Background: an optimization exercise with open tools, aiming at small area and a short achievable clock period. Do not read the settings as production practice. At most, simulation tests tie the RTL to the original design; equivalence was not proved. Not every run is shown, and edits may drop behaviour that the tests do not exercise. The RTL of runs 2 to 14 was laid out without a check of its function.

### flow/constraint.sdc
create_clock -name core_clock -period 7.5 [get_ports {i_CLK}]
set_input_delay 1.5000 -clock core_clock [delete_from_list [all_inputs] [get_ports {i_CLK}]]
set_output_delay 1.5000 -clock core_clock [all_outputs]
set_load 0.01 [all_outputs]
### flow/run.sh
#!/bin/bash
# synth_recipe.tcl (not shown) runs the flow's synth.tcl, then flattens the netlist and writes it again
# the make line also repeats each setting of config.mk as NAME=value (left out here)
make -C /OpenROAD-flow-scripts/flow DESIGN_CONFIG=/design/flow/config.mk WORK_HOME=/design/flow/orfs CLKGATE_MAP_FILE= SYNTH_SCRIPT=/design/flow/synth_recipe.tcl finish
### flow/config.mk
export PLATFORM = sky130hd
export DESIGN_NAME = CORE
export DESIGN_NICKNAME = CORE
export VERILOG_FILES = /design/flow/design.v
export SDC_FILE = /design/flow/constraint.sdc
export NUM_CORES = 4
export LEC_CHECK = 0
export CAP_MARGIN = 20
export CORE_MARGIN = 2
export CORE_UTILIZATION = 40
export SETUP_SLACK_MARGIN = 0.3
export SLEW_MARGIN = 20
### flow/design.v
module cpreg
#(
    parameter WIDTH = 4
)
(
    input wire i_CLK,
    input wire i_RSTn,
    input wire i_READY, i_VALID,
    output reg o_READY, o_VALID,
    input wire [WIDTH-1 : 0] i_D,
    output reg [WIDTH-1 : 0] o_Q   
);
    reg s_LATCH, s_VALID;
    reg [1:0] s_state;
    localparam [1:0] 
        S0 = 2'b00, 
        S1 = 2'b01,
        S2 = 2'b11;
    always @(posedge i_CLK or negedge i_RSTn)
        if (i_RSTn == 1'b0)
            s_VALID <= 1'b0;
        else
            s_VALID <= i_VALID;
    always @(posedge i_CLK)
        if (s_LATCH == 1'b1)
            o_Q <= i_D;
    always @(posedge i_CLK or negedge i_RSTn)
        if(i_RSTn == 1'b0)
            s_state <= S0;
        else
            case(s_state)
                S0: if(i_VALID == 1'b1)
                        s_state <= S1;
                S1: if(i_READY == 1'b0)
                        s_state <= S2;
                    else
                        if(i_VALID == 1'b0)
                            s_state <= S0;
                S2: if(i_READY == 1'b1)
                        if(s_VALID)
                            s_state <= S1;
                        else
                            s_state <= S0;
                default:
                        s_state <= S0;
            endcase
    always @(*) 
    begin
        s_LATCH = 1'b1;
        o_READY = 1'b1;
        o_VALID = 1'b1;
        case (s_state)
            S0: begin
                    o_VALID = 1'b0;
                end
            S1: begin
                    if (i_READY == 1'b0)
                        s_LATCH = 1'b0;
                end
            S2: begin
                    s_LATCH = 1'b0;
                    o_READY = 1'b0;
                end
        endcase
    end
endmodule
module ALU #(
    parameter WIDTH = 8
)
(
    input wire signed [WIDTH-1:0] i_arg0,
    input wire signed [WIDTH-1:0] i_arg1,
    input wire [1:0] i_oper,
    output wire [WIDTH+2:0] o_Y, 
    input wire i_CLK,
    input wire i_RSTn,
    input wire i_VALID,
    output wire o_READY,
    output wire o_VALID,
    input wire i_READY
);
    reg signed [WIDTH-1:0] o_result;
    reg [2:0] o_flag;  
    reg [WIDTH:0] temp_add_sub;
    reg [2*WIDTH-1:0] temp_vec;
    integer i;
    always @(*) begin
        o_result = {WIDTH{1'b0}};
        o_flag = {3{1'b0}};
        temp_add_sub = {(WIDTH+1){1'b0}};
        case(i_oper)
           2'b00: begin
                temp_add_sub = i_arg0 + i_arg1; 
                o_result = temp_add_sub[WIDTH-1:0];
                o_flag[1] = temp_add_sub[WIDTH];
                o_flag[0] = (i_arg0[WIDTH-1] == i_arg1[WIDTH-1]) && (o_result[WIDTH-1] != i_arg0[WIDTH-1]);
            end
            2'b01: begin
                {o_flag[1], o_result} = $unsigned(i_arg0) - $unsigned(i_arg1);
                o_flag[0] = (i_arg0[WIDTH-1] != i_arg1[WIDTH-1]) && (o_result[WIDTH-1] != i_arg0[WIDTH-1]);
            end
            2'b10: begin
                o_result = i_arg0 & i_arg1;
                o_flag[1] = 1'b0;
                o_flag[0] = 1'b0;
            end
            2'b11: begin
                temp_vec = {i_arg1, i_arg0};
                o_result = 0;
                for(i = 0; i < 2*WIDTH; i = i + 1) begin
                    o_result = o_result + temp_vec[i];
                end
            end
        endcase
        o_flag[2] = (o_result == {WIDTH{1'b0}});
    end
    cpreg #(
        .WIDTH(WIDTH + 3)
    ) u_preg (
        .i_CLK(i_CLK),
        .i_RSTn(i_RSTn),
        .i_VALID(i_VALID),
        .o_READY(o_READY),
        .o_VALID(o_VALID),
        .i_READY(i_READY),
        .i_D({o_result, o_flag}),
        .o_Q(o_Y)
    );
endmodule
module REGS #(
    parameter DATA_WIDTH = 8,
    parameter ADDR_WIDTH = 5,
    parameter REG_COUNT  = 32
)
(
    input wire i_CLK,
    input wire i_RSTn,
    input wire [ADDR_WIDTH-1:0] i_reg0,
    input wire [ADDR_WIDTH-1:0] i_reg1,
    input wire [ADDR_WIDTH-1:0] i_reg2,
    input wire [DATA_WIDTH-1:0] i_data2,
    output reg [DATA_WIDTH-1:0] o_data0,
    output reg [DATA_WIDTH-1:0] o_data1
);
    reg [DATA_WIDTH-1:0] registers [1:REG_COUNT-1];
    integer i;
    always @(*) begin
        if (i_reg0 == 0 || i_reg0 >= REG_COUNT)
            o_data0 = {DATA_WIDTH{1'b0}};
        else
            o_data0 = registers[i_reg0];
        if (i_reg1 == 0 || i_reg1 >= REG_COUNT)
            o_data1 = {DATA_WIDTH{1'b0}};
        else
            o_data1 = registers[i_reg1];
    end
    always @(posedge i_CLK or negedge i_RSTn) begin
        if (!i_RSTn) begin
            for (i = 1; i < REG_COUNT; i = i + 1) begin
                registers[i] <= {DATA_WIDTH{1'b0}};
            end
            registers[1] <= 8'd10;
            registers[2] <= 8'd5;
        end
        else
            if (i_reg2 != 0 && i_reg2 < REG_COUNT)
                registers[i_reg2] <= i_data2;
    end
endmodule
module CONTROL #(
    parameter INSTR_WIDTH = 32,
    parameter ADDR_WIDTH = 5
)
(
    input wire i_CLK,
    input wire i_RSTn,
    input wire [INSTR_WIDTH-1:0] i_instr,
    input wire i_valid,
    output reg o_ready,
    output wire [ADDR_WIDTH-1:0] o_reg0_addr,
    output wire [ADDR_WIDTH-1:0] o_reg1_addr,
    output reg [ADDR_WIDTH-1:0] o_reg2_addr,
    output reg [1:0] o_alu_oper,
    input wire i_alu_ready,
    output reg o_alu_valid
);
    wire [1:0] curr_oper = i_instr[31:30];
    wire [ADDR_WIDTH-1:0] curr_reg2 = i_instr[29:25];
    wire [ADDR_WIDTH-1:0] curr_reg0 = i_instr[24:20];
    wire [ADDR_WIDTH-1:0] curr_reg1 = i_instr[19:15];
    reg [ADDR_WIDTH-1:0] pending_dest_reg;
    reg pending_valid;
    wire hazard_detected;
    assign hazard_detected = pending_valid && (pending_dest_reg != 0) && ((curr_reg0 == pending_dest_reg) || (curr_reg1 == pending_dest_reg));
    assign o_reg0_addr = curr_reg0;
    assign o_reg1_addr = curr_reg1;
    always @(posedge i_CLK or negedge i_RSTn) begin
        if (!i_RSTn) begin
            o_ready <= 0;
            o_alu_valid <= 0;
            o_alu_oper <= 0;
            o_reg2_addr <= 0;
            pending_dest_reg <= 0;
            pending_valid <= 0;
        end
        else begin
            o_ready <= 1; 
            if (i_valid && !hazard_detected && i_alu_ready) begin
                o_alu_oper <= curr_oper;
                o_alu_valid <= 1;
                pending_dest_reg <= curr_reg2; 
                pending_valid <= 1;
                o_reg2_addr <= curr_reg2; 
            end
            else if (hazard_detected) begin
                o_alu_valid <= 0;
                o_ready <= 0; 
                pending_valid <= 0;
            end
            else begin
                o_alu_valid <= 0;
                pending_valid <= 0;
            end
        end
    end
endmodule
module CORE #(
    parameter DATA_WIDTH = 8
)
(
    input wire i_CLK,
    input wire i_RSTn,
    input wire [31:0] i_instr,
    input wire i_valid,
    input wire i_ready1,
    output wire o_ready,
    output wire [DATA_WIDTH-1:0] o_data1,
    output wire o_valid1
);
    wire [4:0] s_reg0_addr, s_reg1_addr, s_reg2_addr;
    wire [1:0] s_alu_oper;
    wire s_alu_start_valid;
    wire [4:0] s_wb_reg_addr;
    wire [DATA_WIDTH-1:0] s_op_a, s_op_b;
    wire s_alu_out_ready;
    wire [DATA_WIDTH+2:0] s_alu_result_packet;
    wire s_alu_done_valid;
    wire [DATA_WIDTH-1:0] s_result_data;
    reg [4:0] r_reg2_addr_delayed;
    assign s_wb_reg_addr = (s_alu_done_valid && i_ready1) ? r_reg2_addr_delayed : 5'd0;
    always @(posedge i_CLK or negedge i_RSTn) begin
        if(!i_RSTn) 
            r_reg2_addr_delayed <= 0;
        else if(s_alu_start_valid && s_alu_out_ready)
            r_reg2_addr_delayed <= s_reg2_addr;
    end
    CONTROL U_CTRL (
        .i_CLK(i_CLK), .i_RSTn(i_RSTn),
        .i_instr(i_instr),
        .i_valid(i_valid),
        .o_ready(o_ready),
        .o_reg0_addr(s_reg0_addr),
        .o_reg1_addr(s_reg1_addr),
        .o_reg2_addr(s_reg2_addr),
        .o_alu_oper(s_alu_oper),
        .i_alu_ready(s_alu_out_ready),
        .o_alu_valid(s_alu_start_valid)
    );
    REGS #(.DATA_WIDTH(DATA_WIDTH)) U_REGS (
        .i_CLK(i_CLK), .i_RSTn(i_RSTn),
        .i_reg0(s_reg0_addr),
        .i_reg1(s_reg1_addr),
        .i_reg2(s_wb_reg_addr), 
        .i_data2(s_result_data),
        .o_data0(s_op_a),
        .o_data1(s_op_b)
    );
    ALU #(.WIDTH(DATA_WIDTH)) U_ALU (
        .i_CLK(i_CLK), .i_RSTn(i_RSTn),
        .i_arg0(s_op_a),
        .i_arg1(s_op_b),
        .i_oper(s_alu_oper),
        .i_VALID(s_alu_start_valid),
        .o_READY(s_alu_out_ready),
        .o_VALID(s_alu_done_valid),
        .i_READY(i_ready1),
        .o_Y(s_alu_result_packet)
    );
    assign s_result_data = s_alu_result_packet[DATA_WIDTH+2 : 3];
    assign o_data1 = s_result_data;
    assign o_valid1 = s_alu_done_valid;
endmodule
==> impl_metrics.yaml, run 1 <==
min_path:
  holdCritPathClass: "flip-flop to flip-flop"
  hold_end: "U_ALU.u_preg.s_VALID$_DFF_PN0_"
  min-delay-start: "U_CTRL.pending_valid$_DFF_PN0_"
cells_and_area:
  fill_cells: 3582
  largest_register: "U_REGS.registers"
  nonClkBufAreaFrac_pct: 12.0
  n_sequential_cell: 273
  diodes: 1
  stdcell_area_sq_um: 19700
  seq_area_sq_um: 6880
  sh_seq_area_pct: 34.9
  clock_area_share_pct: 5.83
  largestClassByArea: "multi-input combinational cells"
  multi_input_area_share_pct: 43.5
  mostFrequentLayoutCells: "276 x mux2_2, 261 x dfrtp_1, 228 x buf_4"
  instances_no_fill: 2195
  largest_register_ff_count: 248
  final_common_cell: "mux2_2"
  buffers: 278
  largestRegisters: "U_REGS.registers x248, U_ALU.u_preg.o_Q x8"
  num-nonclk-inverters: 22
timing:
  fin_ws_ns: 0.481
  period_share_pct: 93.6
  slew_viol_final: 0
  tightest_slew_ns: 1.19
  fmax_mhz: 142
  hold_viol: 0
  tns_ns: 0
  slew_headroom_pct: 20.3
  hold_ws_ns: 0.413
  setup_viol: 0
worst_setup_path:
  crit_path_max_fanout: 7
  critical_path.cell_chain: "clkdlybuf4s50_1 -> buf_4 -> nand2b_1 -> buf_4 -> nor4_1 -> buf_4 -> nand2_1 -> nand4_1 -> a221oi_2 -> and3_1 -> fa_1 -> inv_1 -> fa_1 -> inv_1 -> fa_1 -> fa_1 -> fa_2 -> fa_1 -> inv_1 -> mux4_2"
  crit_end: "U_ALU.u_preg.o_Q[4]$_DFFE_PP_"
  cp_top_family: "adder cells"
  slowest_delay_ns: 0.54
  arrival_ns: 7.32
  worst_path_max_delay_cell: "fa_1"
  reg2reg_slack_ns: 1.78
  path_buf_inv: 7
  r2r-start: "U_REGS.registers[13][4]$_DFFE_PN0P_"
  critPathKind: "input port to flip-flop"
synth:
  synth_cell_types: 73
  synth_edf_count: 8
  synthCells: 1445
  synth_most_common_cell: "mux2_2"
  synth_nets: 1513
  synth-simple-area-share_pct: 13.2
  synth.avg_cell_area_sq_um: 11.0
  netlist_top_cells_count: "276 x mux2_2, 261 x dfrtp_1, 91 x a22oi_1"
  synth_top_cell_by_area: "dfrtp_1"
  synth_compound_area_share_pct: 13.9
  synth-adder-area-share_pct: 3.10
  muxShareOfSynthArea_pct: 22.4
  syn_area_sq_um: 15800
  ys_ff_latch: 273
  synth_area_leaders: "dfrtp_1 41%, mux2_2 20%, a22oi_1 4.3%, mux2i_1 2.0%, nor2_1 2.0%"
  yosysTopAreaCellShare_pct: 41.3
floorplanning:
  tap_cells: 518
  ios: 46
  dieArea_sq_um: 41200
  initial_core_util_pct: 40.8
clock_network:
  cts_tree: "done"
  clock-sinks: 273
  cts_setup_buffers: 1
  clk_pin_slew_ns: 0.06
  clkLatencyLatePin_ns: 0.56
  cts-root-buf: "clkbuf_16"
  ctsHoldBuffers: 0
  cts_buffers: 34
  clockBufferDepth: 3
global_route:
  grtUsageMet1_pct: 53.9
  track_usage_pct: 41.0
  use_met2_pct: 60.0
  grt_pass1_vias: 14100
  grt_max_degree: 167
  gr-max-usage-layer: "met2"
  use_met3_pct: 11.1
  overflow: 0
  antenna_found_initial: 2
detailed_routing:
  drt_pass1_iterations: 6
  met2WireLength_um: 35100
  wl_met1_um: 33800
  viasPerCell: 6.63
  drcViolationCount: 0
place:
  place_ws_ns: -0.401
  port-buffer-count: 30
  dp_hpwl_um: 62600
  place_inst: 2134
  place_area_sq_um: 18400
flow_run:
  maxCapViolations: 0
status:
  status: "complete, no violations"
==> run_1/m2.png <==
Scale: 4 px per um.
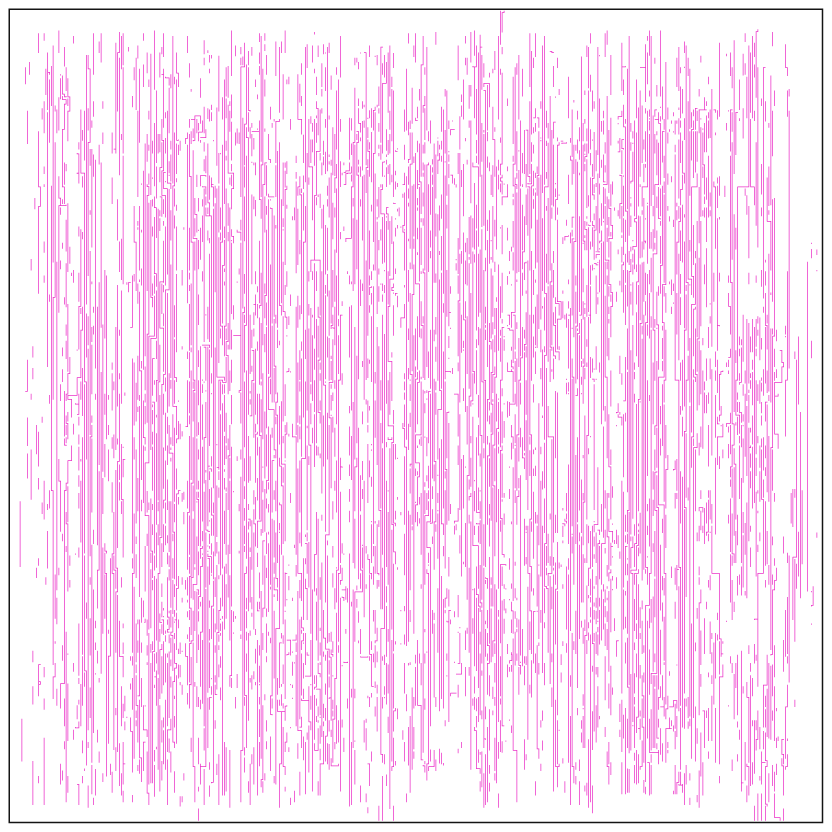
- nets with wire on the layer: 1,520
- longest straight run: 110 um
- share of all routed wire: 42%
- wire length on this layer: 35.1 mm
- main direction: vertical

==> run_1/port_trees.png <==
Scale: 4 px per um.
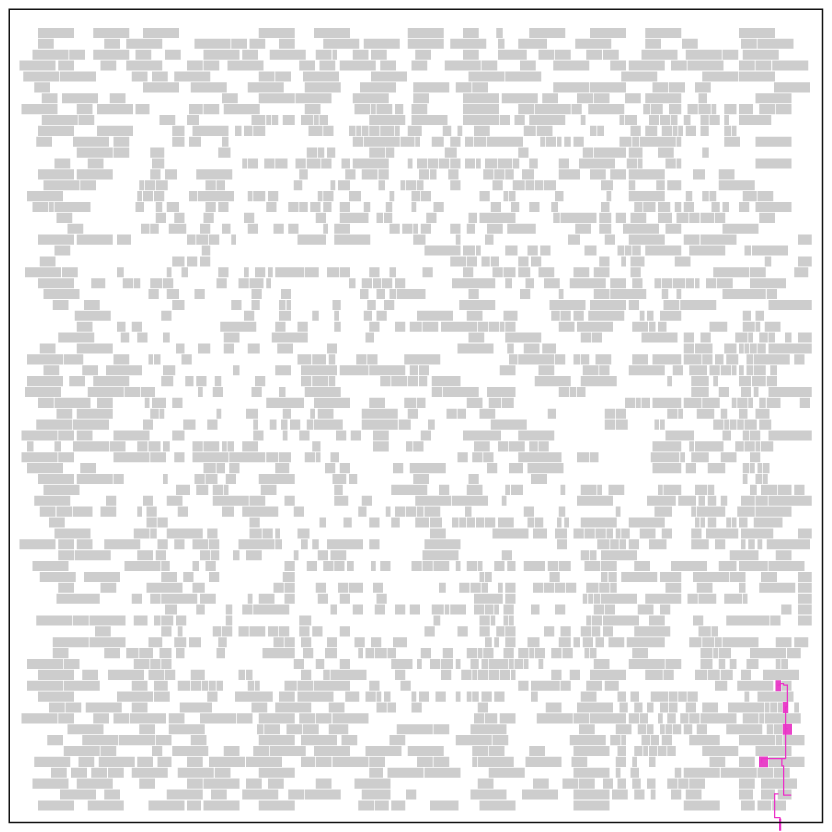
- i_ready1: magenta (direction input; end cells 4; wire 49.8 um)

==> run_1/top_view.png <==
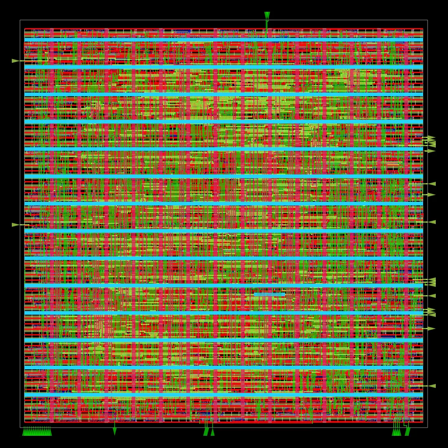
Die X: 203 um
Util after Layout: 50.7%
Cell Rows: 72

==> run 1 -> run 2 <==
==> flow/design.v (replaced) <==
module O22AI (
    input  wire a1, a2, b1, b2,
    output wire y
);
    assign y = ~((a1 | a2) & (b1 | b2));
endmodule
module NOR2 (
    input  wire a, b,
    output wire y
);
    assign y = ~(a | b);
endmodule
module OR16 (
    input  wire [15:0] x,
    output wire        y
);
    assign y = |x;
endmodule
module DEC5N (
    input  wire [4:0]  a,
    output wire [31:1] n
);
    genvar k;
    generate
        for (k = 1; k < 32; k = k + 1) begin : g_dec
            assign n[k] = (a != k);
        end
    endgenerate
endmodule
module ALU (
    input  wire [1:0] i_op,
    input  wire [7:0] i_a,
    input  wire [7:0] i_b,
    output reg  [7:0] o_y
);
    wire [8:0] s = {i_a, 1'b1} + {i_b ^ {8{i_op[0]}}, i_op[0]};
    reg  [4:0] cnt;
    integer i;
    always @(*) begin
        cnt = 5'd0;
        for (i = 0; i < 8; i = i + 1)
            cnt = cnt + i_a[i] + i_b[i];
    end
    always @(*)
        case (i_op)
            2'b10:   o_y = i_a & i_b;
            2'b11:   o_y = {3'd0, cnt};
            default: o_y = s[8:1];
        endcase
endmodule
module RDBIT (
    input  wire [31:1] nsel,
    input  wire [31:1] nd,
    output wire        y
);
    wire [15:0] t;
    genvar k;
    generate
        for (k = 0; k < 15; k = k + 1) begin : g_pair
            O22AI u_p (.a1(nsel[2*k+1]), .a2(nd[2*k+1]),
                       .b1(nsel[2*k+2]), .b2(nd[2*k+2]), .y(t[k]));
        end
    endgenerate
    NOR2 u_last (.a(nsel[31]), .b(nd[31]), .y(t[15]));
    OR16 u_or (.x(t), .y(y));
endmodule
module RDPORT (
    input  wire [4:0]   i_addr,
    input  wire [247:0] i_nd,       
    output wire [7:0]   o_data
);
    wire [31:1] nsel;
    DEC5N u_dec (.a(i_addr), .n(nsel));
    genvar b, k;
    generate
        for (b = 0; b < 8; b = b + 1) begin : g_bit
            wire [31:1] col;
            for (k = 1; k < 32; k = k + 1) begin : g_col
                assign col[k] = i_nd[8*(k-1)+b];
            end
            RDBIT u_bit (.nsel(nsel), .nd(col), .y(o_data[b]));
        end
    endgenerate
endmodule
module CORE #(
    parameter DATA_WIDTH = 8
)
(
    input wire i_CLK,
    input wire i_RSTn,
    input wire [31:0] i_instr,
    input wire i_valid,
    input wire i_ready1,
    output reg o_ready,
    output wire [DATA_WIDTH-1:0] o_data1,
    output wire o_valid1
);
    wire [1:0] op  = i_instr[31:30];
    wire [4:0] rd  = i_instr[29:25];
    wire [4:0] rs0 = i_instr[24:20];
    wire [4:0] rs1 = i_instr[19:15];
    reg       alu_valid;         
    reg [4:0] pend_dest;         
    reg [1:0] alu_oper;
    reg [4:0] wb_dest;
    reg       last_alu_valid;
    reg       st_show;           
    reg       st_hold;           
    wire hazard = alu_valid && (pend_dest != 5'd0) &&
                  ((rs0 == pend_dest) || (rs1 == pend_dest));
    wire alu_ready = !st_hold;
    wire load = !st_show || (!st_hold && i_ready1);
    wire wen  = st_show && i_ready1;
    assign o_valid1 = st_show;
    always @(posedge i_CLK) begin
        pend_dest <= rd;
        alu_oper  <= op;
    end
    always @(posedge i_CLK)
        if (alu_valid && alu_ready)
            wb_dest <= pend_dest;
    always @(posedge i_CLK or negedge i_RSTn)
        if (!i_RSTn) begin
            o_ready        <= 1'b0;
            alu_valid      <= 1'b0;
            last_alu_valid <= 1'b0;
            st_show        <= 1'b0;
            st_hold        <= 1'b0;
        end else begin
            o_ready        <= !hazard;
            alu_valid      <= i_valid && !hazard && alu_ready;
            last_alu_valid <= alu_valid;
            if (!st_show) begin
                st_show <= alu_valid;
            end else if (!st_hold) begin
                if (!i_ready1)
                    st_hold <= 1'b1;
                else if (!alu_valid)
                    st_show <= 1'b0;
            end else if (i_ready1) begin
                st_hold <= 1'b0;
                st_show <= last_alu_valid;
            end
        end
    reg  [247:0] rfn;            
    wire [7:0]   rd0, rd1;
    wire         rst = !i_RSTn;
    genvar k;
    generate
        for (k = 1; k < 32; k = k + 1) begin : g_row
            localparam [7:0] INIT = (k == 1) ? 8'd10 : (k == 2) ? 8'd5 : 8'd0;
            wire we = rst || (wen && wb_dest == k);
            always @(posedge i_CLK)
                if (we)
                    rfn[8*(k-1) +: 8] <= rst ? ~INIT : ~o_data1;
        end
    endgenerate
    RDPORT u_rd0 (.i_addr(rs0), .i_nd(rfn), .o_data(rd0));
    RDPORT u_rd1 (.i_addr(rs1), .i_nd(rfn), .o_data(rd1));
    reg [1:0] res_op;
    reg [7:0] res_a, res_b;
    always @(posedge i_CLK)
        if (load) begin
            res_op <= alu_oper;
            res_a  <= rd0;
            res_b  <= rd1;
        end
    ALU u_alu (.i_op(res_op), .i_a(res_a), .i_b(res_b), .o_y(o_data1));
endmodule
--- a/flow/config.mk
+++ b/flow/config.mk
@@ -12 +12,2 @@
 export SLEW_MARGIN = 20
+export SYNTH_HIERARCHICAL = 1
==> run 2 against run 1 <==
Compared with the run above: cell area decreased by 28%; synthesized area decreased by 21%; setup slack improved by 0.48 ns; non-clock buffer count decreased by 244; critical path type is now flip-flop to primary output.
==> impl_metrics.yaml, run 2 <==
worst_setup_path:
  path_buf_inv: 3
  crit_end: "o_data1[2]"
  r2r-start: "res_a[0]$_DFFE_PP_"
  reg2reg_slack_ns: 2.51
  slowest_delay_ns: 0.66
  critPathKind: "flip-flop to primary output"
  cp_top_family: "adder cells"
  crit_path_max_fanout: 4
  arrival_ns: 5.04
global_route:
  grtUsageMet1_pct: 32.4
  gr-max-usage-layer: "met2"
  use_met2_pct: 35.9
  track_usage_pct: 22.7
  antenna_found_initial: 0
  grt_pass1_vias: 8741
cells_and_area:
  diodes: 0
  n_sequential_cell: 283
  fill_cells: 2699
  instances_no_fill: 1420
  mostFrequentLayoutCells: "271 x edfxtp_1, 241 x o22ai_1, 91 x nand2_1"
  nonClkBufAreaFrac_pct: 2.29
  largest_register: "rfn"
  sh_seq_area_pct: 59.2
  multi_input_area_share_pct: 27.9
  clock_area_share_pct: 6.40
  largest_register_ff_count: 248
  largestRegisters: "rfn x248, res_a x8, res_b x8"
  num-nonclk-inverters: 30
  largestClassByArea: "sequential cells"
synth:
  syn_area_sq_um: 12500
  synth_edf_count: 271
  muxShareOfSynthArea_pct: 0.110
  synth.avg_cell_area_sq_um: 13.1
  yosysTopAreaCellShare_pct: 65.1
  synth_compound_area_share_pct: 15.4
  synth_nets: 1009
  synth-adder-area-share_pct: 2.80
  netlist_top_cells_count: "271 x edfxtp_1, 241 x o22ai_1, 96 x nand2_1"
  ys_ff_latch: 283
  synth-simple-area-share_pct: 11.3
timing:
  hold_viol: 0
  setup_viol: 0
  tightest_slew_ns: 1.15
  slew_headroom_pct: 22.7
  period_share_pct: 87.2
  tns_ns: 0
  slew_viol_final: 0
floorplanning:
  dieArea_sq_um: 32700
  die_x_um: 181
  tap_cells: 396
  initial_core_util_pct: 40.8
clock_network:
  clk_pin_slew_ns: 0.06
  cts-root-buf: "clkbuf_16"
  clock-sinks: 283
  cts_setup_buffers: 0
  ctsHoldBuffers: 0
  clkLatencyLatePin_ns: 0.55
  clockBufferDepth: 3
  cts_buffers: 29
detailed_routing:
  drt_pass1_iterations: 6
  met2WireLength_um: 17400
  viasPerCell: 6.48
status:
  status: "complete, no violations"
place:
  place_area_sq_um: 13300
  port-buffer-count: 30
  dp_hpwl_um: 26800
min_path:
  hold_end: "last_alu_valid$_DFF_PN0_"
==> run_2/port_trees.png <==
Scale: 4 px per um.
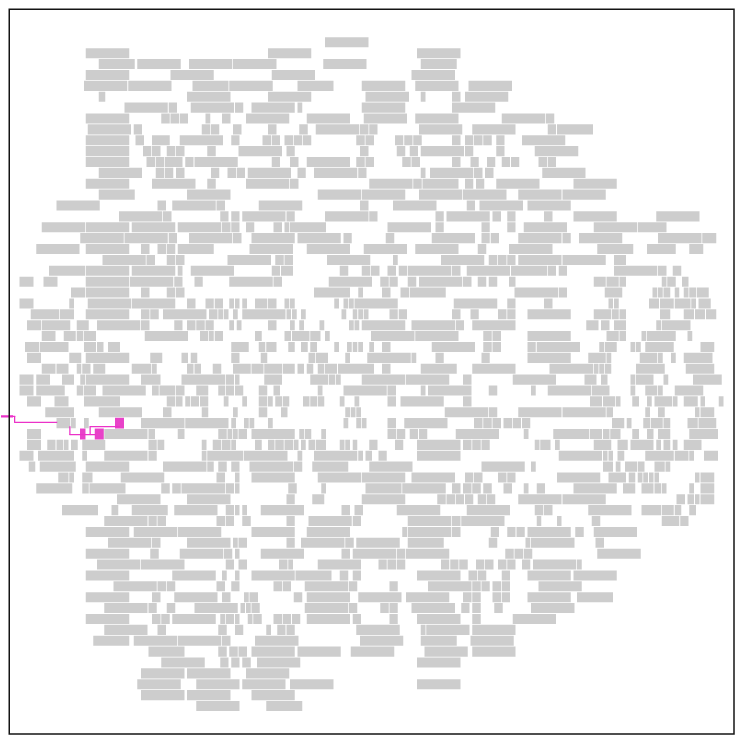
- i_ready1: magenta (direction input; end cells 3; wire 30.7 um)

==> run_2/ff_map.png <==
Scale: 3 px per um.
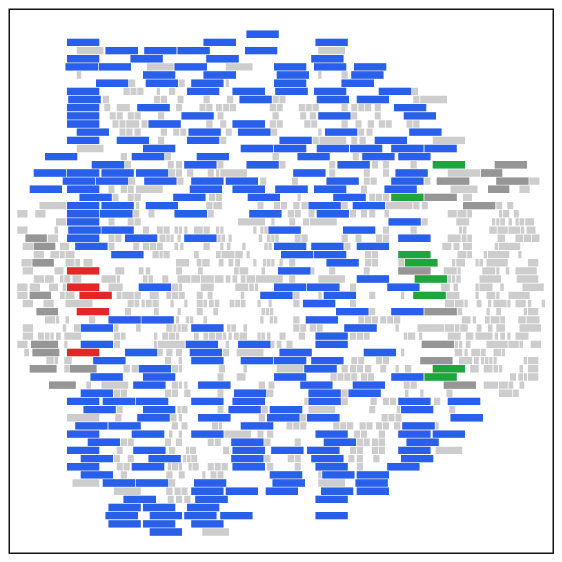
- res_b: green (placed flops 8; where east)
- wb_dest: red (placed flops 5; where west)
- rfn: blue (placed flops 248)
- not colored: 22

==> run_2/class_map.png <==
Scale: 4 px per um.
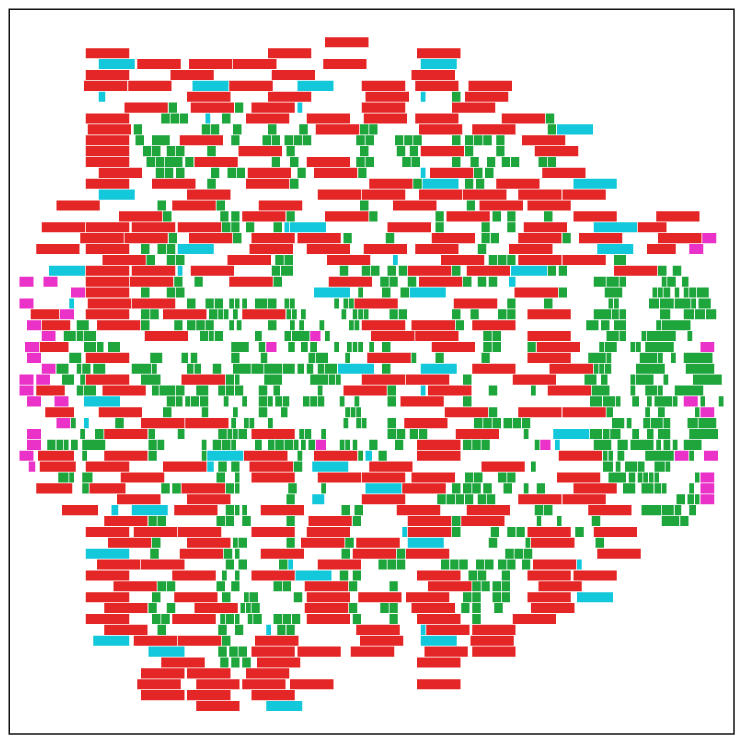
- remaining logic cells: green (cells 653; share of their area 30%)
- clock drivers and dummy loads: cyan (cells 54; share of their area 6.6%)
- registers: red (cells 283; share of their area 61%)
- remaining buffers and delay cells: magenta (cells 34; share of their area 2.4%)

==> run 2 -> run 3 <==
--- a/flow/config.mk
+++ b/flow/config.mk
@@ -10,3 +10,3 @@
 export CORE_UTILIZATION = 40
-export SETUP_SLACK_MARGIN = 0.3
+export SETUP_SLACK_MARGIN = 4.2
 export SLEW_MARGIN = 20
==> run 3 against run 2 <==
Compared with the run above: count of clock-buffer cells in the layout increased by 9; clock skew shrank 0.0035 ns; first-iteration DRC count fell by 5.2%; core utilization rose by 4.6 points; setup slack improved by 0.80 ns; still clean on timing, DRC and antenna; synthesized area is the same; wire length grew 8.0%; critical path type unchanged; register-to-register slack improved by 0.68 ns.
==> impl_metrics.yaml, run 3 <==
synth:
  yosysTopAreaCellShare_pct: 65.1
  synth-simple-area-share_pct: 11.3
  muxShareOfSynthArea_pct: 0.110
clock_network:
  ctsHoldBuffers: 0
  clk_pin_slew_ns: 0.06
  cts_buffers: 30
  cts-root-buf: "clkbuf_16"
  clockBufferDepth: 3
  clkLatencyLatePin_ns: 0.55
cells_and_area:
  fill_cells: 2578
  clock_area_share_pct: 6.51
  nonClkBufAreaFrac_pct: 3.83
  largest_register_ff_count: 248
  seq_area_sq_um: 8400
  largestRegisters: "rfn x248, res_a x8, res_b x8"
  final_common_cell: "edfxtp_1"
  mostFrequentLayoutCells: "271 x edfxtp_1, 241 x o22ai_1, 49 x nand2_1"
  multi_input_area_share_pct: 31.9
  sh_seq_area_pct: 53.8
  finish.utilization_pct: 50.9
  largestClassByArea: "sequential cells"
worst_setup_path:
  crit_path_max_fanout: 2
  critPathKind: "flip-flop to primary output"
  arrival_ns: 4.25
  path_buf_inv: 3
  worst_path_max_delay_cell: "fa_1"
global_route:
  use_met3_pct: 6.11
  antenna_found_initial: 0
  grt_max_degree: 67
  gr-max-usage-layer: "met2"
  track_usage_pct: 24.1
timing:
  tns_ns: 0
  setup_viol: 0
  fin_ws_ns: 1.75
  fmax_mhz: 174
  slew_viol_final: 0
  hold_ws_ns: 0.374
  hold_viol: 0
  period_share_pct: 76.6
  tightest_slew_ns: 1.11
floorplanning:
  tap_cells: 396
  dieArea_sq_um: 32700
  die_x_um: 181
  initial_core_util_pct: 40.8
  ios: 46
place:
  place_area_sq_um: 13400
  port-buffer-count: 30
detailed_routing:
  wl_met1_um: 15800
  drt_pass1_iterations: 5
  met2WireLength_um: 18100
flow_run:
  maxCapViolations: 0
status:
  status: "complete, no violations"
min_path:
  holdCritPathClass: "flip-flop to flip-flop"
==> run_3/class_map.png <==
Scale: 4 px per um.
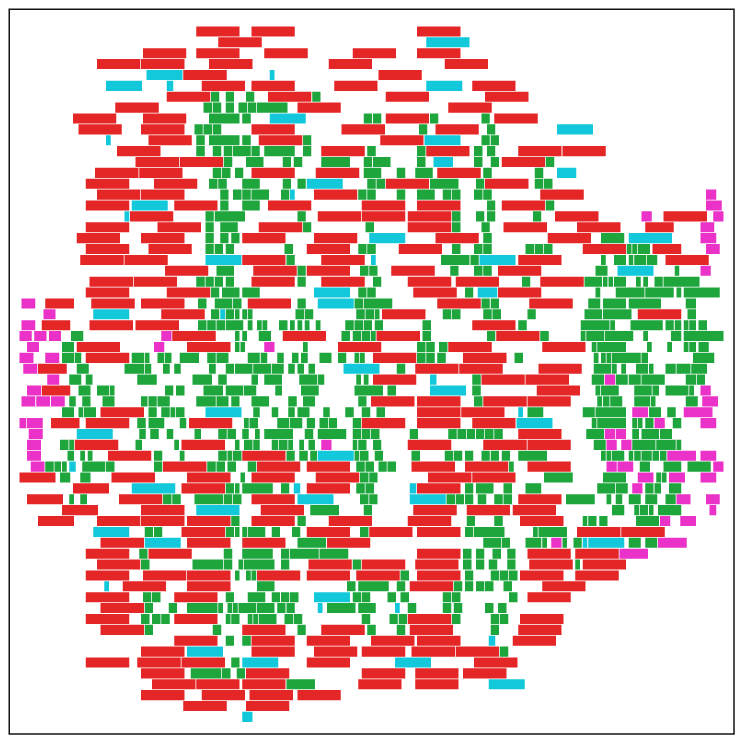
- remaining logic cells: green (cells 666; share of their area 34%)
- remaining buffers and delay cells: magenta (cells 61; share of their area 4.0%)
- clock drivers and dummy loads: cyan (cells 56; share of their area 6.7%)
- registers: red (cells 283; share of their area 56%)

==> run_3/ff_map.png <==
Scale: 3 px per um.
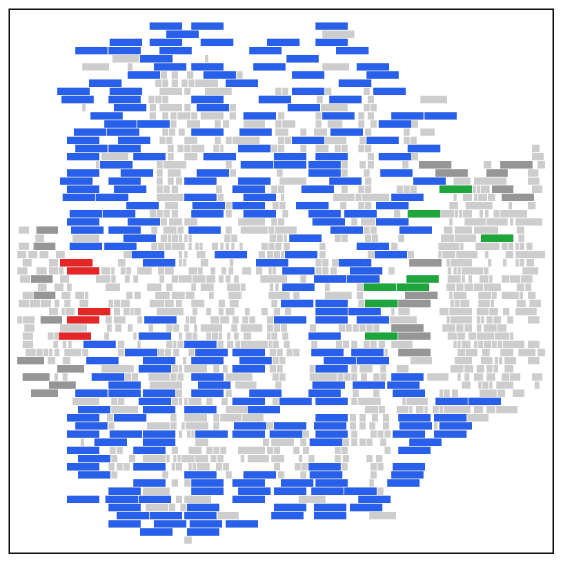
- res_b: green (placed flops 8; where east)
- wb_dest: red (placed flops 5; where west)
- rfn: blue (placed flops 248)

==> run_3/m2.png <==
Scale: 4 px per um.
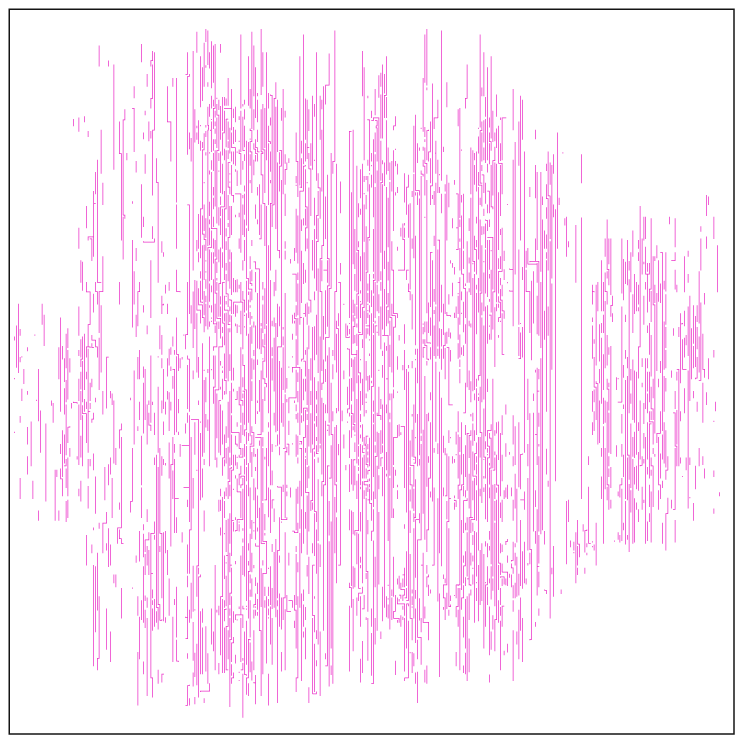
- main direction: vertical
- wire length on this layer: 18,100 um

==> run 3 -> run 4 <==
--- a/flow/design.v
+++ b/flow/design.v
@@ -29,3 +29,3 @@
 endmodule
-module ALU (
+module ALU_PRE (
     input  wire [1:0] i_op,
@@ -33,18 +33,67 @@
     input  wire [7:0] i_b,
-    output reg  [7:0] o_y
-);
-    wire [8:0] s = {i_a, 1'b1} + {i_b ^ {8{i_op[0]}}, i_op[0]};
-    reg  [4:0] cnt;
-    integer i;
+    output wire [7:0] o_x,
+    output wire [7:0] o_y
+);
+    wire sub   = (i_op == 2'b01);
+    wire andop = (i_op == 2'b10);
+    wire cntop = (i_op == 2'b11);
+    wire [7:0] bb = i_b ^ {8{sub}};
+    wire [7:0] p  = i_a ^ bb;
+    wire [7:0] g  = i_a & bb;
+    wire [7:0] g0 = {g[7:1], g[0] | (p[0] & sub)};
+    wire [7:0] p0 = p;
+    wire [7:0] g1, p1, g2, p2, g3;
+    genvar i;
+    generate
+        for (i = 0; i < 8; i = i + 1) begin : g_ks
+            if (i >= 1) begin : l1
+                assign g1[i] = g0[i] | (p0[i] & g0[i-1]);
+                assign p1[i] = p0[i] & p0[i-1];
+            end else begin : l1n
+                assign g1[i] = g0[i];
+                assign p1[i] = p0[i];
+            end
+            if (i >= 2) begin : l2
+                assign g2[i] = g1[i] | (p1[i] & g1[i-2]);
+                assign p2[i] = p1[i] & p1[i-2];
+            end else begin : l2n
+                assign g2[i] = g1[i];
+                assign p2[i] = p1[i];
+            end
+            if (i >= 4) begin : l3
+                assign g3[i] = g2[i] | (p2[i] & g2[i-4]);
+            end else begin : l3n
+                assign g3[i] = g2[i];
+            end
+        end
+    endgenerate
+    wire [7:0] c = {g3[6:0], sub};       
+    reg [3:0] ca, cb;
+    integer k;
     always @(*) begin
-        cnt = 5'd0;
-        for (i = 0; i < 8; i = i + 1)
-            cnt = cnt + i_a[i] + i_b[i];
+        ca = 4'd0;
+        cb = 4'd0;
+        for (k = 0; k < 8; k = k + 1) begin
+            ca = ca + i_a[k];
+            cb = cb + i_b[k];
+        end
     end
-    always @(*)
-        case (i_op)
-            2'b10:   o_y = i_a & i_b;
-            2'b11:   o_y = {3'd0, cnt};
-            default: o_y = s[8:1];
-        endcase
+    assign o_x = cntop ? {4'd0, ca} : andop ? g : p;
+    assign o_y = cntop ? {4'd0, cb} : andop ? 8'd0 : c;
+endmodule
+module ALU_POST (
+    input  wire       i_cnt,
+    input  wire [7:0] i_x,
+    input  wire [7:0] i_y,
+    output wire [7:0] o_r
+);
+    wire [4:0] c;
+    assign c[0] = 1'b0;
+    genvar i;
+    generate
+        for (i = 0; i < 4; i = i + 1) begin : g_c
+            assign c[i+1] = (i_x[i] & i_y[i]) | ((i_x[i] | i_y[i]) & c[i]);
+        end
+    endgenerate
+    assign o_r = i_x ^ i_y ^ {3'd0, {5{i_cnt}} & c};
 endmodule
@@ -159,11 +208,13 @@
     RDPORT u_rd1 (.i_addr(rs1), .i_nd(rfn), .o_data(rd1));
-    reg [1:0] res_op;
-    reg [7:0] res_a, res_b;
+    wire [7:0] pre_x, pre_y;
+    ALU_PRE u_pre (.i_op(alu_oper), .i_a(rd0), .i_b(rd1), .o_x(pre_x), .o_y(pre_y));
+    reg       res_cnt;
+    reg [7:0] res_x, res_y;
     always @(posedge i_CLK)
         if (load) begin
-            res_op <= alu_oper;
-            res_a  <= rd0;
-            res_b  <= rd1;
-        end
-    ALU u_alu (.i_op(res_op), .i_a(res_a), .i_b(res_b), .o_y(o_data1));
-endmodule
+            res_cnt <= (alu_oper == 2'b11);
+            res_x   <= pre_x;
+            res_y   <= pre_y;
+        end
+    ALU_POST u_post (.i_cnt(res_cnt), .i_x(res_x), .i_y(res_y), .o_r(o_data1));
+endmodule
--- a/flow/config.mk
+++ b/flow/config.mk
@@ -10,3 +10,3 @@
 export CORE_UTILIZATION = 40
-export SETUP_SLACK_MARGIN = 4.2
+export SETUP_SLACK_MARGIN = 4.0
 export SLEW_MARGIN = 20
==> run 4 against run 3 <==
Compared with the run above: via count is 4.1% higher; wire length is 0.41% higher; hold slack better by 0.011 ns; non-clock buffer count is 110 higher; cell area is 12% higher; synthesized cell count is 0.32% lower; maximum frequency is 11% higher; still clean; flip-flop and latch count is 1 lower; largest cell class unchanged; count of clock-buffer cells in the layout stayed put.
==> impl_metrics.yaml, run 4 <==
floorplanning:
  tap_cells: 396
  num_rows: 64
  die_x_um: 181
  ios: 46
cells_and_area:
  buffers: 171
  multi_input_area_share_pct: 32.5
  seq_area_sq_um: 8370
  clock_area_share_pct: 5.82
  fill_cells: 2389
  diodes: 0
  nonClkBufAreaFrac_pct: 10.3
  finish.utilization_pct: 56.9
  final_common_cell: "edfxtp_1"
synth:
  synth_cell_types: 52
  synthCells: 948
  synth-adder-area-share_pct: 3.36
  synth_most_common_cell: "edfxtp_1"
  ys_ff_latch: 282
  synth_edf_count: 270
  syn_area_sq_um: 12600
  synth_nets: 1013
worst_setup_path:
  critPathKind: "input port to flip-flop"
  path_buf_inv: 5
  cp_top_family: "adder cells"
  slowest_delay_ns: 0.60
clock_network:
  ctsHoldBuffers: 0
  cts_setup_buffers: 81
  cts_buffers: 29
  clock-sinks: 282
status:
  status: "complete, no violations"
timing:
  slew_viol_final: 0
  setup_viol: 0
  tightest_slew_ns: 1.10
  hold_ws_ns: 0.385
  fin_ws_ns: 2.33
place:
  place_ws_ns: 0.570
  port-buffer-count: 30
  place_inst: 1382
global_route:
  grt_pass1_vias: 9728
  overflow: 0
  use_met3_pct: 3.35
detailed_routing:
  wl_met1_um: 16300
==> run_4/m2.png <==
Scale: 4 px per um.
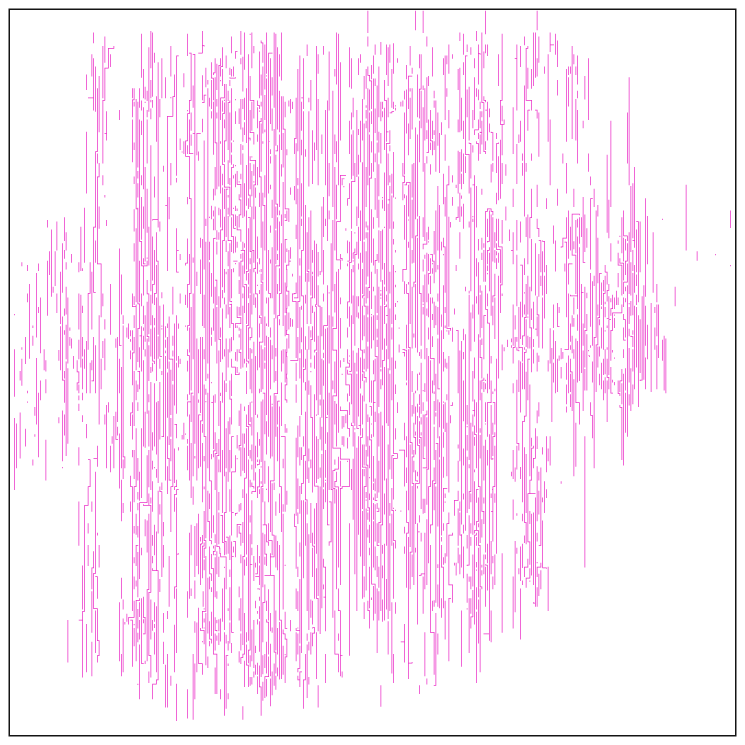
- longest straight run: 97.2 um
- nets with wire on the layer: 1,099

==> run_4/port_trees.png <==
Scale: 4 px per um.
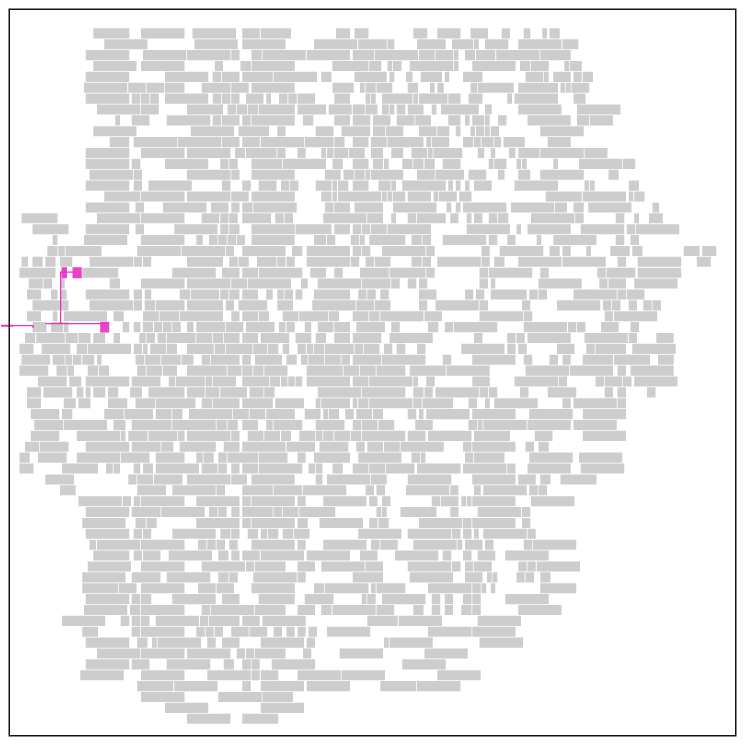
- i_ready1: magenta (direction input; end cells 3; wire 36.7 um)

==> run_4/ff_map.png <==
Scale: 3 px per um.
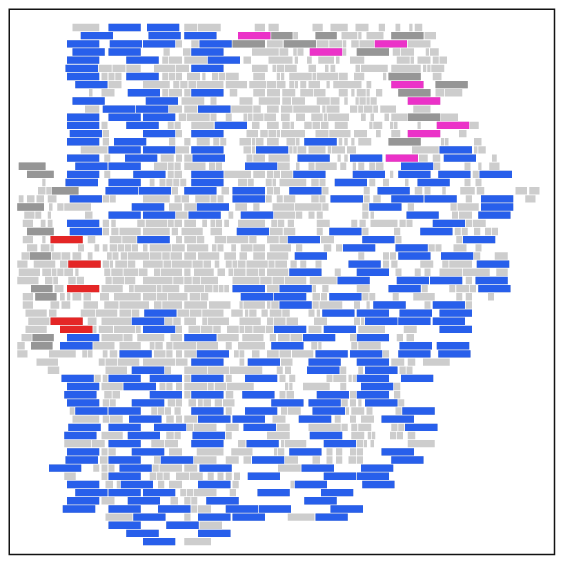
- rfn: blue (placed flops 248; where widely spread)
- wb_dest: red (placed flops 5; where west)
- res_x: magenta (placed flops 8; where north-east)

==> run 4 -> run 5 <==
--- a/flow/config.mk
+++ b/flow/config.mk
@@ -10,3 +10,3 @@
 export CORE_UTILIZATION = 40
-export SETUP_SLACK_MARGIN = 4.0
+export SETUP_SLACK_MARGIN = 4.4
 export SLEW_MARGIN = 20
==> run 5 against run 4 <==
Compared with the run above: still clean on timing, DRC and antenna; hold slack improved by 0.015 ns; clock skew up 0.018 ns; register-to-register slack worse by 0.18 ns; count of clock-buffer cells in the layout decreased by 7; first-iteration DRC count shrank 5.8%; cell area grew 2.9%; via count grew 2.1%; global-route usage is 1.8 points higher; setup slack lost 0.16 ns; highest routed layer unchanged.
==> impl_metrics.yaml, run 5 <==
status:
  status: "complete, no violations"
floorplanning:
  die_x_um: 181
  ios: 46
  tap_cells: 396
  num_rows: 64
  initial_core_util_pct: 40.9
worst_setup_path:
  crit_path_max_fanout: 7
  path_buf_inv: 6
  arrival_ns: 5.66
  critical_path.cell_chain: "buf_4 -> and2_4 -> buf_12 -> nand2_8 -> o22ai_1 -> nor4_1 -> nand4_1 -> buf_4 -> fa_1 -> inv_2 -> fa_1 -> fa_2 -> inv_2 -> ha_4 -> inv_2 -> fa_2 -> a21oi_1 -> mux2_4"
  slowest_delay_ns: 0.56
  critPathKind: "input port to flip-flop"
  cp_top_family: "adder cells"
  crit_end: "res_x[1]$_DFFE_PP_"
  reg2reg_slack_ns: 3.22
  worst_path_max_delay_cell: "fa_1"
  r2r-start: "rfn[35]$_DFFE_PP_"
timing:
  hold_viol: 0
  fin_ws_ns: 2.17
  fmax_mhz: 188
  slew_headroom_pct: 32.4
  setup_viol: 0
  period_minus_slack_ns: 5.33
  tns_ns: 0
  slew_viol_final: 0
  period_share_pct: 71.0
  tightest_slew_ns: 1.00
  hold_ws_ns: 0.400
synth:
  netlist_top_cells_count: "270 x edfxtp_1, 244 x o22ai_1, 91 x nand2_1"
  synth-simple-area-share_pct: 10.9
  synth_compound_area_share_pct: 15.4
  synth_most_common_cell: "edfxtp_1"
  yosysTopAreaCellShare_pct: 64.5
  synth_top_cell_by_area: "edfxtp_1"
  syn_area_sq_um: 12600
  ys_ff_latch: 282
  synth.avg_cell_area_sq_um: 13.3
  synth_area_leaders: "edfxtp_1 64%, o22ai_1 12%, nor4_1 3.2%, nand2_1 2.7%, ha_1 2.1%"
  synth-adder-area-share_pct: 3.36
  synth_nets: 1013
  synthCells: 948
  muxShareOfSynthArea_pct: 0.368
  synth_edf_count: 270
cells_and_area:
  nonClkBufAreaFrac_pct: 11.1
  clockBufferCount: 35
  largest_register: "rfn"
  largest_register_ff_count: 248
  multi_input_area_share_pct: 33.2
  buffers: 201
  n_sequential_cell: 282
  stdcell_area_sq_um: 18000
  final_common_cell: "edfxtp_1"
  seq_area_sq_um: 8370
  finish.utilization_pct: 58.5
  clock_area_share_pct: 5.79
  sh_seq_area_pct: 46.6
  mostFrequentLayoutCells: "270 x edfxtp_1, 190 x o22ai_1, 115 x buf_4"
  largestRegisters: "rfn x248, res_x x8, res_y x8"
  diodes: 0
  num-nonclk-inverters: 31
global_route:
  grtUsageMet1_pct: 34.3
  use_met2_pct: 40.9
  grt_max_degree: 57
  overflow: 0
  gr-max-usage-layer: "met2"
  use_met3_pct: 5.34
  grt_pass1_vias: 10000
  antenna_found_initial: 0
  track_usage_pct: 25.8
detailed_routing:
  drt_pass1_iterations: 5
  met2WireLength_um: 19900
  drcViolationCount: 0
  viasPerCell: 6.42
  wl_met1_um: 17100
place:
  dp_hpwl_um: 27300
  place_ws_ns: 0.682
  port-buffer-count: 30
  place_area_sq_um: 14000
clock_network:
  cts-root-buf: "clkbuf_16"
  clockBufferDepth: 3
  cts_buffers: 31
  cts_setup_buffers: 126
  clk_pin_slew_ns: 0.06
  clock-sinks: 282
  ctsHoldBuffers: 0
  cts_tree: "done"
min_path:
  hold_end: "last_alu_valid$_DFF_PN0_"
  holdCritPathClass: "flip-flop to flip-flop"
  min-delay-start: "alu_valid$_DFF_PN0_"
flow_run:
  maxCapViolations: 0
==> run_5/top_view.png <==
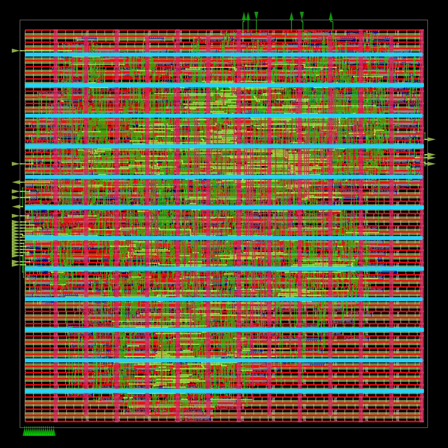
WL final: 43,200 um
die area: 32,900 sq um
Non-Filler Instances: 1,589

==> run_5/port_trees.png <==
Scale: 4 px per um.
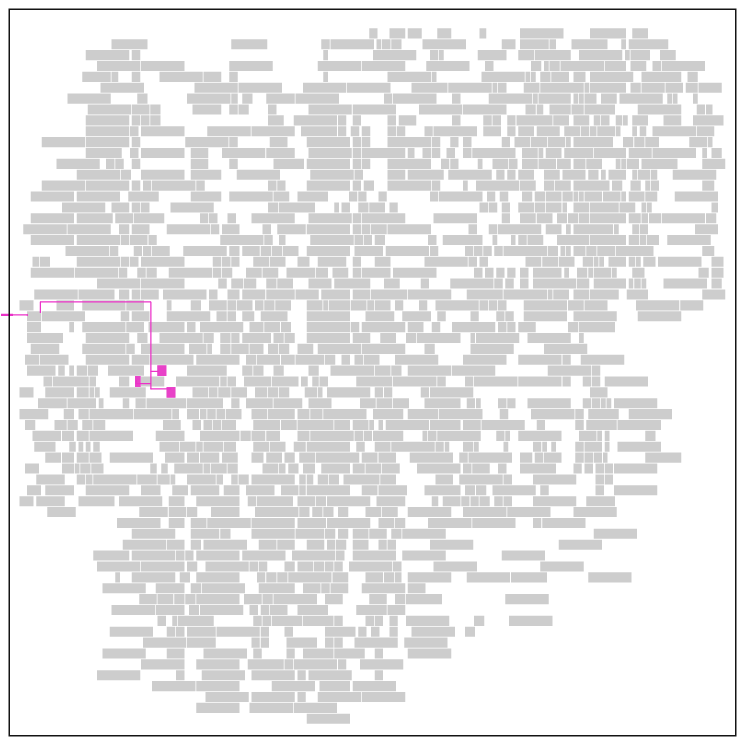
- i_ready1: magenta (direction input; end cells 3; wire 67.6 um)

==> run_5/ff_map.png <==
Scale: 3 px per um.
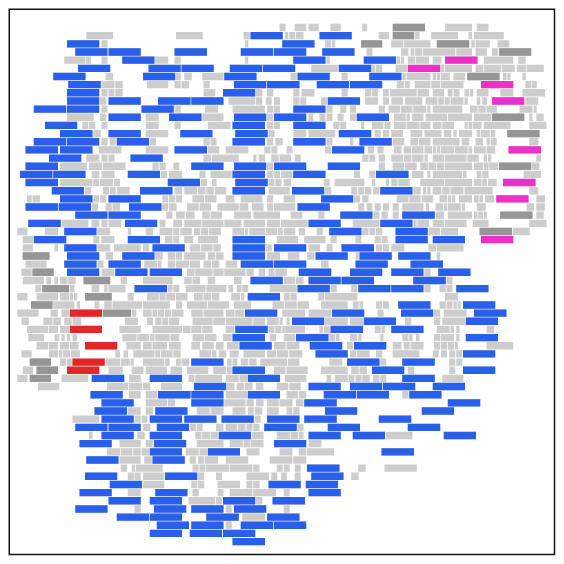
- res_x: magenta (placed flops 8; where north-east)
- rfn: blue (placed flops 248)
- wb_dest: red (placed flops 5)
- not colored: 21

## Run 6: files that changed since run 5, shown whole
==> flow/design.v <==
module O22AI (
    input  wire a1, a2, b1, b2,
    output wire y
);
    assign y = ~((a1 | a2) & (b1 | b2));
endmodule
module NOR2 (
    input  wire a, b,
    output wire y
);
    assign y = ~(a | b);
endmodule
module OR16 (
    input  wire [15:0] x,
    output wire        y
);
    assign y = |x;
endmodule
module DEC5N (
    input  wire [4:0]  a,
    output wire [31:1] n
);
    genvar k;
    generate
        for (k = 1; k < 32; k = k + 1) begin : g_dec
            assign n[k] = (a != k);
        end
    endgenerate
endmodule
module XOR2 (
    input  wire a, b,
    output wire y
);
    assign y = a ^ b;
endmodule
module PC4 (
    input  wire [3:0] x,
    output wire [2:0] c
);
    wire h0, k0, h1, k1, hk;
    XOR2 u_h (.a(x[0]), .b(x[1]), .y(h0));
    XOR2 u_k (.a(x[2]), .b(x[3]), .y(k0));
    assign h1 = x[0] & x[1];
    assign k1 = x[2] & x[3];
    XOR2 u_c0 (.a(h0), .b(k0), .y(c[0]));
    XOR2 u_hk (.a(h1), .b(k1), .y(hk));
    assign c[1] = hk | (h0 & k0);
    assign c[2] = h1 & k1;
endmodule
module PC8 (
    input  wire [7:0] x,
    output wire [3:0] c
);
    wire [2:0] u, v;
    PC4 u_lo (.x(x[3:0]), .c(u));
    PC4 u_hi (.x(x[7:4]), .c(v));
    wire c1 = u[0] & v[0];
    wire uv1;
    XOR2 u_0 (.a(u[0]), .b(v[0]), .y(c[0]));
    XOR2 u_1 (.a(u[1]), .b(v[1]), .y(uv1));
    XOR2 u_2 (.a(uv1), .b(c1), .y(c[1]));
    wire c2 = (u[1] & v[1]) | ((u[1] | v[1]) & c1);
    assign c[2] = (u[2] ^ v[2]) | c2;
    assign c[3] = u[2] & v[2];
endmodule
module CARRY8 (
    input  wire [7:0] g,
    input  wire [7:0] t,
    input  wire       cin,
    output wire [7:0] o_c
);
    wire [7:0] g0 = {g[7:1], g[0] | (t[0] & cin)};
    wire [7:0] g1, p1, g2, p2, g3;
    genvar i;
    generate
        for (i = 0; i < 8; i = i + 1) begin : g_ks
            if (i >= 1) begin : l1
                assign g1[i] = g0[i] | (t[i] & g0[i-1]);
                assign p1[i] = t[i] & t[i-1];
            end else begin : l1n
                assign g1[i] = g0[i];
                assign p1[i] = t[i];
            end
            if (i >= 2) begin : l2
                assign g2[i] = g1[i] | (p1[i] & g1[i-2]);
                assign p2[i] = p1[i] & p1[i-2];
            end else begin : l2n
                assign g2[i] = g1[i];
                assign p2[i] = p1[i];
            end
            if (i >= 4) begin : l3
                assign g3[i] = g2[i] | (p2[i] & g2[i-4]);
            end else begin : l3n
                assign g3[i] = g2[i];
            end
        end
    endgenerate
    assign o_c = {g3[6:0], cin};
endmodule
module ALU_PRE (
    input  wire [1:0] i_op,
    input  wire [7:0] i_a,
    input  wire [7:0] i_b,
    output wire [7:0] o_x,
    output wire [7:0] o_y
);
    wire sub   = (i_op == 2'b01);
    wire andop = (i_op == 2'b10);
    wire cntop = (i_op == 2'b11);
    wire asop  = !i_op[1];
    wire [7:0] bb, p, c;
    wire [3:0] ca, cb;
    genvar i;
    generate
        for (i = 0; i < 8; i = i + 1) begin : g_bit
            XOR2 u_bb (.a(i_b[i]), .b(sub), .y(bb[i]));
            XOR2 u_p  (.a(i_a[i]), .b(bb[i]), .y(p[i]));
        end
    endgenerate
    wire [7:0] g = i_a & bb;
    wire [7:0] t = i_a | bb;
    CARRY8 u_carry (.g(g), .t(t), .cin(sub), .o_c(c));
    PC8 u_ca (.x(i_a), .c(ca));
    PC8 u_cb (.x(i_b), .c(cb));
    assign o_x = ({8{cntop}} & {4'd0, ca}) | ({8{andop}} & g) | ({8{asop}} & p);
    assign o_y = ({8{cntop}} & {4'd0, cb}) | ({8{asop}} & c);
endmodule
module ALU_POST (
    input  wire       i_cnt,
    input  wire [7:0] i_x,
    input  wire [7:0] i_y,
    output wire [7:0] o_r
);
    wire [3:0] gg = i_x[3:0] & i_y[3:0];
    wire [3:0] tt = i_x[3:0] | i_y[3:0];
    wire [4:1] c;
    assign c[1] = i_cnt & gg[0];
    assign c[2] = i_cnt & (gg[1] | (tt[1] & gg[0]));
    assign c[3] = i_cnt & (gg[2] | (tt[2] & gg[1]) | (tt[2] & tt[1] & gg[0]));
    assign c[4] = i_cnt & gg[3];
    wire [7:0] pp;
    wire [4:1] s;
    genvar i;
    generate
        for (i = 0; i < 8; i = i + 1) begin : g_pp
            XOR2 u_pp (.a(i_x[i]), .b(i_y[i]), .y(pp[i]));
        end
        for (i = 1; i < 5; i = i + 1) begin : g_s
            XOR2 u_s (.a(pp[i]), .b(c[i]), .y(s[i]));
        end
    endgenerate
    assign o_r = {pp[7:5], s[4:1], pp[0]};
endmodule
module RDBIT (
    input  wire [31:1] nsel,
    input  wire [31:1] nd,
    output wire        y
);
    wire [15:0] t;
    genvar k;
    generate
        for (k = 0; k < 15; k = k + 1) begin : g_pair
            O22AI u_p (.a1(nsel[2*k+1]), .a2(nd[2*k+1]),
                       .b1(nsel[2*k+2]), .b2(nd[2*k+2]), .y(t[k]));
        end
    endgenerate
    NOR2 u_last (.a(nsel[31]), .b(nd[31]), .y(t[15]));
    OR16 u_or (.x(t), .y(y));
endmodule
module RDPORT (
    input  wire [4:0]   i_addr,
    input  wire [247:0] i_nd,       
    output wire [7:0]   o_data
);
    wire [31:1] nsel;
    DEC5N u_dec (.a(i_addr), .n(nsel));
    genvar b, k;
    generate
        for (b = 0; b < 8; b = b + 1) begin : g_bit
            wire [31:1] col;
            for (k = 1; k < 32; k = k + 1) begin : g_col
                assign col[k] = i_nd[8*(k-1)+b];
            end
            RDBIT u_bit (.nsel(nsel), .nd(col), .y(o_data[b]));
        end
    endgenerate
endmodule
module CORE #(
    parameter DATA_WIDTH = 8
)
(
    input wire i_CLK,
    input wire i_RSTn,
    input wire [31:0] i_instr,
    input wire i_valid,
    input wire i_ready1,
    output reg o_ready,
    output wire [DATA_WIDTH-1:0] o_data1,
    output wire o_valid1
);
    wire [1:0] op  = i_instr[31:30];
    wire [4:0] rd  = i_instr[29:25];
    wire [4:0] rs0 = i_instr[24:20];
    wire [4:0] rs1 = i_instr[19:15];
    reg       alu_valid;         
    reg [4:0] pend_dest;         
    reg [1:0] alu_oper;
    reg [4:0] wb_dest;
    reg       last_alu_valid;
    reg       st_show;           
    reg       st_hold;           
    wire hazard = alu_valid && (pend_dest != 5'd0) &&
                  ((rs0 == pend_dest) || (rs1 == pend_dest));
    wire alu_ready = !st_hold;
    wire load = !st_show || (!st_hold && i_ready1);
    wire wen  = st_show && i_ready1;
    assign o_valid1 = st_show;
    always @(posedge i_CLK) begin
        pend_dest <= rd;
        alu_oper  <= op;
    end
    always @(posedge i_CLK)
        if (alu_valid && alu_ready)
            wb_dest <= pend_dest;
    always @(posedge i_CLK or negedge i_RSTn)
        if (!i_RSTn) begin
            o_ready        <= 1'b0;
            alu_valid      <= 1'b0;
            last_alu_valid <= 1'b0;
            st_show        <= 1'b0;
            st_hold        <= 1'b0;
        end else begin
            o_ready        <= !hazard;
            alu_valid      <= i_valid && !hazard && alu_ready;
            last_alu_valid <= alu_valid;
            if (!st_show) begin
                st_show <= alu_valid;
            end else if (!st_hold) begin
                if (!i_ready1)
                    st_hold <= 1'b1;
                else if (!alu_valid)
                    st_show <= 1'b0;
            end else if (i_ready1) begin
                st_hold <= 1'b0;
                st_show <= last_alu_valid;
            end
        end
    reg  [247:0] rfn;            
    wire [7:0]   rd0, rd1;
    wire         rst = !i_RSTn;
    genvar k;
    generate
        for (k = 1; k < 32; k = k + 1) begin : g_row
            localparam [7:0] INIT = (k == 1) ? 8'd10 : (k == 2) ? 8'd5 : 8'd0;
            wire we = rst || (wen && wb_dest == k);
            always @(posedge i_CLK)
                if (we)
                    rfn[8*(k-1) +: 8] <= rst ? ~INIT : ~o_data1;
        end
    endgenerate
    RDPORT u_rd0 (.i_addr(rs0), .i_nd(rfn), .o_data(rd0));
    RDPORT u_rd1 (.i_addr(rs1), .i_nd(rfn), .o_data(rd1));
    wire [7:0] pre_x, pre_y;
    ALU_PRE u_pre (.i_op(alu_oper), .i_a(rd0), .i_b(rd1), .o_x(pre_x), .o_y(pre_y));
    reg       res_cnt;
    reg [7:0] res_x, res_y;
    always @(posedge i_CLK)
        if (load) begin
            res_cnt <= (alu_oper == 2'b11);
            res_x   <= pre_x;
            res_y   <= pre_y;
        end
    ALU_POST u_post (.i_cnt(res_cnt), .i_x(res_x), .i_y(res_y), .o_r(o_data1));
endmodule
==> flow/config.mk <==
export PLATFORM = sky130hd
export DESIGN_NAME = CORE
export DESIGN_NICKNAME = CORE
export VERILOG_FILES = /design/flow/design.v
export SDC_FILE = /design/flow/constraint.sdc
export NUM_CORES = 4
export LEC_CHECK = 0
export CAP_MARGIN = 20
export CORE_MARGIN = 2
export CORE_UTILIZATION = 40
export SETUP_SLACK_MARGIN = 3.8
export SLEW_MARGIN = 20
export SYNTH_HIERARCHICAL = 1
==> run 6 against run 5 <==
Compared with the run above: still clean; critical path depth decreased by 6; global-route usage decreased by 1.8 points; hold slack got worse by 0.0068 ns; maximum frequency increased by 37%; synthesized area increased by 0.77%; die area increased by 0.75%; clock skew decreased by 0.017 ns; non-clock buffer count decreased by 29; sequential share of layout area increased by 0.53 points; critical path type unchanged; highest routed layer unchanged.
==> impl_metrics.yaml, run 6 <==
timing:
  fmax_mhz: 257
  slew_viol_final: 0
  tns_ns: 0
  rsz0062_at_grt: "yes"
  hold_ws_ns: 0.393
  period_share_pct: 51.8
  period_minus_slack_ns: 3.89
  hold_viol: 0
  tightest_slew_ns: 1.08
  slew_headroom_pct: 27.3
  setup_viol: 0
cells_and_area:
  largest_register_ff_count: 248
  multi_input_area_share_pct: 34.8
  seq_area_sq_um: 8370
  clockBufferCount: 32
  area_growth_pct: 40.4
  mostFrequentLayoutCells: "270 x edfxtp_1, 194 x o22ai_1, 108 x buf_4"
  largest_register: "rfn"
  sh_seq_area_pct: 47.1
  largestClassByArea: "sequential cells"
  final_common_cell: "edfxtp_1"
  num-nonclk-inverters: 15
  clock_area_share_pct: 5.48
  nonClkBufAreaFrac_pct: 9.50
  diodes: 0
  buffers: 172
  n_sequential_cell: 282
clock_network:
  clock-sinks: 282
  ctsHoldBuffers: 0
  cts_setup_buffers: 60
  clkLatencyLatePin_ns: 0.57
  clk_pin_slew_ns: 0.06
  clockBufferDepth: 3
  cts_buffers: 30
  cts-root-buf: "clkbuf_16"
  cts_tree: "done"
global_route:
  grt_pass1_vias: 9583
  use_met2_pct: 37.1
  gr-max-usage-layer: "met2"
  grt_max_degree: 57
  track_usage_pct: 24.0
  antenna_found_initial: 0
  grtUsageMet1_pct: 33.6
  use_met3_pct: 5.13
  overflow: 0
detailed_routing:
  viasPerCell: 6.47
  wl_met1_um: 16800
  drcViolationCount: 0
  routed_wl_um: 42200
  met2WireLength_um: 19300
  drt_pass1_iterations: 5
min_path:
  hold_end: "last_alu_valid$_DFF_PN0_"
  min-delay-start: "alu_valid$_DFF_PN0_"
  holdCritPathClass: "flip-flop to flip-flop"
worst_setup_path:
  arrival_ns: 4.21
  slowest_delay_ns: 0.53
  reg2reg_slack_ns: 4.49
  critical_path.cell_chain: "buf_12 -> and3b_4 -> nand2_4 -> o22ai_4 -> nor4_4 -> nand4_1 -> xor2_2 -> or2_4 -> a21o_4 -> a21o_1 -> a31o_1 -> and2b_1"
  cp_top_family: "simple AND/OR/NAND/NOR gates"
  r2r-start: "alu_oper[1]$_DFF_P_"
  worst_path_max_delay_cell: "nor4_4"
  path_buf_inv: 1
  critPathKind: "input port to flip-flop"
  crit_end: "res_y[4]$_DFFE_PP_"
flow_run:
  maxCapViolations: 0
status:
  status: "complete, no violations"
place:
  dp_hpwl_um: 26600
  port-buffer-count: 30
  place_area_sq_um: 13900
  place_inst: 1409
  place_ws_ns: 1.65
floorplanning:
  tap_cells: 402
  initial_core_util_pct: 40.4
  ios: 46
synth:
  syn_area_sq_um: 12700
  synth.avg_cell_area_sq_um: 12.9
  synth_nets: 1020
  synthCells: 982
==> run_6/m2.png <==
Scale: 4 px per um.
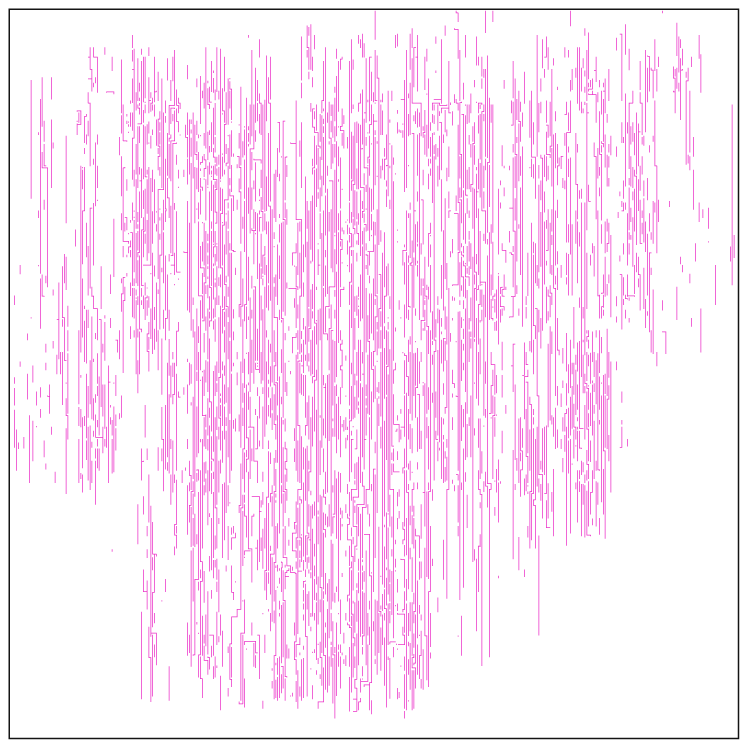
- longest straight run: 82.8 um
- wire length on this layer: 19,300 um
- nets with wire on the layer: 1,083
- main direction: vertical
- share of all routed wire: 46%

==> run_6/port_trees.png <==
Scale: 4 px per um.
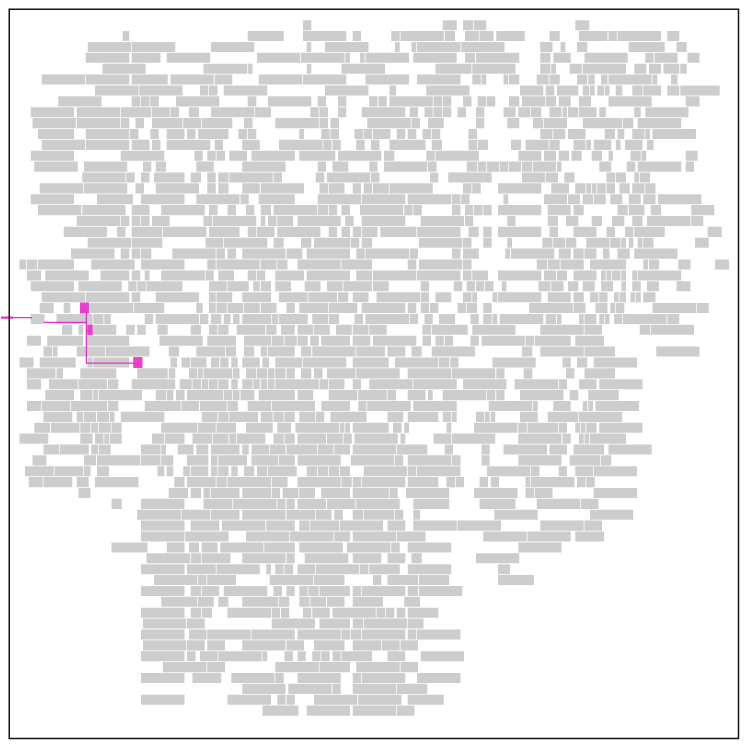
- i_ready1: magenta (direction input; end cells 3; wire 44.3 um)

==> run_6/top_view.png <==
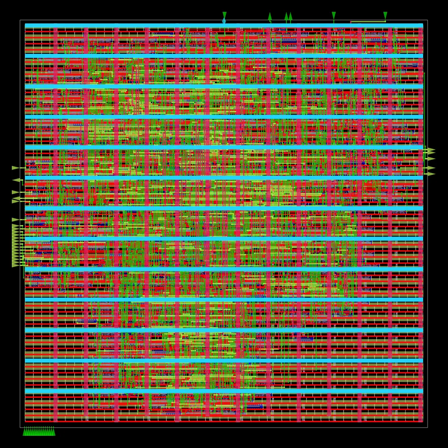
Die X: 182 um
die area: 33,100 sq um
Die Y-Extent: 182 um
Util after Layout: 56.7%
Cell Rows: 65

==> run 6 -> run 7 <==
--- a/flow/config.mk
+++ b/flow/config.mk
@@ -10,3 +10,3 @@
 export CORE_UTILIZATION = 40
-export SETUP_SLACK_MARGIN = 3.8
+export SETUP_SLACK_MARGIN = 4.3
 export SLEW_MARGIN = 20
==> run 7 against run 6 <==
Compared with the run above: synthesized cell count unchanged; count of clock-buffer cells in the layout increased by 2; hold slack got worse by 0.015 ns.
==> impl_metrics.yaml, run 7 <==
floorplanning:
  dieArea_sq_um: 33100
  die_y_um: 182
  initial_core_util_pct: 40.4
  num_rows: 65
  ios: 46
  die_x_um: 182
  tap_cells: 402
clock_network:
  cts_buffers: 30
  clk_pin_slew_ns: 0.06
  cts_tree: "done"
  cts_setup_buffers: 92
  clockBufferDepth: 3
  cts-root-buf: "clkbuf_16"
  clkLatencyLatePin_ns: 0.56
  ctsHoldBuffers: 0
  clock-sinks: 282
worst_setup_path:
  slowest_delay_ns: 0.52
  cp_top_family: "simple AND/OR/NAND/NOR gates"
  path_buf_inv: 3
  r2r-start: "rfn[41]$_DFFE_PP_"
  arrival_ns: 4.22
  reg2reg_slack_ns: 4.63
  crit_path_max_fanout: 8
  crit_end: "res_y[1]$_DFFE_PP_"
  critical_path.cell_chain: "buf_12 -> and3b_2 -> nand2_4 -> o22ai_4 -> nor4_4 -> nand4_1 -> buf_4 -> buf_4 -> and2_1 -> xor2_1 -> a21o_1 -> xor2_2 -> xor2_1 -> nand3_1 -> o21ai_1"
  worst_path_max_delay_cell: "nor4_4"
  critPathKind: "input port to flip-flop"
synth:
  synthCells: 982
  syn_area_sq_um: 12700
  synth_nets: 1020
global_route:
  use_met2_pct: 38.9
  grtUsageMet1_pct: 33.7
  antenna_found_initial: 0
  overflow: 0
  gr-max-usage-layer: "met2"
  grt_pass1_vias: 9766
  use_met3_pct: 4.69
  grt_max_degree: 57
  track_usage_pct: 24.5
cells_and_area:
  fill_cells: 2374
  largest_register: "rfn"
  largestClassByArea: "sequential cells"
  area_growth_pct: 42.2
  n_sequential_cell: 282
  buffers: 165
  clockBufferCount: 34
  largest_register_ff_count: 248
  instances_no_fill: 1586
  finish.utilization_pct: 57.4
  num-nonclk-inverters: 15
  final_common_cell: "edfxtp_1"
  nonClkBufAreaFrac_pct: 9.60
  sh_seq_area_pct: 46.5
  diodes: 0
  multi_input_area_share_pct: 35.6
  largestRegisters: "rfn x248, res_x x8, res_y x8"
detailed_routing:
  drcViolationCount: 0
  wl_met1_um: 16300
  routed_wl_um: 41900
  viasPerCell: 6.41
  met2WireLength_um: 19100
min_path:
  hold_end: "last_alu_valid$_DFF_PN0_"
  holdCritPathClass: "flip-flop to flip-flop"
  min-delay-start: "alu_valid$_DFF_PN0_"
place:
  dp_hpwl_um: 26500
  port-buffer-count: 30
  place_area_sq_um: 13900
  place_inst: 1405
timing:
  period_minus_slack_ns: 3.93
  setup_viol: 0
  fin_ws_ns: 3.57
  slew_headroom_pct: 25.4
  tns_ns: 0
  slew_viol_final: 0
  tightest_slew_ns: 1.12
  hold_viol: 0
  rsz0062_at_grt: "yes"
  period_share_pct: 52.4
status:
  status: "complete, no violations"
flow_run:
  maxCapViolations: 0
==> run_7/port_trees.png <==
Scale: 4 px per um.
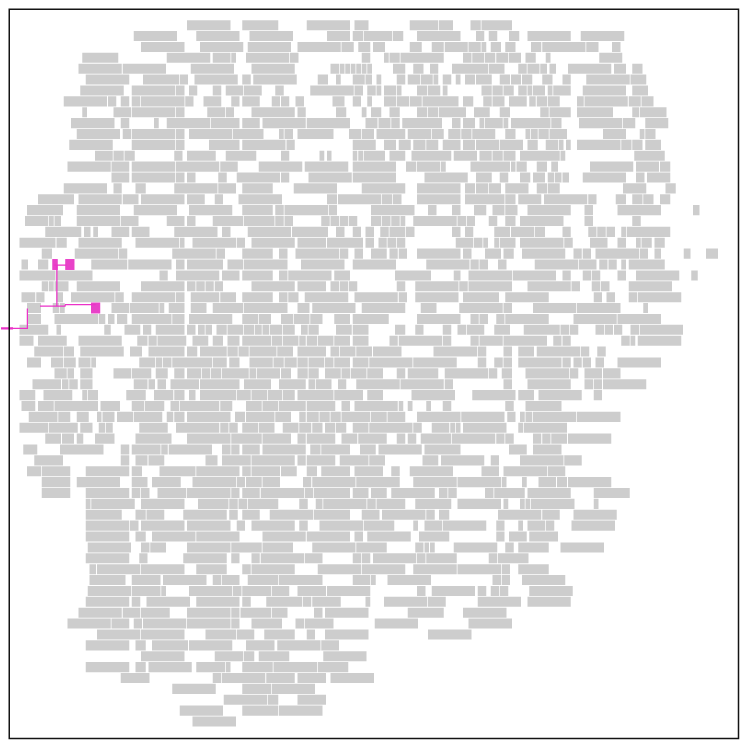
- i_ready1: magenta (direction input; end cells 3; wire 36.1 um)

==> run_7/class_map.png <==
Scale: 4 px per um.
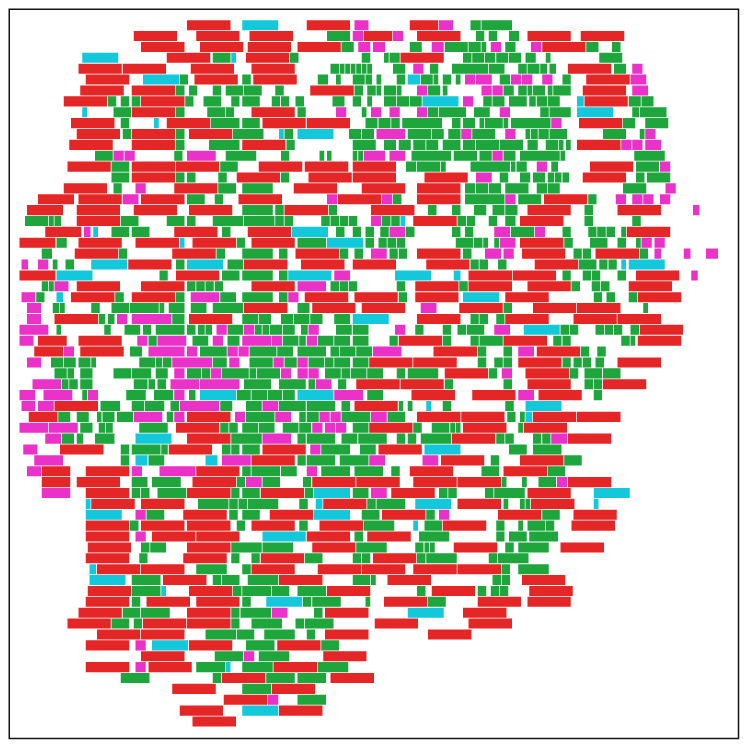
- remaining logic cells: green (cells 681; share of their area 37%)
- remaining buffers and delay cells: magenta (cells 165; share of their area 9.9%)
- registers: red (cells 282; share of their area 48%)
- clock drivers and dummy loads: cyan (cells 56; share of their area 5.4%)

==> run_7/ff_map.png <==
Scale: 3 px per um.
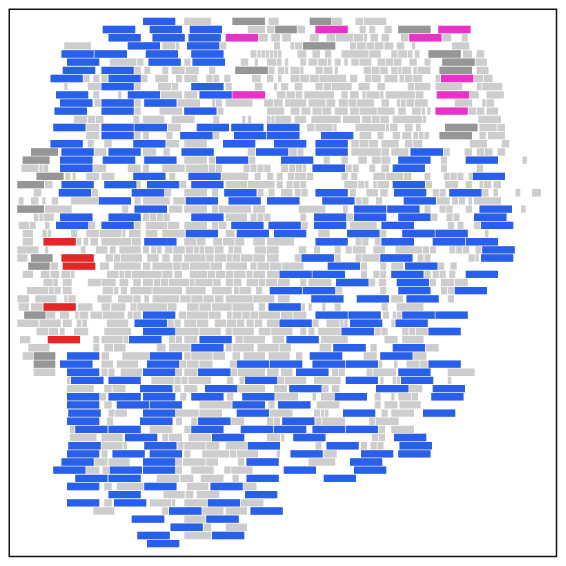
- rfn: blue (placed flops 248; where widely spread)
- wb_dest: red (placed flops 5; where west)
- res_x: magenta (placed flops 8)
- not colored: 21

==> run 7 -> run 8 <==
--- a/flow/config.mk
+++ b/flow/config.mk
@@ -10,3 +10,4 @@
 export CORE_UTILIZATION = 40
-export SETUP_SLACK_MARGIN = 4.3
+export CTS_BUF_LIST = sky130_fd_sc_hd__clkbuf_4 sky130_fd_sc_hd__clkbuf_8
+export SETUP_SLACK_MARGIN = 3.8
 export SLEW_MARGIN = 20
==> run 8 against run 7 <==
Compared with the run above: still clean; core utilization down 1.1 points; first-iteration DRC count up 4.3%; synthesized cell count did not move; non-clock buffer count down 8; final cell count grew 1.5%; cell area down 2.0%; global-route usage is 0.31 points lower; clock skew is 0.0048 ns higher; critical endpoint is now res_y[4]$_DFFE_PP_.
==> impl_metrics.yaml, run 8 <==
timing:
  slew_viol_final: 0
  period_minus_slack_ns: 3.86
  tns_ns: 0
  fmax_mhz: 259
  hold_viol: 0
  period_share_pct: 51.4
  rsz0062_at_grt: "yes"
  tightest_slew_ns: 1.13
  slew_headroom_pct: 24.0
  hold_ws_ns: 0.391
  setup_viol: 0
floorplanning:
  ios: 46
  die_y_um: 182
  num_rows: 65
  die_x_um: 182
  initial_core_util_pct: 40.4
  dieArea_sq_um: 33100
cells_and_area:
  mostFrequentLayoutCells: "270 x edfxtp_1, 207 x o22ai_1, 96 x buf_4"
  final_common_cell: "edfxtp_1"
  clock_area_share_pct: 5.87
  multi_input_area_share_pct: 34.6
  largestClassByArea: "sequential cells"
  num-nonclk-inverters: 15
  sh_seq_area_pct: 47.4
  buffers: 157
  fill_cells: 2448
  nonClkBufAreaFrac_pct: 8.99
  diodes: 0
  largestRegisters: "rfn x248, res_x x8, res_y x8"
  largest_register_ff_count: 248
  area_growth_pct: 39.4
  seq_area_sq_um: 8370
place:
  place_inst: 1409
  place_area_sq_um: 13900
  dp_hpwl_um: 26600
  place_ws_ns: 1.65
  port-buffer-count: 30
detailed_routing:
  drt_pass1_iterations: 6
  drcViolationCount: 0
  met2WireLength_um: 19300
min_path:
  min-delay-start: "alu_valid$_DFF_PN0_"
  holdCritPathClass: "flip-flop to flip-flop"
  hold_end: "last_alu_valid$_DFF_PN0_"
worst_setup_path:
  critPathKind: "input port to flip-flop"
  worst_path_max_delay_cell: "nor4_2"
  cp_top_family: "simple AND/OR/NAND/NOR gates"
  crit_end: "res_y[4]$_DFFE_PP_"
  critical_path.cell_chain: "buf_12 -> nor3b_4 -> buf_4 -> nand2_8 -> o22ai_1 -> nor4_2 -> nand4_1 -> buf_4 -> xor2_2 -> or2_4 -> a21o_4 -> a21o_1 -> a31o_1 -> and2b_1"
  crit_path_max_fanout: 8
  slowest_delay_ns: 0.46
clock_network:
  ctsHoldBuffers: 0
  clkLatencyLatePin_ns: 0.58
  cts_setup_buffers: 60
  cts_tree: "done"
  clockBufferDepth: 3
global_route:
  grtUsageMet1_pct: 33.8
  antenna_found_initial: 0
  gr-max-usage-layer: "met2"
  grt_pass1_vias: 9689
  grt_max_degree: 57
  use_met2_pct: 37.6
synth:
  synth.avg_cell_area_sq_um: 12.9
  synthCells: 982
  syn_area_sq_um: 12700
status:
  status: "complete, no violations"
==> run_8/ff_map.png <==
Scale: 3 px per um.
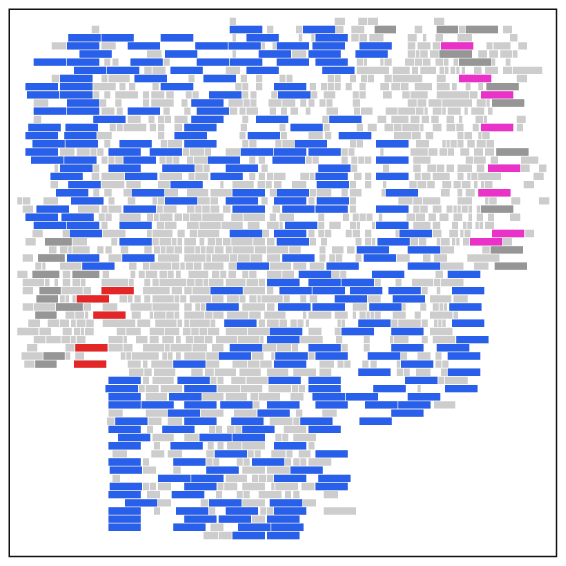
- res_x: magenta (placed flops 8)
- rfn: blue (placed flops 248)
- wb_dest: red (placed flops 5; where west)
- not colored: 21

==> run_8/class_map.png <==
Scale: 4 px per um.
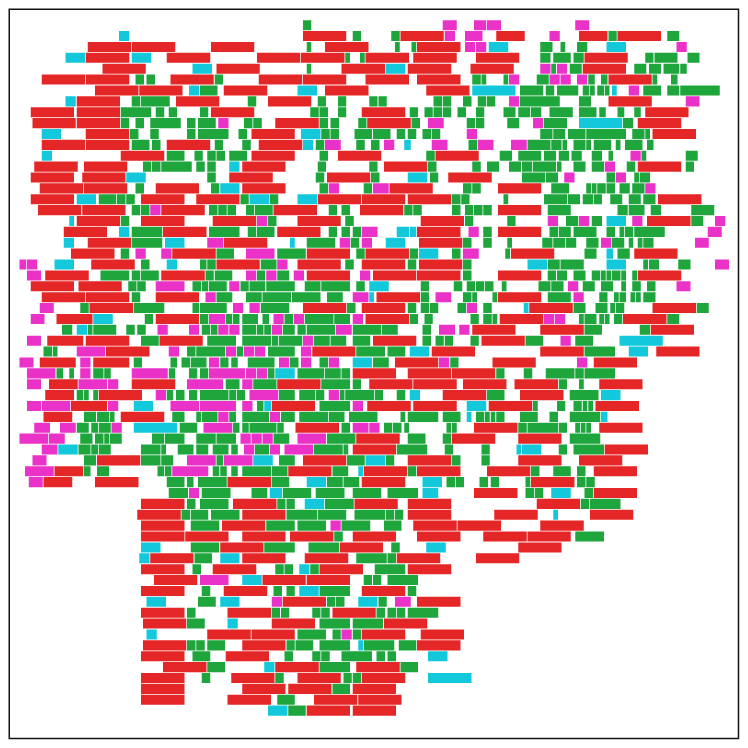
- clock drivers and dummy loads: cyan (cells 88; share of their area 6.0%)
- registers: red (cells 282; share of their area 49%)
- remaining logic cells: green (cells 681; share of their area 36%)
- remaining buffers and delay cells: magenta (cells 157; share of their area 9.3%)

==> run_8/top_view.png <==
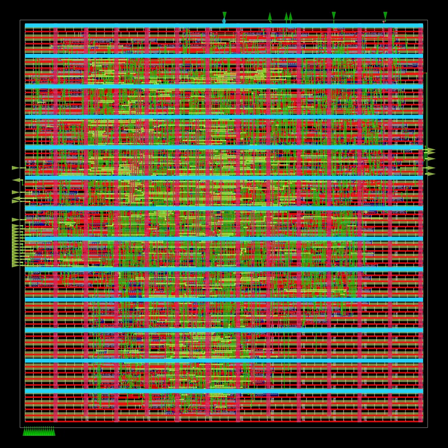
Non-Filler Instances: 1,610
WL final: 42,300 um

==> run 8 -> run 9 <==
--- a/flow/config.mk
+++ b/flow/config.mk
@@ -9,4 +9,3 @@
 export CORE_MARGIN = 2
-export CORE_UTILIZATION = 40
-export CTS_BUF_LIST = sky130_fd_sc_hd__clkbuf_4 sky130_fd_sc_hd__clkbuf_8
+export CORE_UTILIZATION = 60
 export SETUP_SLACK_MARGIN = 3.8
==> run 9 against run 8 <==
Compared with the run above: largest cell class unchanged; synthesized area unchanged; highest routed layer is now met5; flip-flop and latch count unchanged; register-to-register slack got worse by 0.16 ns; cell area decreased by 0.67%; final cell count decreased by 9.6%; sequential share of layout area increased by 0.32 points.
==> impl_metrics.yaml, run 9 <==
status:
  status: "complete, no violations"
cells_and_area:
  n_sequential_cell: 282
  multi_input_area_share_pct: 34.6
  largest_register_ff_count: 248
  diodes: 0
  instances_no_fill: 1456
  mostFrequentLayoutCells: "270 x edfxtp_1, 213 x o22ai_1, 104 x buf_4"
  buffers: 167
  multi_input_cells: 666
  fill_cells: 1002
  clockBufferCount: 30
  sh_seq_area_pct: 47.7
  seq_area_sq_um: 8370
  area_growth_pct: 38.5
  largestClassByArea: "sequential cells"
  num-nonclk-inverters: 15
  clock_area_share_pct: 5.68
  largest_register: "rfn"
  largestRegisters: "rfn x248, res_x x8, res_y x8"
  nonClkBufAreaFrac_pct: 9.69
  final_common_cell: "edfxtp_1"
worst_setup_path:
  critical_path.cell_chain: "buf_12 -> and3b_2 -> nand2_4 -> buf_6 -> o22ai_1 -> nor4_2 -> nand4_1 -> buf_4 -> buf_4 -> xor2_2 -> xor2_1 -> buf_4 -> xor2_1 -> nand3_1 -> o21ai_0"
  crit_end: "res_y[0]$_DFFE_PP_"
  cp_top_family: "simple AND/OR/NAND/NOR gates"
  worst_path_max_delay_cell: "nor4_2"
  critPathKind: "input port to flip-flop"
  crit_path_max_fanout: 6
  r2r-start: "alu_oper[1]$_DFF_P_"
  arrival_ns: 4.45
  reg2reg_slack_ns: 4.32
  path_buf_inv: 5
  slowest_delay_ns: 0.46
place:
  dp_hpwl_um: 27600
  port-buffer-count: 30
  place_inst: 1282
  place_ws_ns: 1.60
  place_area_sq_um: 13800
timing:
  hold_ws_ns: 0.382
  period_minus_slack_ns: 4.13
  setup_viol: 0
  tightest_slew_ns: 1.16
  fmax_mhz: 242
  slew_viol_final: 0
  hold_viol: 0
  fin_ws_ns: 3.37
  slew_headroom_pct: 22.2
  tns_ns: 0
  period_share_pct: 55.1
floorplanning:
  tap_cells: 275
  ios: 46
  initial_core_util_pct: 60.6
  die_y_um: 149
  dieArea_sq_um: 22300
  die_x_um: 149
detailed_routing:
  met2WireLength_um: 21200
  first_iter_violations: 1638
  drcViolationCount: 0
  viasPerCell: 7.52
clock_network:
  cts-root-buf: "clkbuf_16"
  clockBufferDepth: 3
  clkLatencyLatePin_ns: 0.55
  cts_buffers: 28
  ctsHoldBuffers: 0
  clock-sinks: 282
  cts_tree: "done"
  cts_setup_buffers: 76
  clk_pin_slew_ns: 0.06
min_path:
  hold_end: "last_alu_valid$_DFF_PN0_"
  holdCritPathClass: "flip-flop to flip-flop"
synth:
  synthCells: 982
  synth.avg_cell_area_sq_um: 12.9
  syn_area_sq_um: 12700
global_route:
  grt_pass1_vias: 10300
  use_met2_pct: 61.9
  track_usage_pct: 39.3
  grtUsageMet1_pct: 50.9
  use_met3_pct: 9.72
flow_run:
  maxCapViolations: 0
==> run_9/ff_map.png <==
Scale: 4 px per um.
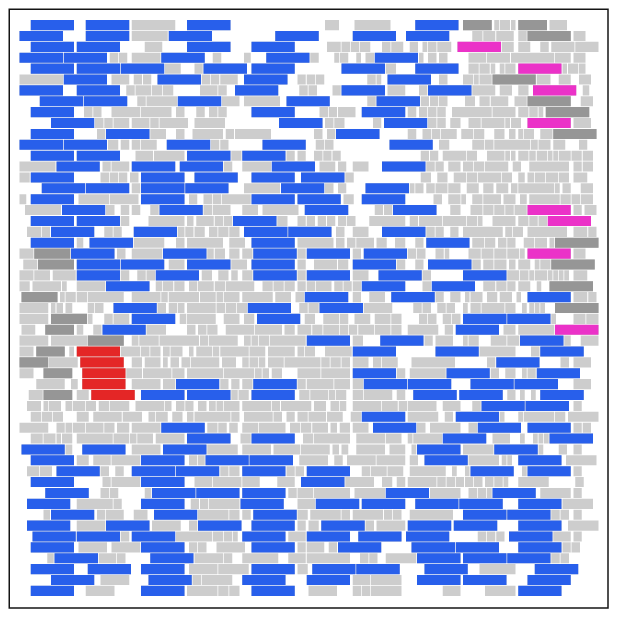
- wb_dest: red (placed flops 5; where west)
- res_x: magenta (placed flops 8)
- rfn: blue (placed flops 248; where widely spread)
- not colored: 21

==> run_9/class_map.png <==
Scale: 4 px per um.
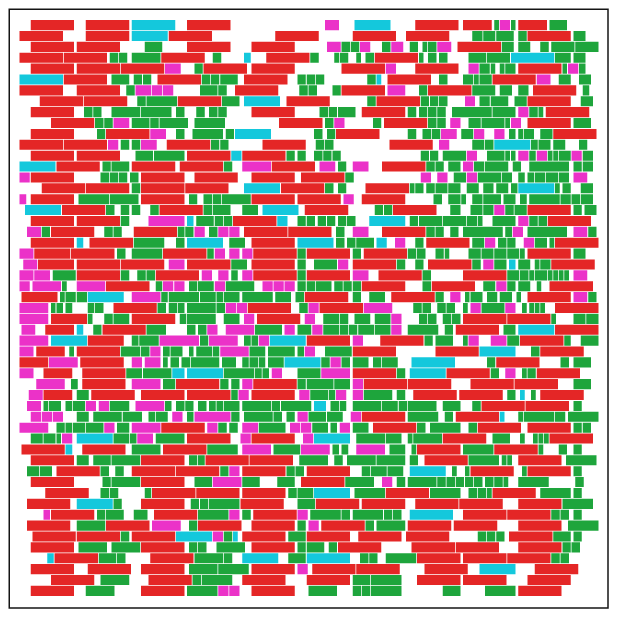
- clock drivers and dummy loads: cyan (cells 51; share of their area 5.8%)
- remaining buffers and delay cells: magenta (cells 167; share of their area 9.9%)
- remaining logic cells: green (cells 681; share of their area 36%)
- registers: red (cells 282; share of their area 49%)

==> run_9/top_view.png <==
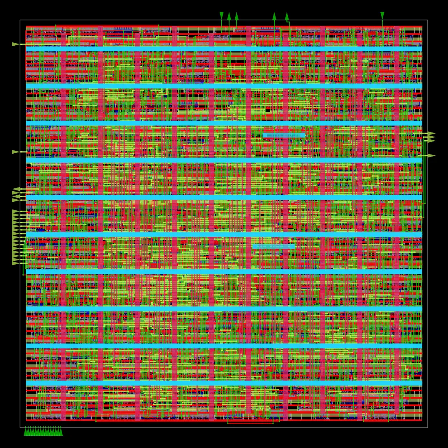
post-route cell area: 17,500 sq um
WL final: 46,500 um
Util after Layout: 84.0%

==> run 9 -> run 10 <==
--- a/flow/config.mk
+++ b/flow/config.mk
@@ -9,4 +9,4 @@
 export CORE_MARGIN = 2
-export CORE_UTILIZATION = 60
-export SETUP_SLACK_MARGIN = 3.8
+export CORE_UTILIZATION = 40
+export SETUP_SLACK_MARGIN = 0.3
 export SLEW_MARGIN = 20
==> run 10 against run 9 <==
Compared with the run above: flip-flop and latch count is the same; critical endpoint is now res_y[7]$_DFFE_PP_; highest routed layer is now met4; critical path type unchanged; still clean.
==> impl_metrics.yaml, run 10 <==
status:
  status: "complete, no violations"
worst_setup_path:
  crit_end: "res_y[7]$_DFFE_PP_"
  crit_path_max_fanout: 9
  crit_path_start: "i_instr[24]"
  arrival_ns: 5.69
  path_buf_inv: 1
  reg2reg_slack_ns: 4.09
  r2r-start: "rfn[199]$_DFFE_PP_"
  critical_path.cell_chain: "clkdlybuf4s50_1 -> and3b_1 -> nand2_1 -> o22ai_1 -> nor4_1 -> nand4_1 -> or2_2 -> a21o_1 -> a31oi_1 -> a32oi_1 -> and2b_1"
  worst_path_max_delay_cell: "nor4_1"
  cp_top_family: "simple AND/OR/NAND/NOR gates"
  slowest_delay_ns: 0.87
timing:
  tns_ns: 0
  hold_ws_ns: 0.385
  fmax_mhz: 186
  tightest_slew_ns: 1.08
  period_minus_slack_ns: 5.37
  hold_viol: 0
  period_share_pct: 71.6
  rsz0062_at_grt: "no"
  slew_headroom_pct: 27.1
  slew_viol_final: 0
  fin_ws_ns: 2.13
cells_and_area:
  sh_seq_area_pct: 58.2
  mostFrequentLayoutCells: "270 x edfxtp_1, 245 x o22ai_1, 91 x nand2_1"
  nonClkBufAreaFrac_pct: 2.78
  multi_input_cells: 666
  fill_cells: 2788
  largestClassByArea: "sequential cells"
  largestRegisters: "rfn x248, res_x x8, res_y x8"
  n_sequential_cell: 282
  largest_register_ff_count: 248
  largest_register: "rfn"
  diodes: 0
  num-nonclk-inverters: 15
  clock_area_share_pct: 6.51
  area_growth_pct: 13.7
  final_common_cell: "edfxtp_1"
  multi_input_area_share_pct: 28.7
  clockBufferCount: 36
flow_run:
  maxCapViolations: 0
floorplanning:
  num_rows: 65
  core_area_sq_um: 31400
  dieArea_sq_um: 33100
  die_y_um: 182
  initial_core_util_pct: 40.4
  tap_cells: 402
  die_x_um: 182
clock_network:
  cts_tree: "done"
  clk_pin_slew_ns: 0.06
  cts_setup_buffers: 0
  cts-root-buf: "clkbuf_16"
  clock-sinks: 282
  ctsHoldBuffers: 0
  clkLatencyLatePin_ns: 0.57
  clockBufferDepth: 3
place:
  dp_hpwl_um: 27000
  place_ws_ns: 1.65
  place_area_sq_um: 13500
  port-buffer-count: 30
  place_inst: 1409
detailed_routing:
  drcViolationCount: 0
  viasPerCell: 6.41
  top_layer_used: "met4"
  wl_met1_um: 15500
  first_iter_violations: 1197
  drt_pass1_iterations: 5
  wire_per_inst_um: 26.1
  met2WireLength_um: 18300
global_route:
  overflow: 0
  grtUsageMet1_pct: 30.6
  grt_max_degree: 57
  antenna_found_initial: 0
  track_usage_pct: 22.9
  use_met3_pct: 3.63
  grt_pass1_vias: 8865
  use_met2_pct: 38.4
  gr-max-usage-layer: "met2"
min_path:
  hold_end: "last_alu_valid$_DFF_PN0_"
  holdCritPathClass: "flip-flop to flip-flop"
  min-delay-start: "alu_valid$_DFF_PN0_"
synth:
  synthCells: 982
  synth.avg_cell_area_sq_um: 12.9
  synth_nets: 1020
  syn_area_sq_um: 12700
==> run_10/m2.png <==
Scale: 4 px per um.
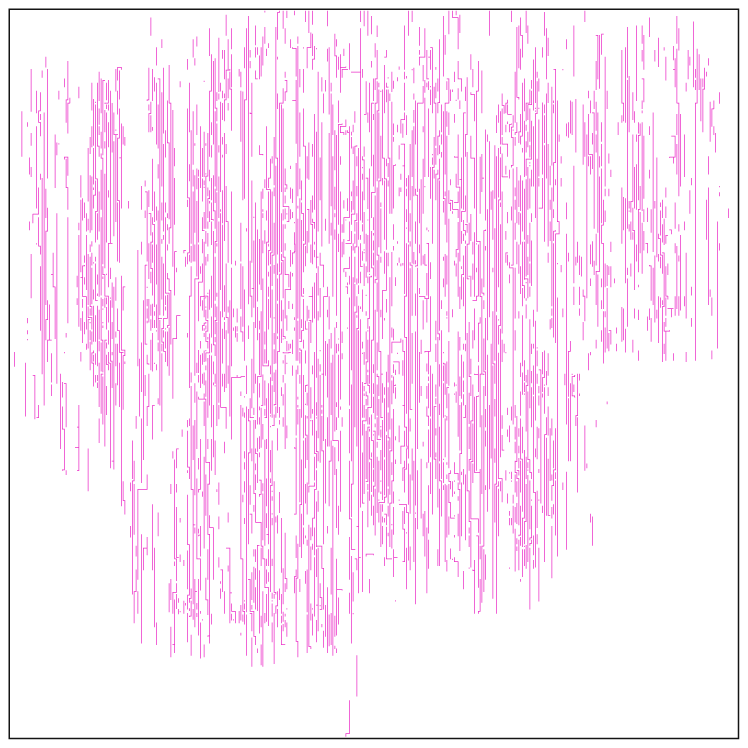
- share of all routed wire: 48%
- longest straight run: 73.1 um
- main direction: vertical
- wire length on this layer: 18,300 um

==> run_10/top_view.png <==
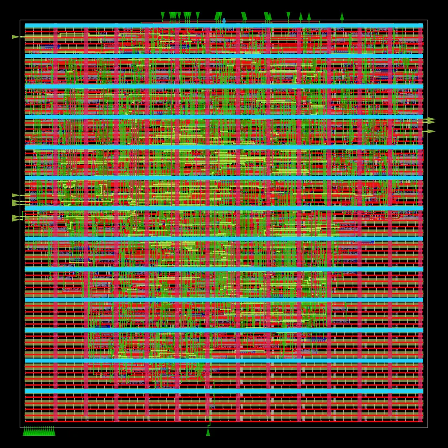
Util after Layout: 45.9%
WL final: 38,300 um
IO Count: 46
Non-Filler Instances: 1,464
post-route cell area: 14,400 sq um

==> run_10/class_map.png <==
Scale: 4 px per um.
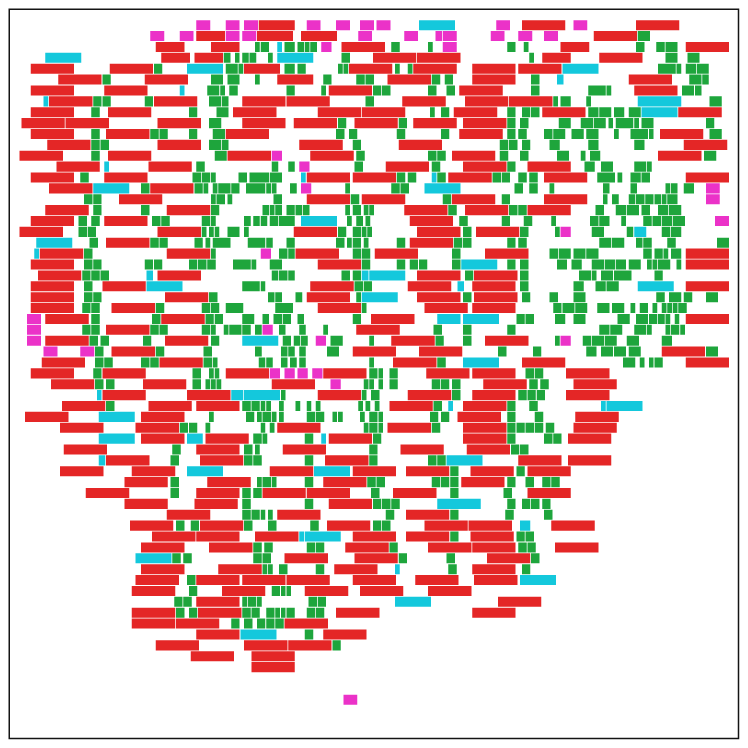
- registers: red (cells 282; share of their area 60%)
- clock drivers and dummy loads: cyan (cells 55; share of their area 6.7%)
- remaining logic cells: green (cells 681; share of their area 30%)
- remaining buffers and delay cells: magenta (cells 44; share of their area 2.9%)

==> run 10 -> run 11 <==
--- a/flow/config.mk
+++ b/flow/config.mk
@@ -10,3 +10,6 @@
 export CORE_UTILIZATION = 40
-export SETUP_SLACK_MARGIN = 0.3
+export CTS_BUF_LIST = sky130_fd_sc_hd__clkbuf_16
+export CTS_CLUSTER_DIAMETER = 100
+export CTS_CLUSTER_SIZE = 30
+export SETUP_SLACK_MARGIN = 3.8
 export SLEW_MARGIN = 20
==> run 11 against run 10 <==
Compared with the run above: highest routed layer unchanged; largest cell class unchanged; wire length up 6.6%; critical path type unchanged; still clean.
==> impl_metrics.yaml, run 11 <==
clock_network:
  ctsHoldBuffers: 0
  clk_pin_slew_ns: 0.11
  cts-root-buf: "clkbuf_16"
  cts_setup_buffers: 68
  clock-sinks: 282
  clkLatencyLatePin_ns: 0.52
  cts_buffers: 14
  cts_tree: "done"
synth:
  synth_nets: 1020
  syn_area_sq_um: 12700
  synthCells: 982
  synth.avg_cell_area_sq_um: 12.9
cells_and_area:
  multi_input_area_sq_um: 6180
  largestRegisters: "rfn x248, res_x x8, res_y x8"
  mostFrequentLayoutCells: "270 x edfxtp_1, 204 x o22ai_1, 78 x buf_4"
  num-nonclk-inverters: 15
  nonClkBufAreaFrac_pct: 8.44
  seq_area_sq_um: 8370
  final_common_cell: "edfxtp_1"
  buffers: 139
  sh_seq_area_pct: 49.2
  clockBufferCount: 15
  area_growth_pct: 34.3
  largest_register_ff_count: 248
  fill_cells: 2503
  multi_input_cells: 666
  multi_input_area_share_pct: 36.4
  diodes: 0
  nets: 1156
  largest_register: "rfn"
  largestClassByArea: "sequential cells"
  clock_area_share_pct: 2.69
  n_sequential_cell: 282
flow_run:
  maxCapViolations: 0
place:
  dp_hpwl_um: 26600
  place_inst: 1409
  port-buffer-count: 30
  place_area_sq_um: 13900
  place_ws_ns: 1.65
detailed_routing:
  top_layer_used: "met4"
  met2WireLength_um: 18900
  wl_met1_um: 16300
  drcViolationCount: 0
  wire_per_inst_um: 26.8
  viasPerCell: 6.50
  ant_nets: 0
  first_iter_violations: 1326
  drt_pass1_iterations: 5
floorplanning:
  core_area_sq_um: 31400
  tap_cells: 402
  die_y_um: 182
  die_x_um: 182
  ios: 46
  num_rows: 65
worst_setup_path:
  critPathKind: "input port to flip-flop"
  reg2regPathDepth: 7
  arrival_ns: 4.14
  crit_path_max_fanout: 7
  critical_path.cell_chain: "buf_12 -> and3b_2 -> buf_12 -> nand2_8 -> o22ai_4 -> nor4_4 -> nand4_1 -> buf_4 -> xor2_2 -> or2_4 -> a21o_4 -> a21o_1 -> a31o_1 -> and2b_1"
  r2r-start: "alu_oper[1]$_DFF_P_"
  cp_top_family: "simple AND/OR/NAND/NOR gates"
  crit_path_start: "i_instr[18]"
  slowest_delay_ns: 0.46
  worst_path_max_delay_cell: "nor4_4"
  crit_end: "res_y[4]$_DFFE_PP_"
  crit_required_ns: 7.78
  crit_path_frequent_cell: "buf_12"
timing:
  setup_viol: 0
  hold_viol: 0
  hold_ws_ns: 0.422
  period_share_pct: 51.4
  fin_ws_ns: 3.65
  slew_headroom_pct: 20.5
  fmax_mhz: 260
  slew_viol_final: 0
  finClkSkew_ns: 0.0348
  tightest_slew_ns: 1.18
  period_minus_slack_ns: 3.85
  rsz0062_at_grt: "yes"
global_route:
  antenna_found_initial: 0
  grtUsageMet1_pct: 33.9
  track_usage_pct: 24.1
  grt_max_degree: 57
  grt_pass1_wl_um: 60100
  use_met3_pct: 4.55
  gr-max-usage-layer: "met2"
  use_met2_pct: 38.1
  grt_pass1_vias: 9557
min_path:
  holdCritPathClass: "flip-flop to flip-flop"
  min-delay-start: "alu_valid$_DFF_PN0_"
status:
  status: "complete, no violations"
==> run_11/top_view.png <==
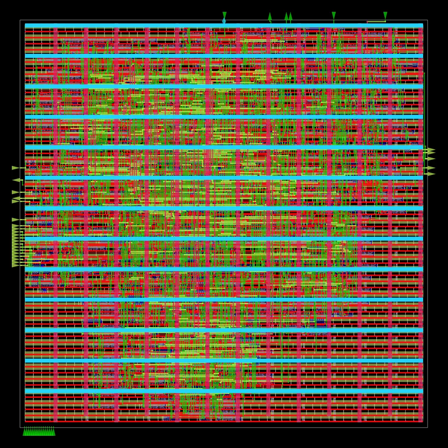
WL final: 40,800 um
Non-Filler Instances: 1,525
Util after Layout: 54.2%
post-route cell area: 17,000 sq um

==> run_11/port_trees.png <==
Scale: 4 px per um.
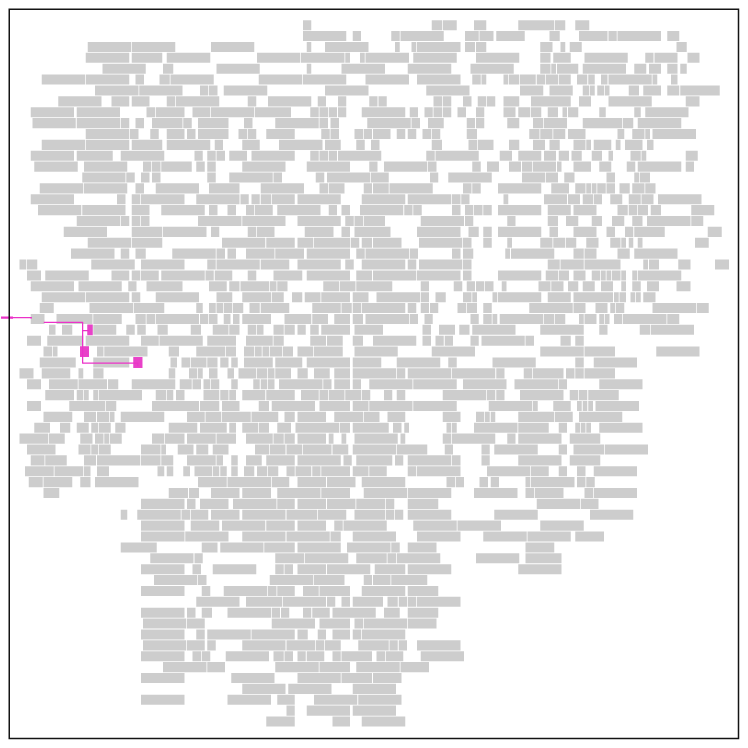
- i_ready1: magenta (direction input; end cells 3; wire 40.9 um)

==> run_11/ff_map.png <==
Scale: 3 px per um.
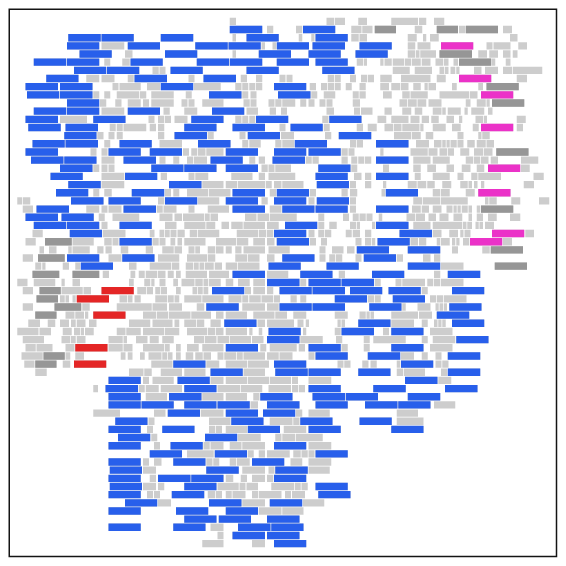
- res_x: magenta (placed flops 8)
- wb_dest: red (placed flops 5; where west)
- rfn: blue (placed flops 248)
- not colored: 21

==> run 11 -> run 12 <==
--- a/flow/config.mk
+++ b/flow/config.mk
@@ -16 +16,2 @@
 export SYNTH_HIERARCHICAL = 1
+export TNS_END_PERCENT = 20
==> run 12 against run 11 <==
Compared with the run above: still clean on timing, DRC and antenna; non-clock buffer count down 14; first-iteration DRC count up 5.1%; register-to-register slack worse by 0.08 ns; sequential share of layout area up 2.7 points; critical path type unchanged; setup slack worse by 0.093 ns; wire length down 3.8%.
==> impl_metrics.yaml, run 12 <==
status:
  status: "complete, no violations"
floorplanning:
  die_y_um: 182
  dieArea_sq_um: 33100
  ios: 46
  initial_core_util_pct: 40.4
  tap_cells: 402
  die_x_um: 182
worst_setup_path:
  crit_required_ns: 7.76
  worst_path_max_delay_cell: "nor4_2"
  crit_path_start: "i_instr[19]"
  reg2reg_slack_ns: 4.46
  arrival_ns: 4.20
  critical_path.cell_chain: "buf_12 -> and3b_2 -> buf_12 -> nand2_8 -> o22ai_1 -> nor4_2 -> nand4_1 -> buf_6 -> xor2_4 -> and2_4 -> a211o_1 -> o211ai_1 -> a32oi_1 -> and2b_1"
  crit_path_frequent_cell: "buf_12"
  reg2regPathDepth: 8
  cp_top_family: "simple AND/OR/NAND/NOR gates"
  crit_path_max_fanout: 8
  path_buf_inv: 3
  r2r-start: "alu_oper[1]$_DFF_P_"
global_route:
  track_usage_pct: 23.3
  use_met2_pct: 36.8
  grtUsageMet1_pct: 32.2
  use_met3_pct: 3.95
  grt_max_degree: 57
  grt_pass1_vias: 9305
  grt_pass1_wl_um: 57800
  gr-max-usage-layer: "met2"
clock_network:
  cts_tree: "done"
  cts_buffers: 13
  clkLatencyLatePin_ns: 0.50
  clk_pin_slew_ns: 0.11
  clock-sinks: 282
  clockBufferDepth: 3
  ctsHoldBuffers: 0
timing:
  hold_ws_ns: 0.395
  fin_ws_ns: 3.55
  finClkSkew_ns: 0.0199
  slew_headroom_pct: 25.1
  hold_viol: 0
  rsz0062_at_grt: "yes"
  tightest_slew_ns: 1.12
  setup_viol: 0
  period_share_pct: 52.6
  period_minus_slack_ns: 3.95
cells_and_area:
  clockBufferCount: 13
  sh_seq_area_pct: 51.9
  largest_register_ff_count: 248
  n_sequential_cell: 282
  instances_no_fill: 1511
  area_growth_pct: 27.3
  nets: 1141
  multi_input_area_sq_um: 5600
  buffers: 125
  nonClkBufAreaFrac_pct: 7.44
  largestClassByArea: "sequential cells"
  num-nonclk-inverters: 15
  diodes: 0
  fill_cells: 2598
  largestRegisters: "rfn x248, res_x x8, res_y x8"
  clock_area_share_pct: 2.45
  mostFrequentLayoutCells: "270 x edfxtp_1, 225 x o22ai_1, 74 x buf_4"
  seq_area_sq_um: 8370
detailed_routing:
  met2WireLength_um: 17800
  wl_met1_um: 16000
  drcViolationCount: 0
  first_iter_violations: 1393
  top_layer_used: "met4"
  ant_nets: 0
  drt_pass1_iterations: 6
  wire_per_inst_um: 26.0
synth:
  synth_nets: 1020
  synthCells: 982
  synth.avg_cell_area_sq_um: 12.9
min_path:
  min-delay-start: "alu_valid$_DFF_PN0_"
  hold_end: "last_alu_valid$_DFF_PN0_"
  holdCritPathClass: "flip-flop to flip-flop"
place:
  place_ws_ns: 1.74
  place_inst: 1409
  port-buffer-count: 30
  place_area_sq_um: 13700
  dp_hpwl_um: 26100
flow_run:
  maxCapViolations: 0
==> run_12/port_trees.png <==
Scale: 4 px per um.
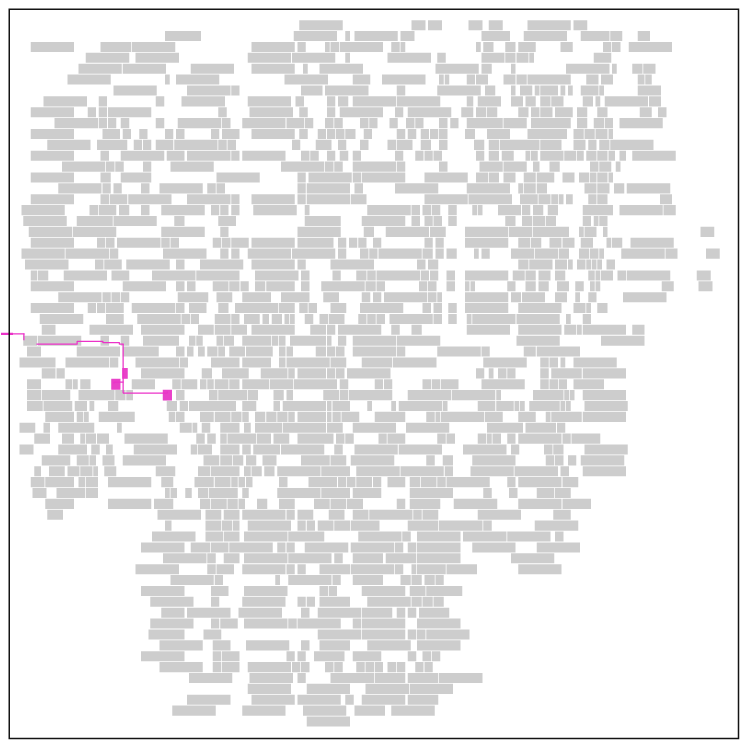
- i_ready1: magenta (direction input; end cells 3; wire 53.9 um)

==> run_12/m2.png <==
Scale: 4 px per um.
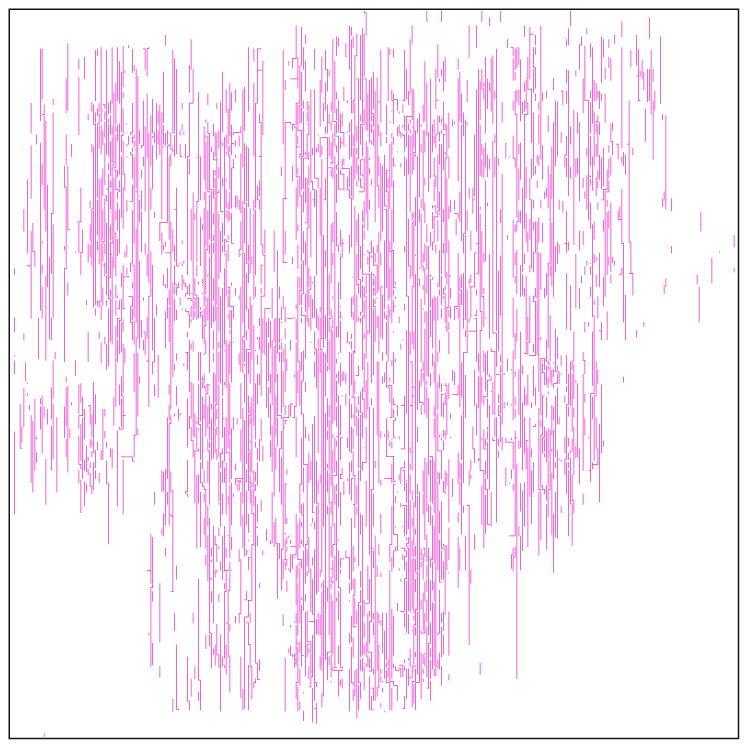
- nets with wire on the layer: 1,019
- wire length on this layer: 17,800 um
- main direction: vertical

==> run_12/top_view.png <==
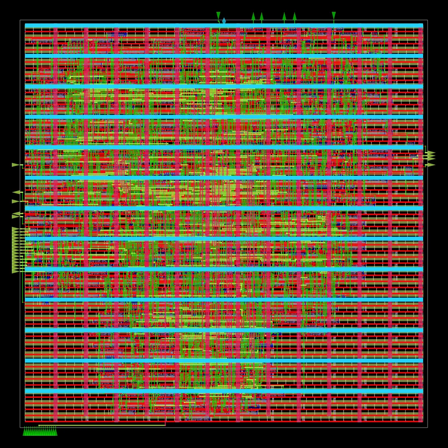
WL final: 39,300 um
Util after Layout: 51.4%
post-route cell area: 16,100 sq um

==> run 12 -> run 13 <==
--- a/flow/config.mk
+++ b/flow/config.mk
@@ -13,5 +13,4 @@
 export CTS_CLUSTER_SIZE = 30
-export SETUP_SLACK_MARGIN = 3.8
+export SETUP_SLACK_MARGIN = 4.1
 export SLEW_MARGIN = 20
 export SYNTH_HIERARCHICAL = 1
-export TNS_END_PERCENT = 20
==> run 13 against run 12 <==
Compared with the run above: wire length rose by 0.37%; final cell count is 2.1% higher; count of clock-buffer cells in the layout is the same; critical path depth stayed put; synthesized cell count stayed put; critical endpoint unchanged; highest routed layer unchanged; global-route usage shrank 0.36 points.
==> impl_metrics.yaml, run 13 <==
timing:
  fin_ws_ns: 3.58
  hold_viol: 0
  slew_viol_final: 0
  slew_headroom_pct: 30.8
  setup_viol: 0
  finClkSkew_ns: 0.0270
  tightest_slew_ns: 1.03
  tns_ns: 0
  period_minus_slack_ns: 3.92
  hold_ws_ns: 0.405
floorplanning:
  initial_core_util_pct: 40.4
  ios: 46
  num_rows: 65
worst_setup_path:
  crit_path_max_fanout: 8
  crit_path_start: "i_instr[15]"
  arrival_ns: 4.18
  reg2reg_slack_ns: 4.42
  critPathKind: "input port to flip-flop"
  worst_path_max_delay_cell: "nor4_2"
  reg2regPathDepth: 7
cells_and_area:
  clock_area_share_pct: 2.16
  multi_input_area_share_pct: 35.9
  sh_seq_area_pct: 49.5
  nonClkBufAreaFrac_pct: 9.13
  seq_area_sq_um: 8370
  largest_register: "rfn"
  multi_input_cells: 666
  largestClassByArea: "sequential cells"
global_route:
  use_met3_pct: 3.91
  grtUsageMet1_pct: 31.5
  antenna_found_initial: 0
  track_usage_pct: 23.0
  grt_pass1_vias: 9531
  overflow: 0
  use_met2_pct: 37.6
clock_network:
  cts-root-buf: "clkbuf_16"
  cts_tree: "done"
  cts_buffers: 13
synth:
  synth.avg_cell_area_sq_um: 12.9
  synthCells: 982
min_path:
  hold_end: "last_alu_valid$_DFF_PN0_"
  min-delay-start: "alu_valid$_DFF_PN0_"
flow_run:
  maxCapViolations: 0
status:
  status: "complete, no violations"
place:
  place_inst: 1406
  place_ws_ns: 1.53
  dp_hpwl_um: 26600
detailed_routing:
  met2WireLength_um: 18200
  first_iter_violations: 1166
  wire_per_inst_um: 25.6
  ant_nets: 0
==> run_13/top_view.png <==
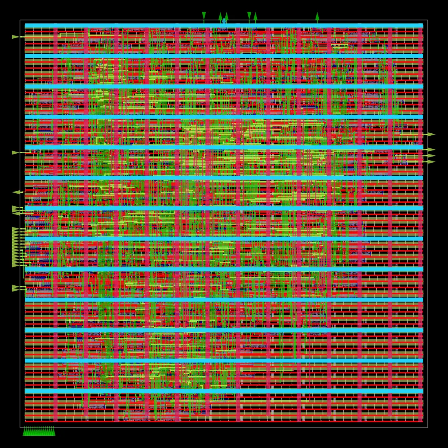
post-route cell area: 16,900 sq um
Util after Layout: 53.9%
Non-Filler Instances: 1,542
WL final: 39,400 um

==> run_13/ff_map.png <==
Scale: 3 px per um.
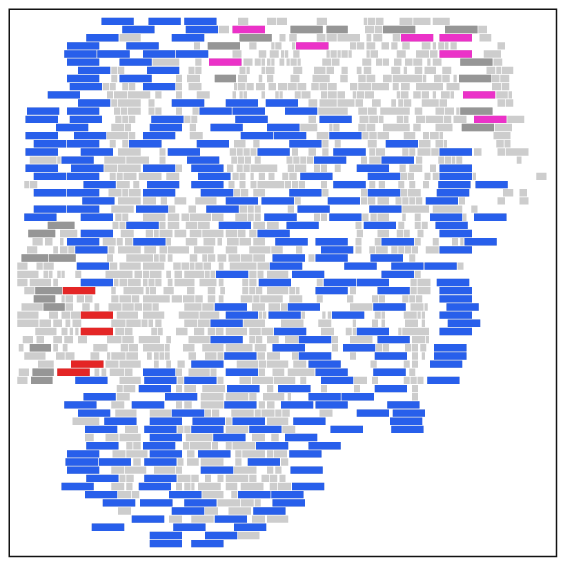
- wb_dest: red (placed flops 5; where west)
- rfn: blue (placed flops 248; where widely spread)
- res_x: magenta (placed flops 8)
- not colored: 21

==> run_13/m2.png <==
Scale: 4 px per um.
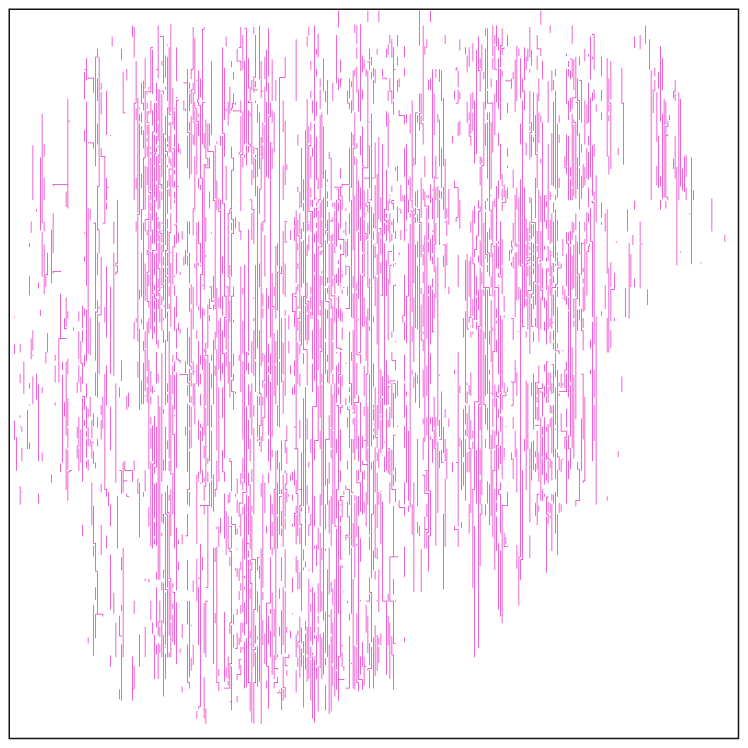
- longest straight run: 106 um
- share of all routed wire: 46%
- wire length on this layer: 18,200 um
- main direction: vertical

==> run 13 -> run 14 <==
--- a/flow/config.mk
+++ b/flow/config.mk
@@ -12,5 +12,6 @@
 export CTS_CLUSTER_DIAMETER = 100
-export CTS_CLUSTER_SIZE = 30
-export SETUP_SLACK_MARGIN = 4.1
+export CTS_CLUSTER_SIZE = 24
+export SETUP_SLACK_MARGIN = 3.8
 export SLEW_MARGIN = 20
 export SYNTH_HIERARCHICAL = 1
+export TNS_END_PERCENT = 5
==> run 14 against run 13 <==
Compared with the run above: register-to-register slack gained 0.09 ns; global-route usage about the same; still clean on timing, DRC and antenna; final cell count down 3.0%; core utilization shrank 2.7 points; via count fell by 2.6%; sequential share of layout area increased by 2.7 points; critical path type unchanged; setup slack better by 0.013 ns.
==> impl_metrics.yaml, run 14 <==
global_route:
  use_met2_pct: 36.4
  grtUsageMet1_pct: 31.9
  grt_pass1_vias: 9127
  grt_max_degree: 57
  grt_pass1_wl_um: 57100
  overflow: 0
place:
  place_ws_ns: 1.74
  place_inst: 1409
worst_setup_path:
  reg2reg_slack_ns: 4.51
  worst_path_max_delay_cell: "nor4_4"
  r2r-start: "alu_oper[1]$_DFF_P_"
  crit_path_start: "i_instr[19]"
  crit_end: "res_y[4]$_DFFE_PP_"
cells_and_area:
  multi_input_cells: 666
  area_growth_pct: 26.7
  mostFrequentLayoutCells: "270 x edfxtp_1, 224 x o22ai_1, 60 x buf_4"
  largestRegisters: "rfn x248, res_x x8, res_y x8"
  n_sequential_cell: 282
  sh_seq_area_pct: 52.2
  diodes: 0
  largest_register: "rfn"
  stdcell_area_sq_um: 16100
  fill_cells: 2621
clock_network:
  cts_tree: "done"
  ctsHoldBuffers: 0
  cts_setup_buffers: 41
  clockBufferDepth: 3
  clk_pin_slew_ns: 0.09
  clock-sinks: 282
detailed_routing:
  first_iter_violations: 1199
  routed_wl_um: 38900
  viasPerCell: 6.40
  wire_per_inst_um: 26.0
  ant_nets: 0
  wl_met1_um: 15700
  met2WireLength_um: 17700
  drcViolationCount: 0
floorplanning:
  ios: 46
  die_x_um: 182
  num_rows: 65
  die_y_um: 182
timing:
  fmax_mhz: 256
  period_minus_slack_ns: 3.91
  rsz0062_at_grt: "yes"
  fin_ws_ns: 3.59
  slew_headroom_pct: 17.6
  setup_viol: 0
  tns_ns: 0
synth:
  syn_area_sq_um: 12700
  synth.avg_cell_area_sq_um: 12.9
min_path:
  min-delay-start: "alu_valid$_DFF_PN0_"
status:
  status: "complete, no violations"
==> run_14/m2.png <==
Scale: 4 px per um.
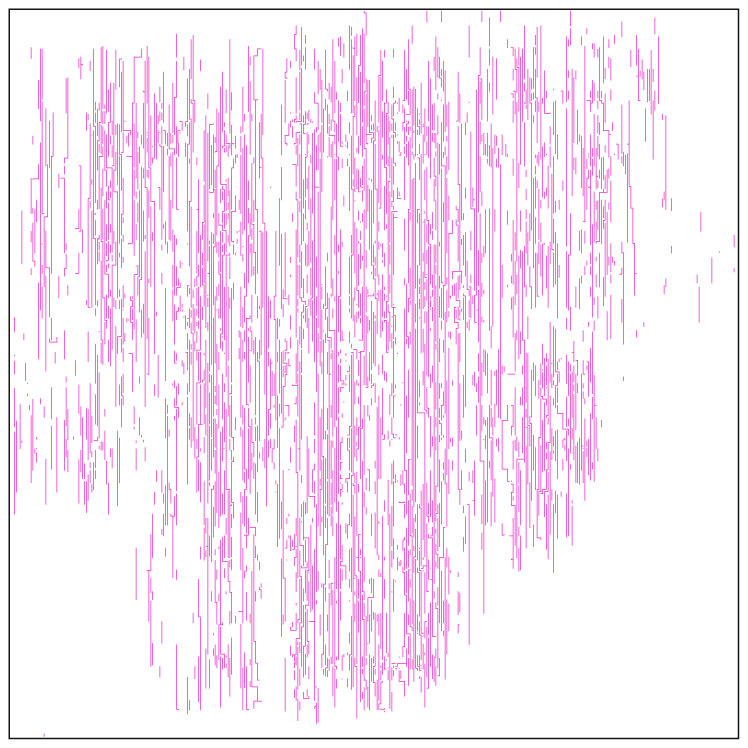
- share of all routed wire: 46%
- nets with wire on the layer: 1,000
- wire length on this layer: 17,700 um
- main direction: vertical
- longest straight run: 85.8 um

==> run_14/ff_map.png <==
Scale: 3 px per um.
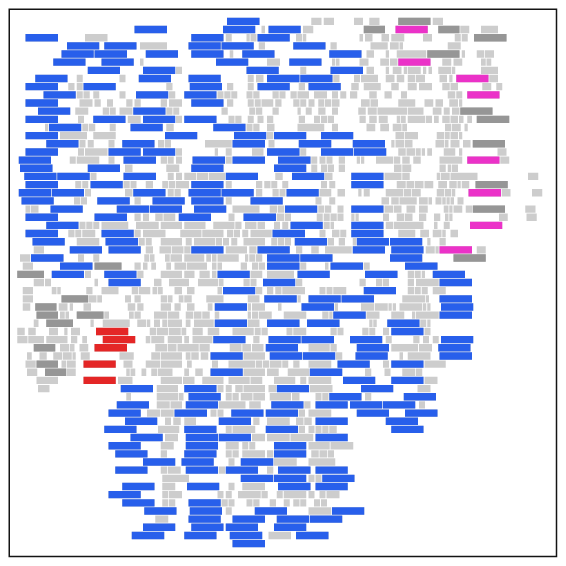
- rfn: blue (placed flops 248)
- wb_dest: red (placed flops 5)
- res_x: magenta (placed flops 8; where north-east)

==> run_14/class_map.png <==
Scale: 4 px per um.
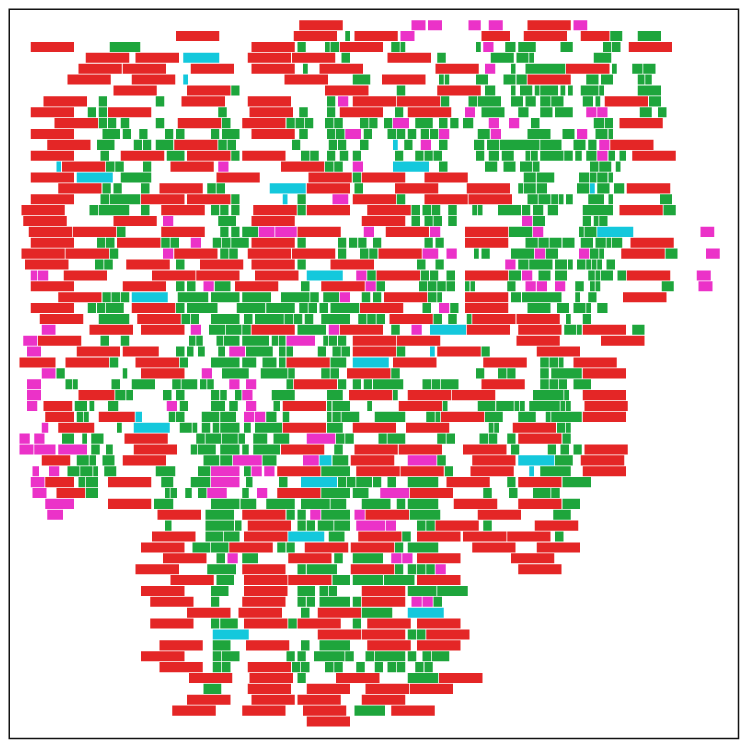
- remaining logic cells: green (cells 681; share of their area 37%)
- remaining buffers and delay cells: magenta (cells 107; share of their area 6.6%)
- clock drivers and dummy loads: cyan (cells 24; share of their area 2.7%)
- registers: red (cells 282; share of their area 54%)

-- afterwards: timing with drivers on the ports --
In the flow no input, the clock included, has a driving cell. The finished layouts below were timed again as built, in two steps. Step 1 assumes that a clkbuf_16 drives the clock port and a buf_2 every other input. Step 2, shift: input delay + t, output delay - t, t = (earliest + latest rising clock arrival at the registers) / 2. This alone moves slack from input paths to output paths. Slacks: ideal / step 1 / step 2; pairs: ideal / step 1.
run | t, ns | setup slack, ns | worst data-port slew with drivers (ns)
run 1 | 0.609 | 0.481 / 0.491 / -0.119 | 0.05
run 2 | 0.599 | 0.957 / 0.907 / 1.506 | 0.04
run 3 | 0.599 | 1.753 / 1.702 / 2.301 | 0.04
run 4 | 0.599 | 2.327 / 2.213 / 1.614 | 0.17
run 5 | 0.611 | 2.171 / 2.136 / 1.524 | 0.17
run 6 | 0.616 | 3.613 / 3.546 / 2.930 | 0.13
run 7 | 0.605 | 3.572 / 3.480 / 2.875 | 0.17
run 8 | 0.617 | 3.644 / 3.606 / 2.989 | 0.15
run 9 | 0.587 | 3.365 / 3.268 / 2.681 | 0.16
run 10 | 0.608 | 2.128 / 2.153 / 1.545 | 0.06
run 11 | 0.549 | 3.648 / 3.625 / 3.076 | 0.10
run 12 | 0.535 | 3.555 / 3.537 / 3.002 | 0.12
run 13 | 0.540 | 3.579 / 3.496 / 2.955 | 0.13
run 14 | 0.559 | 3.592 / 3.576 / 3.017 | 0.07
With both steps, setup timing fails in run 1, where it was met with ideal ports. For run 4, which loses most, drivers alone change the setup slack by -0.114 ns; drivers and shift together by -0.713 ns.
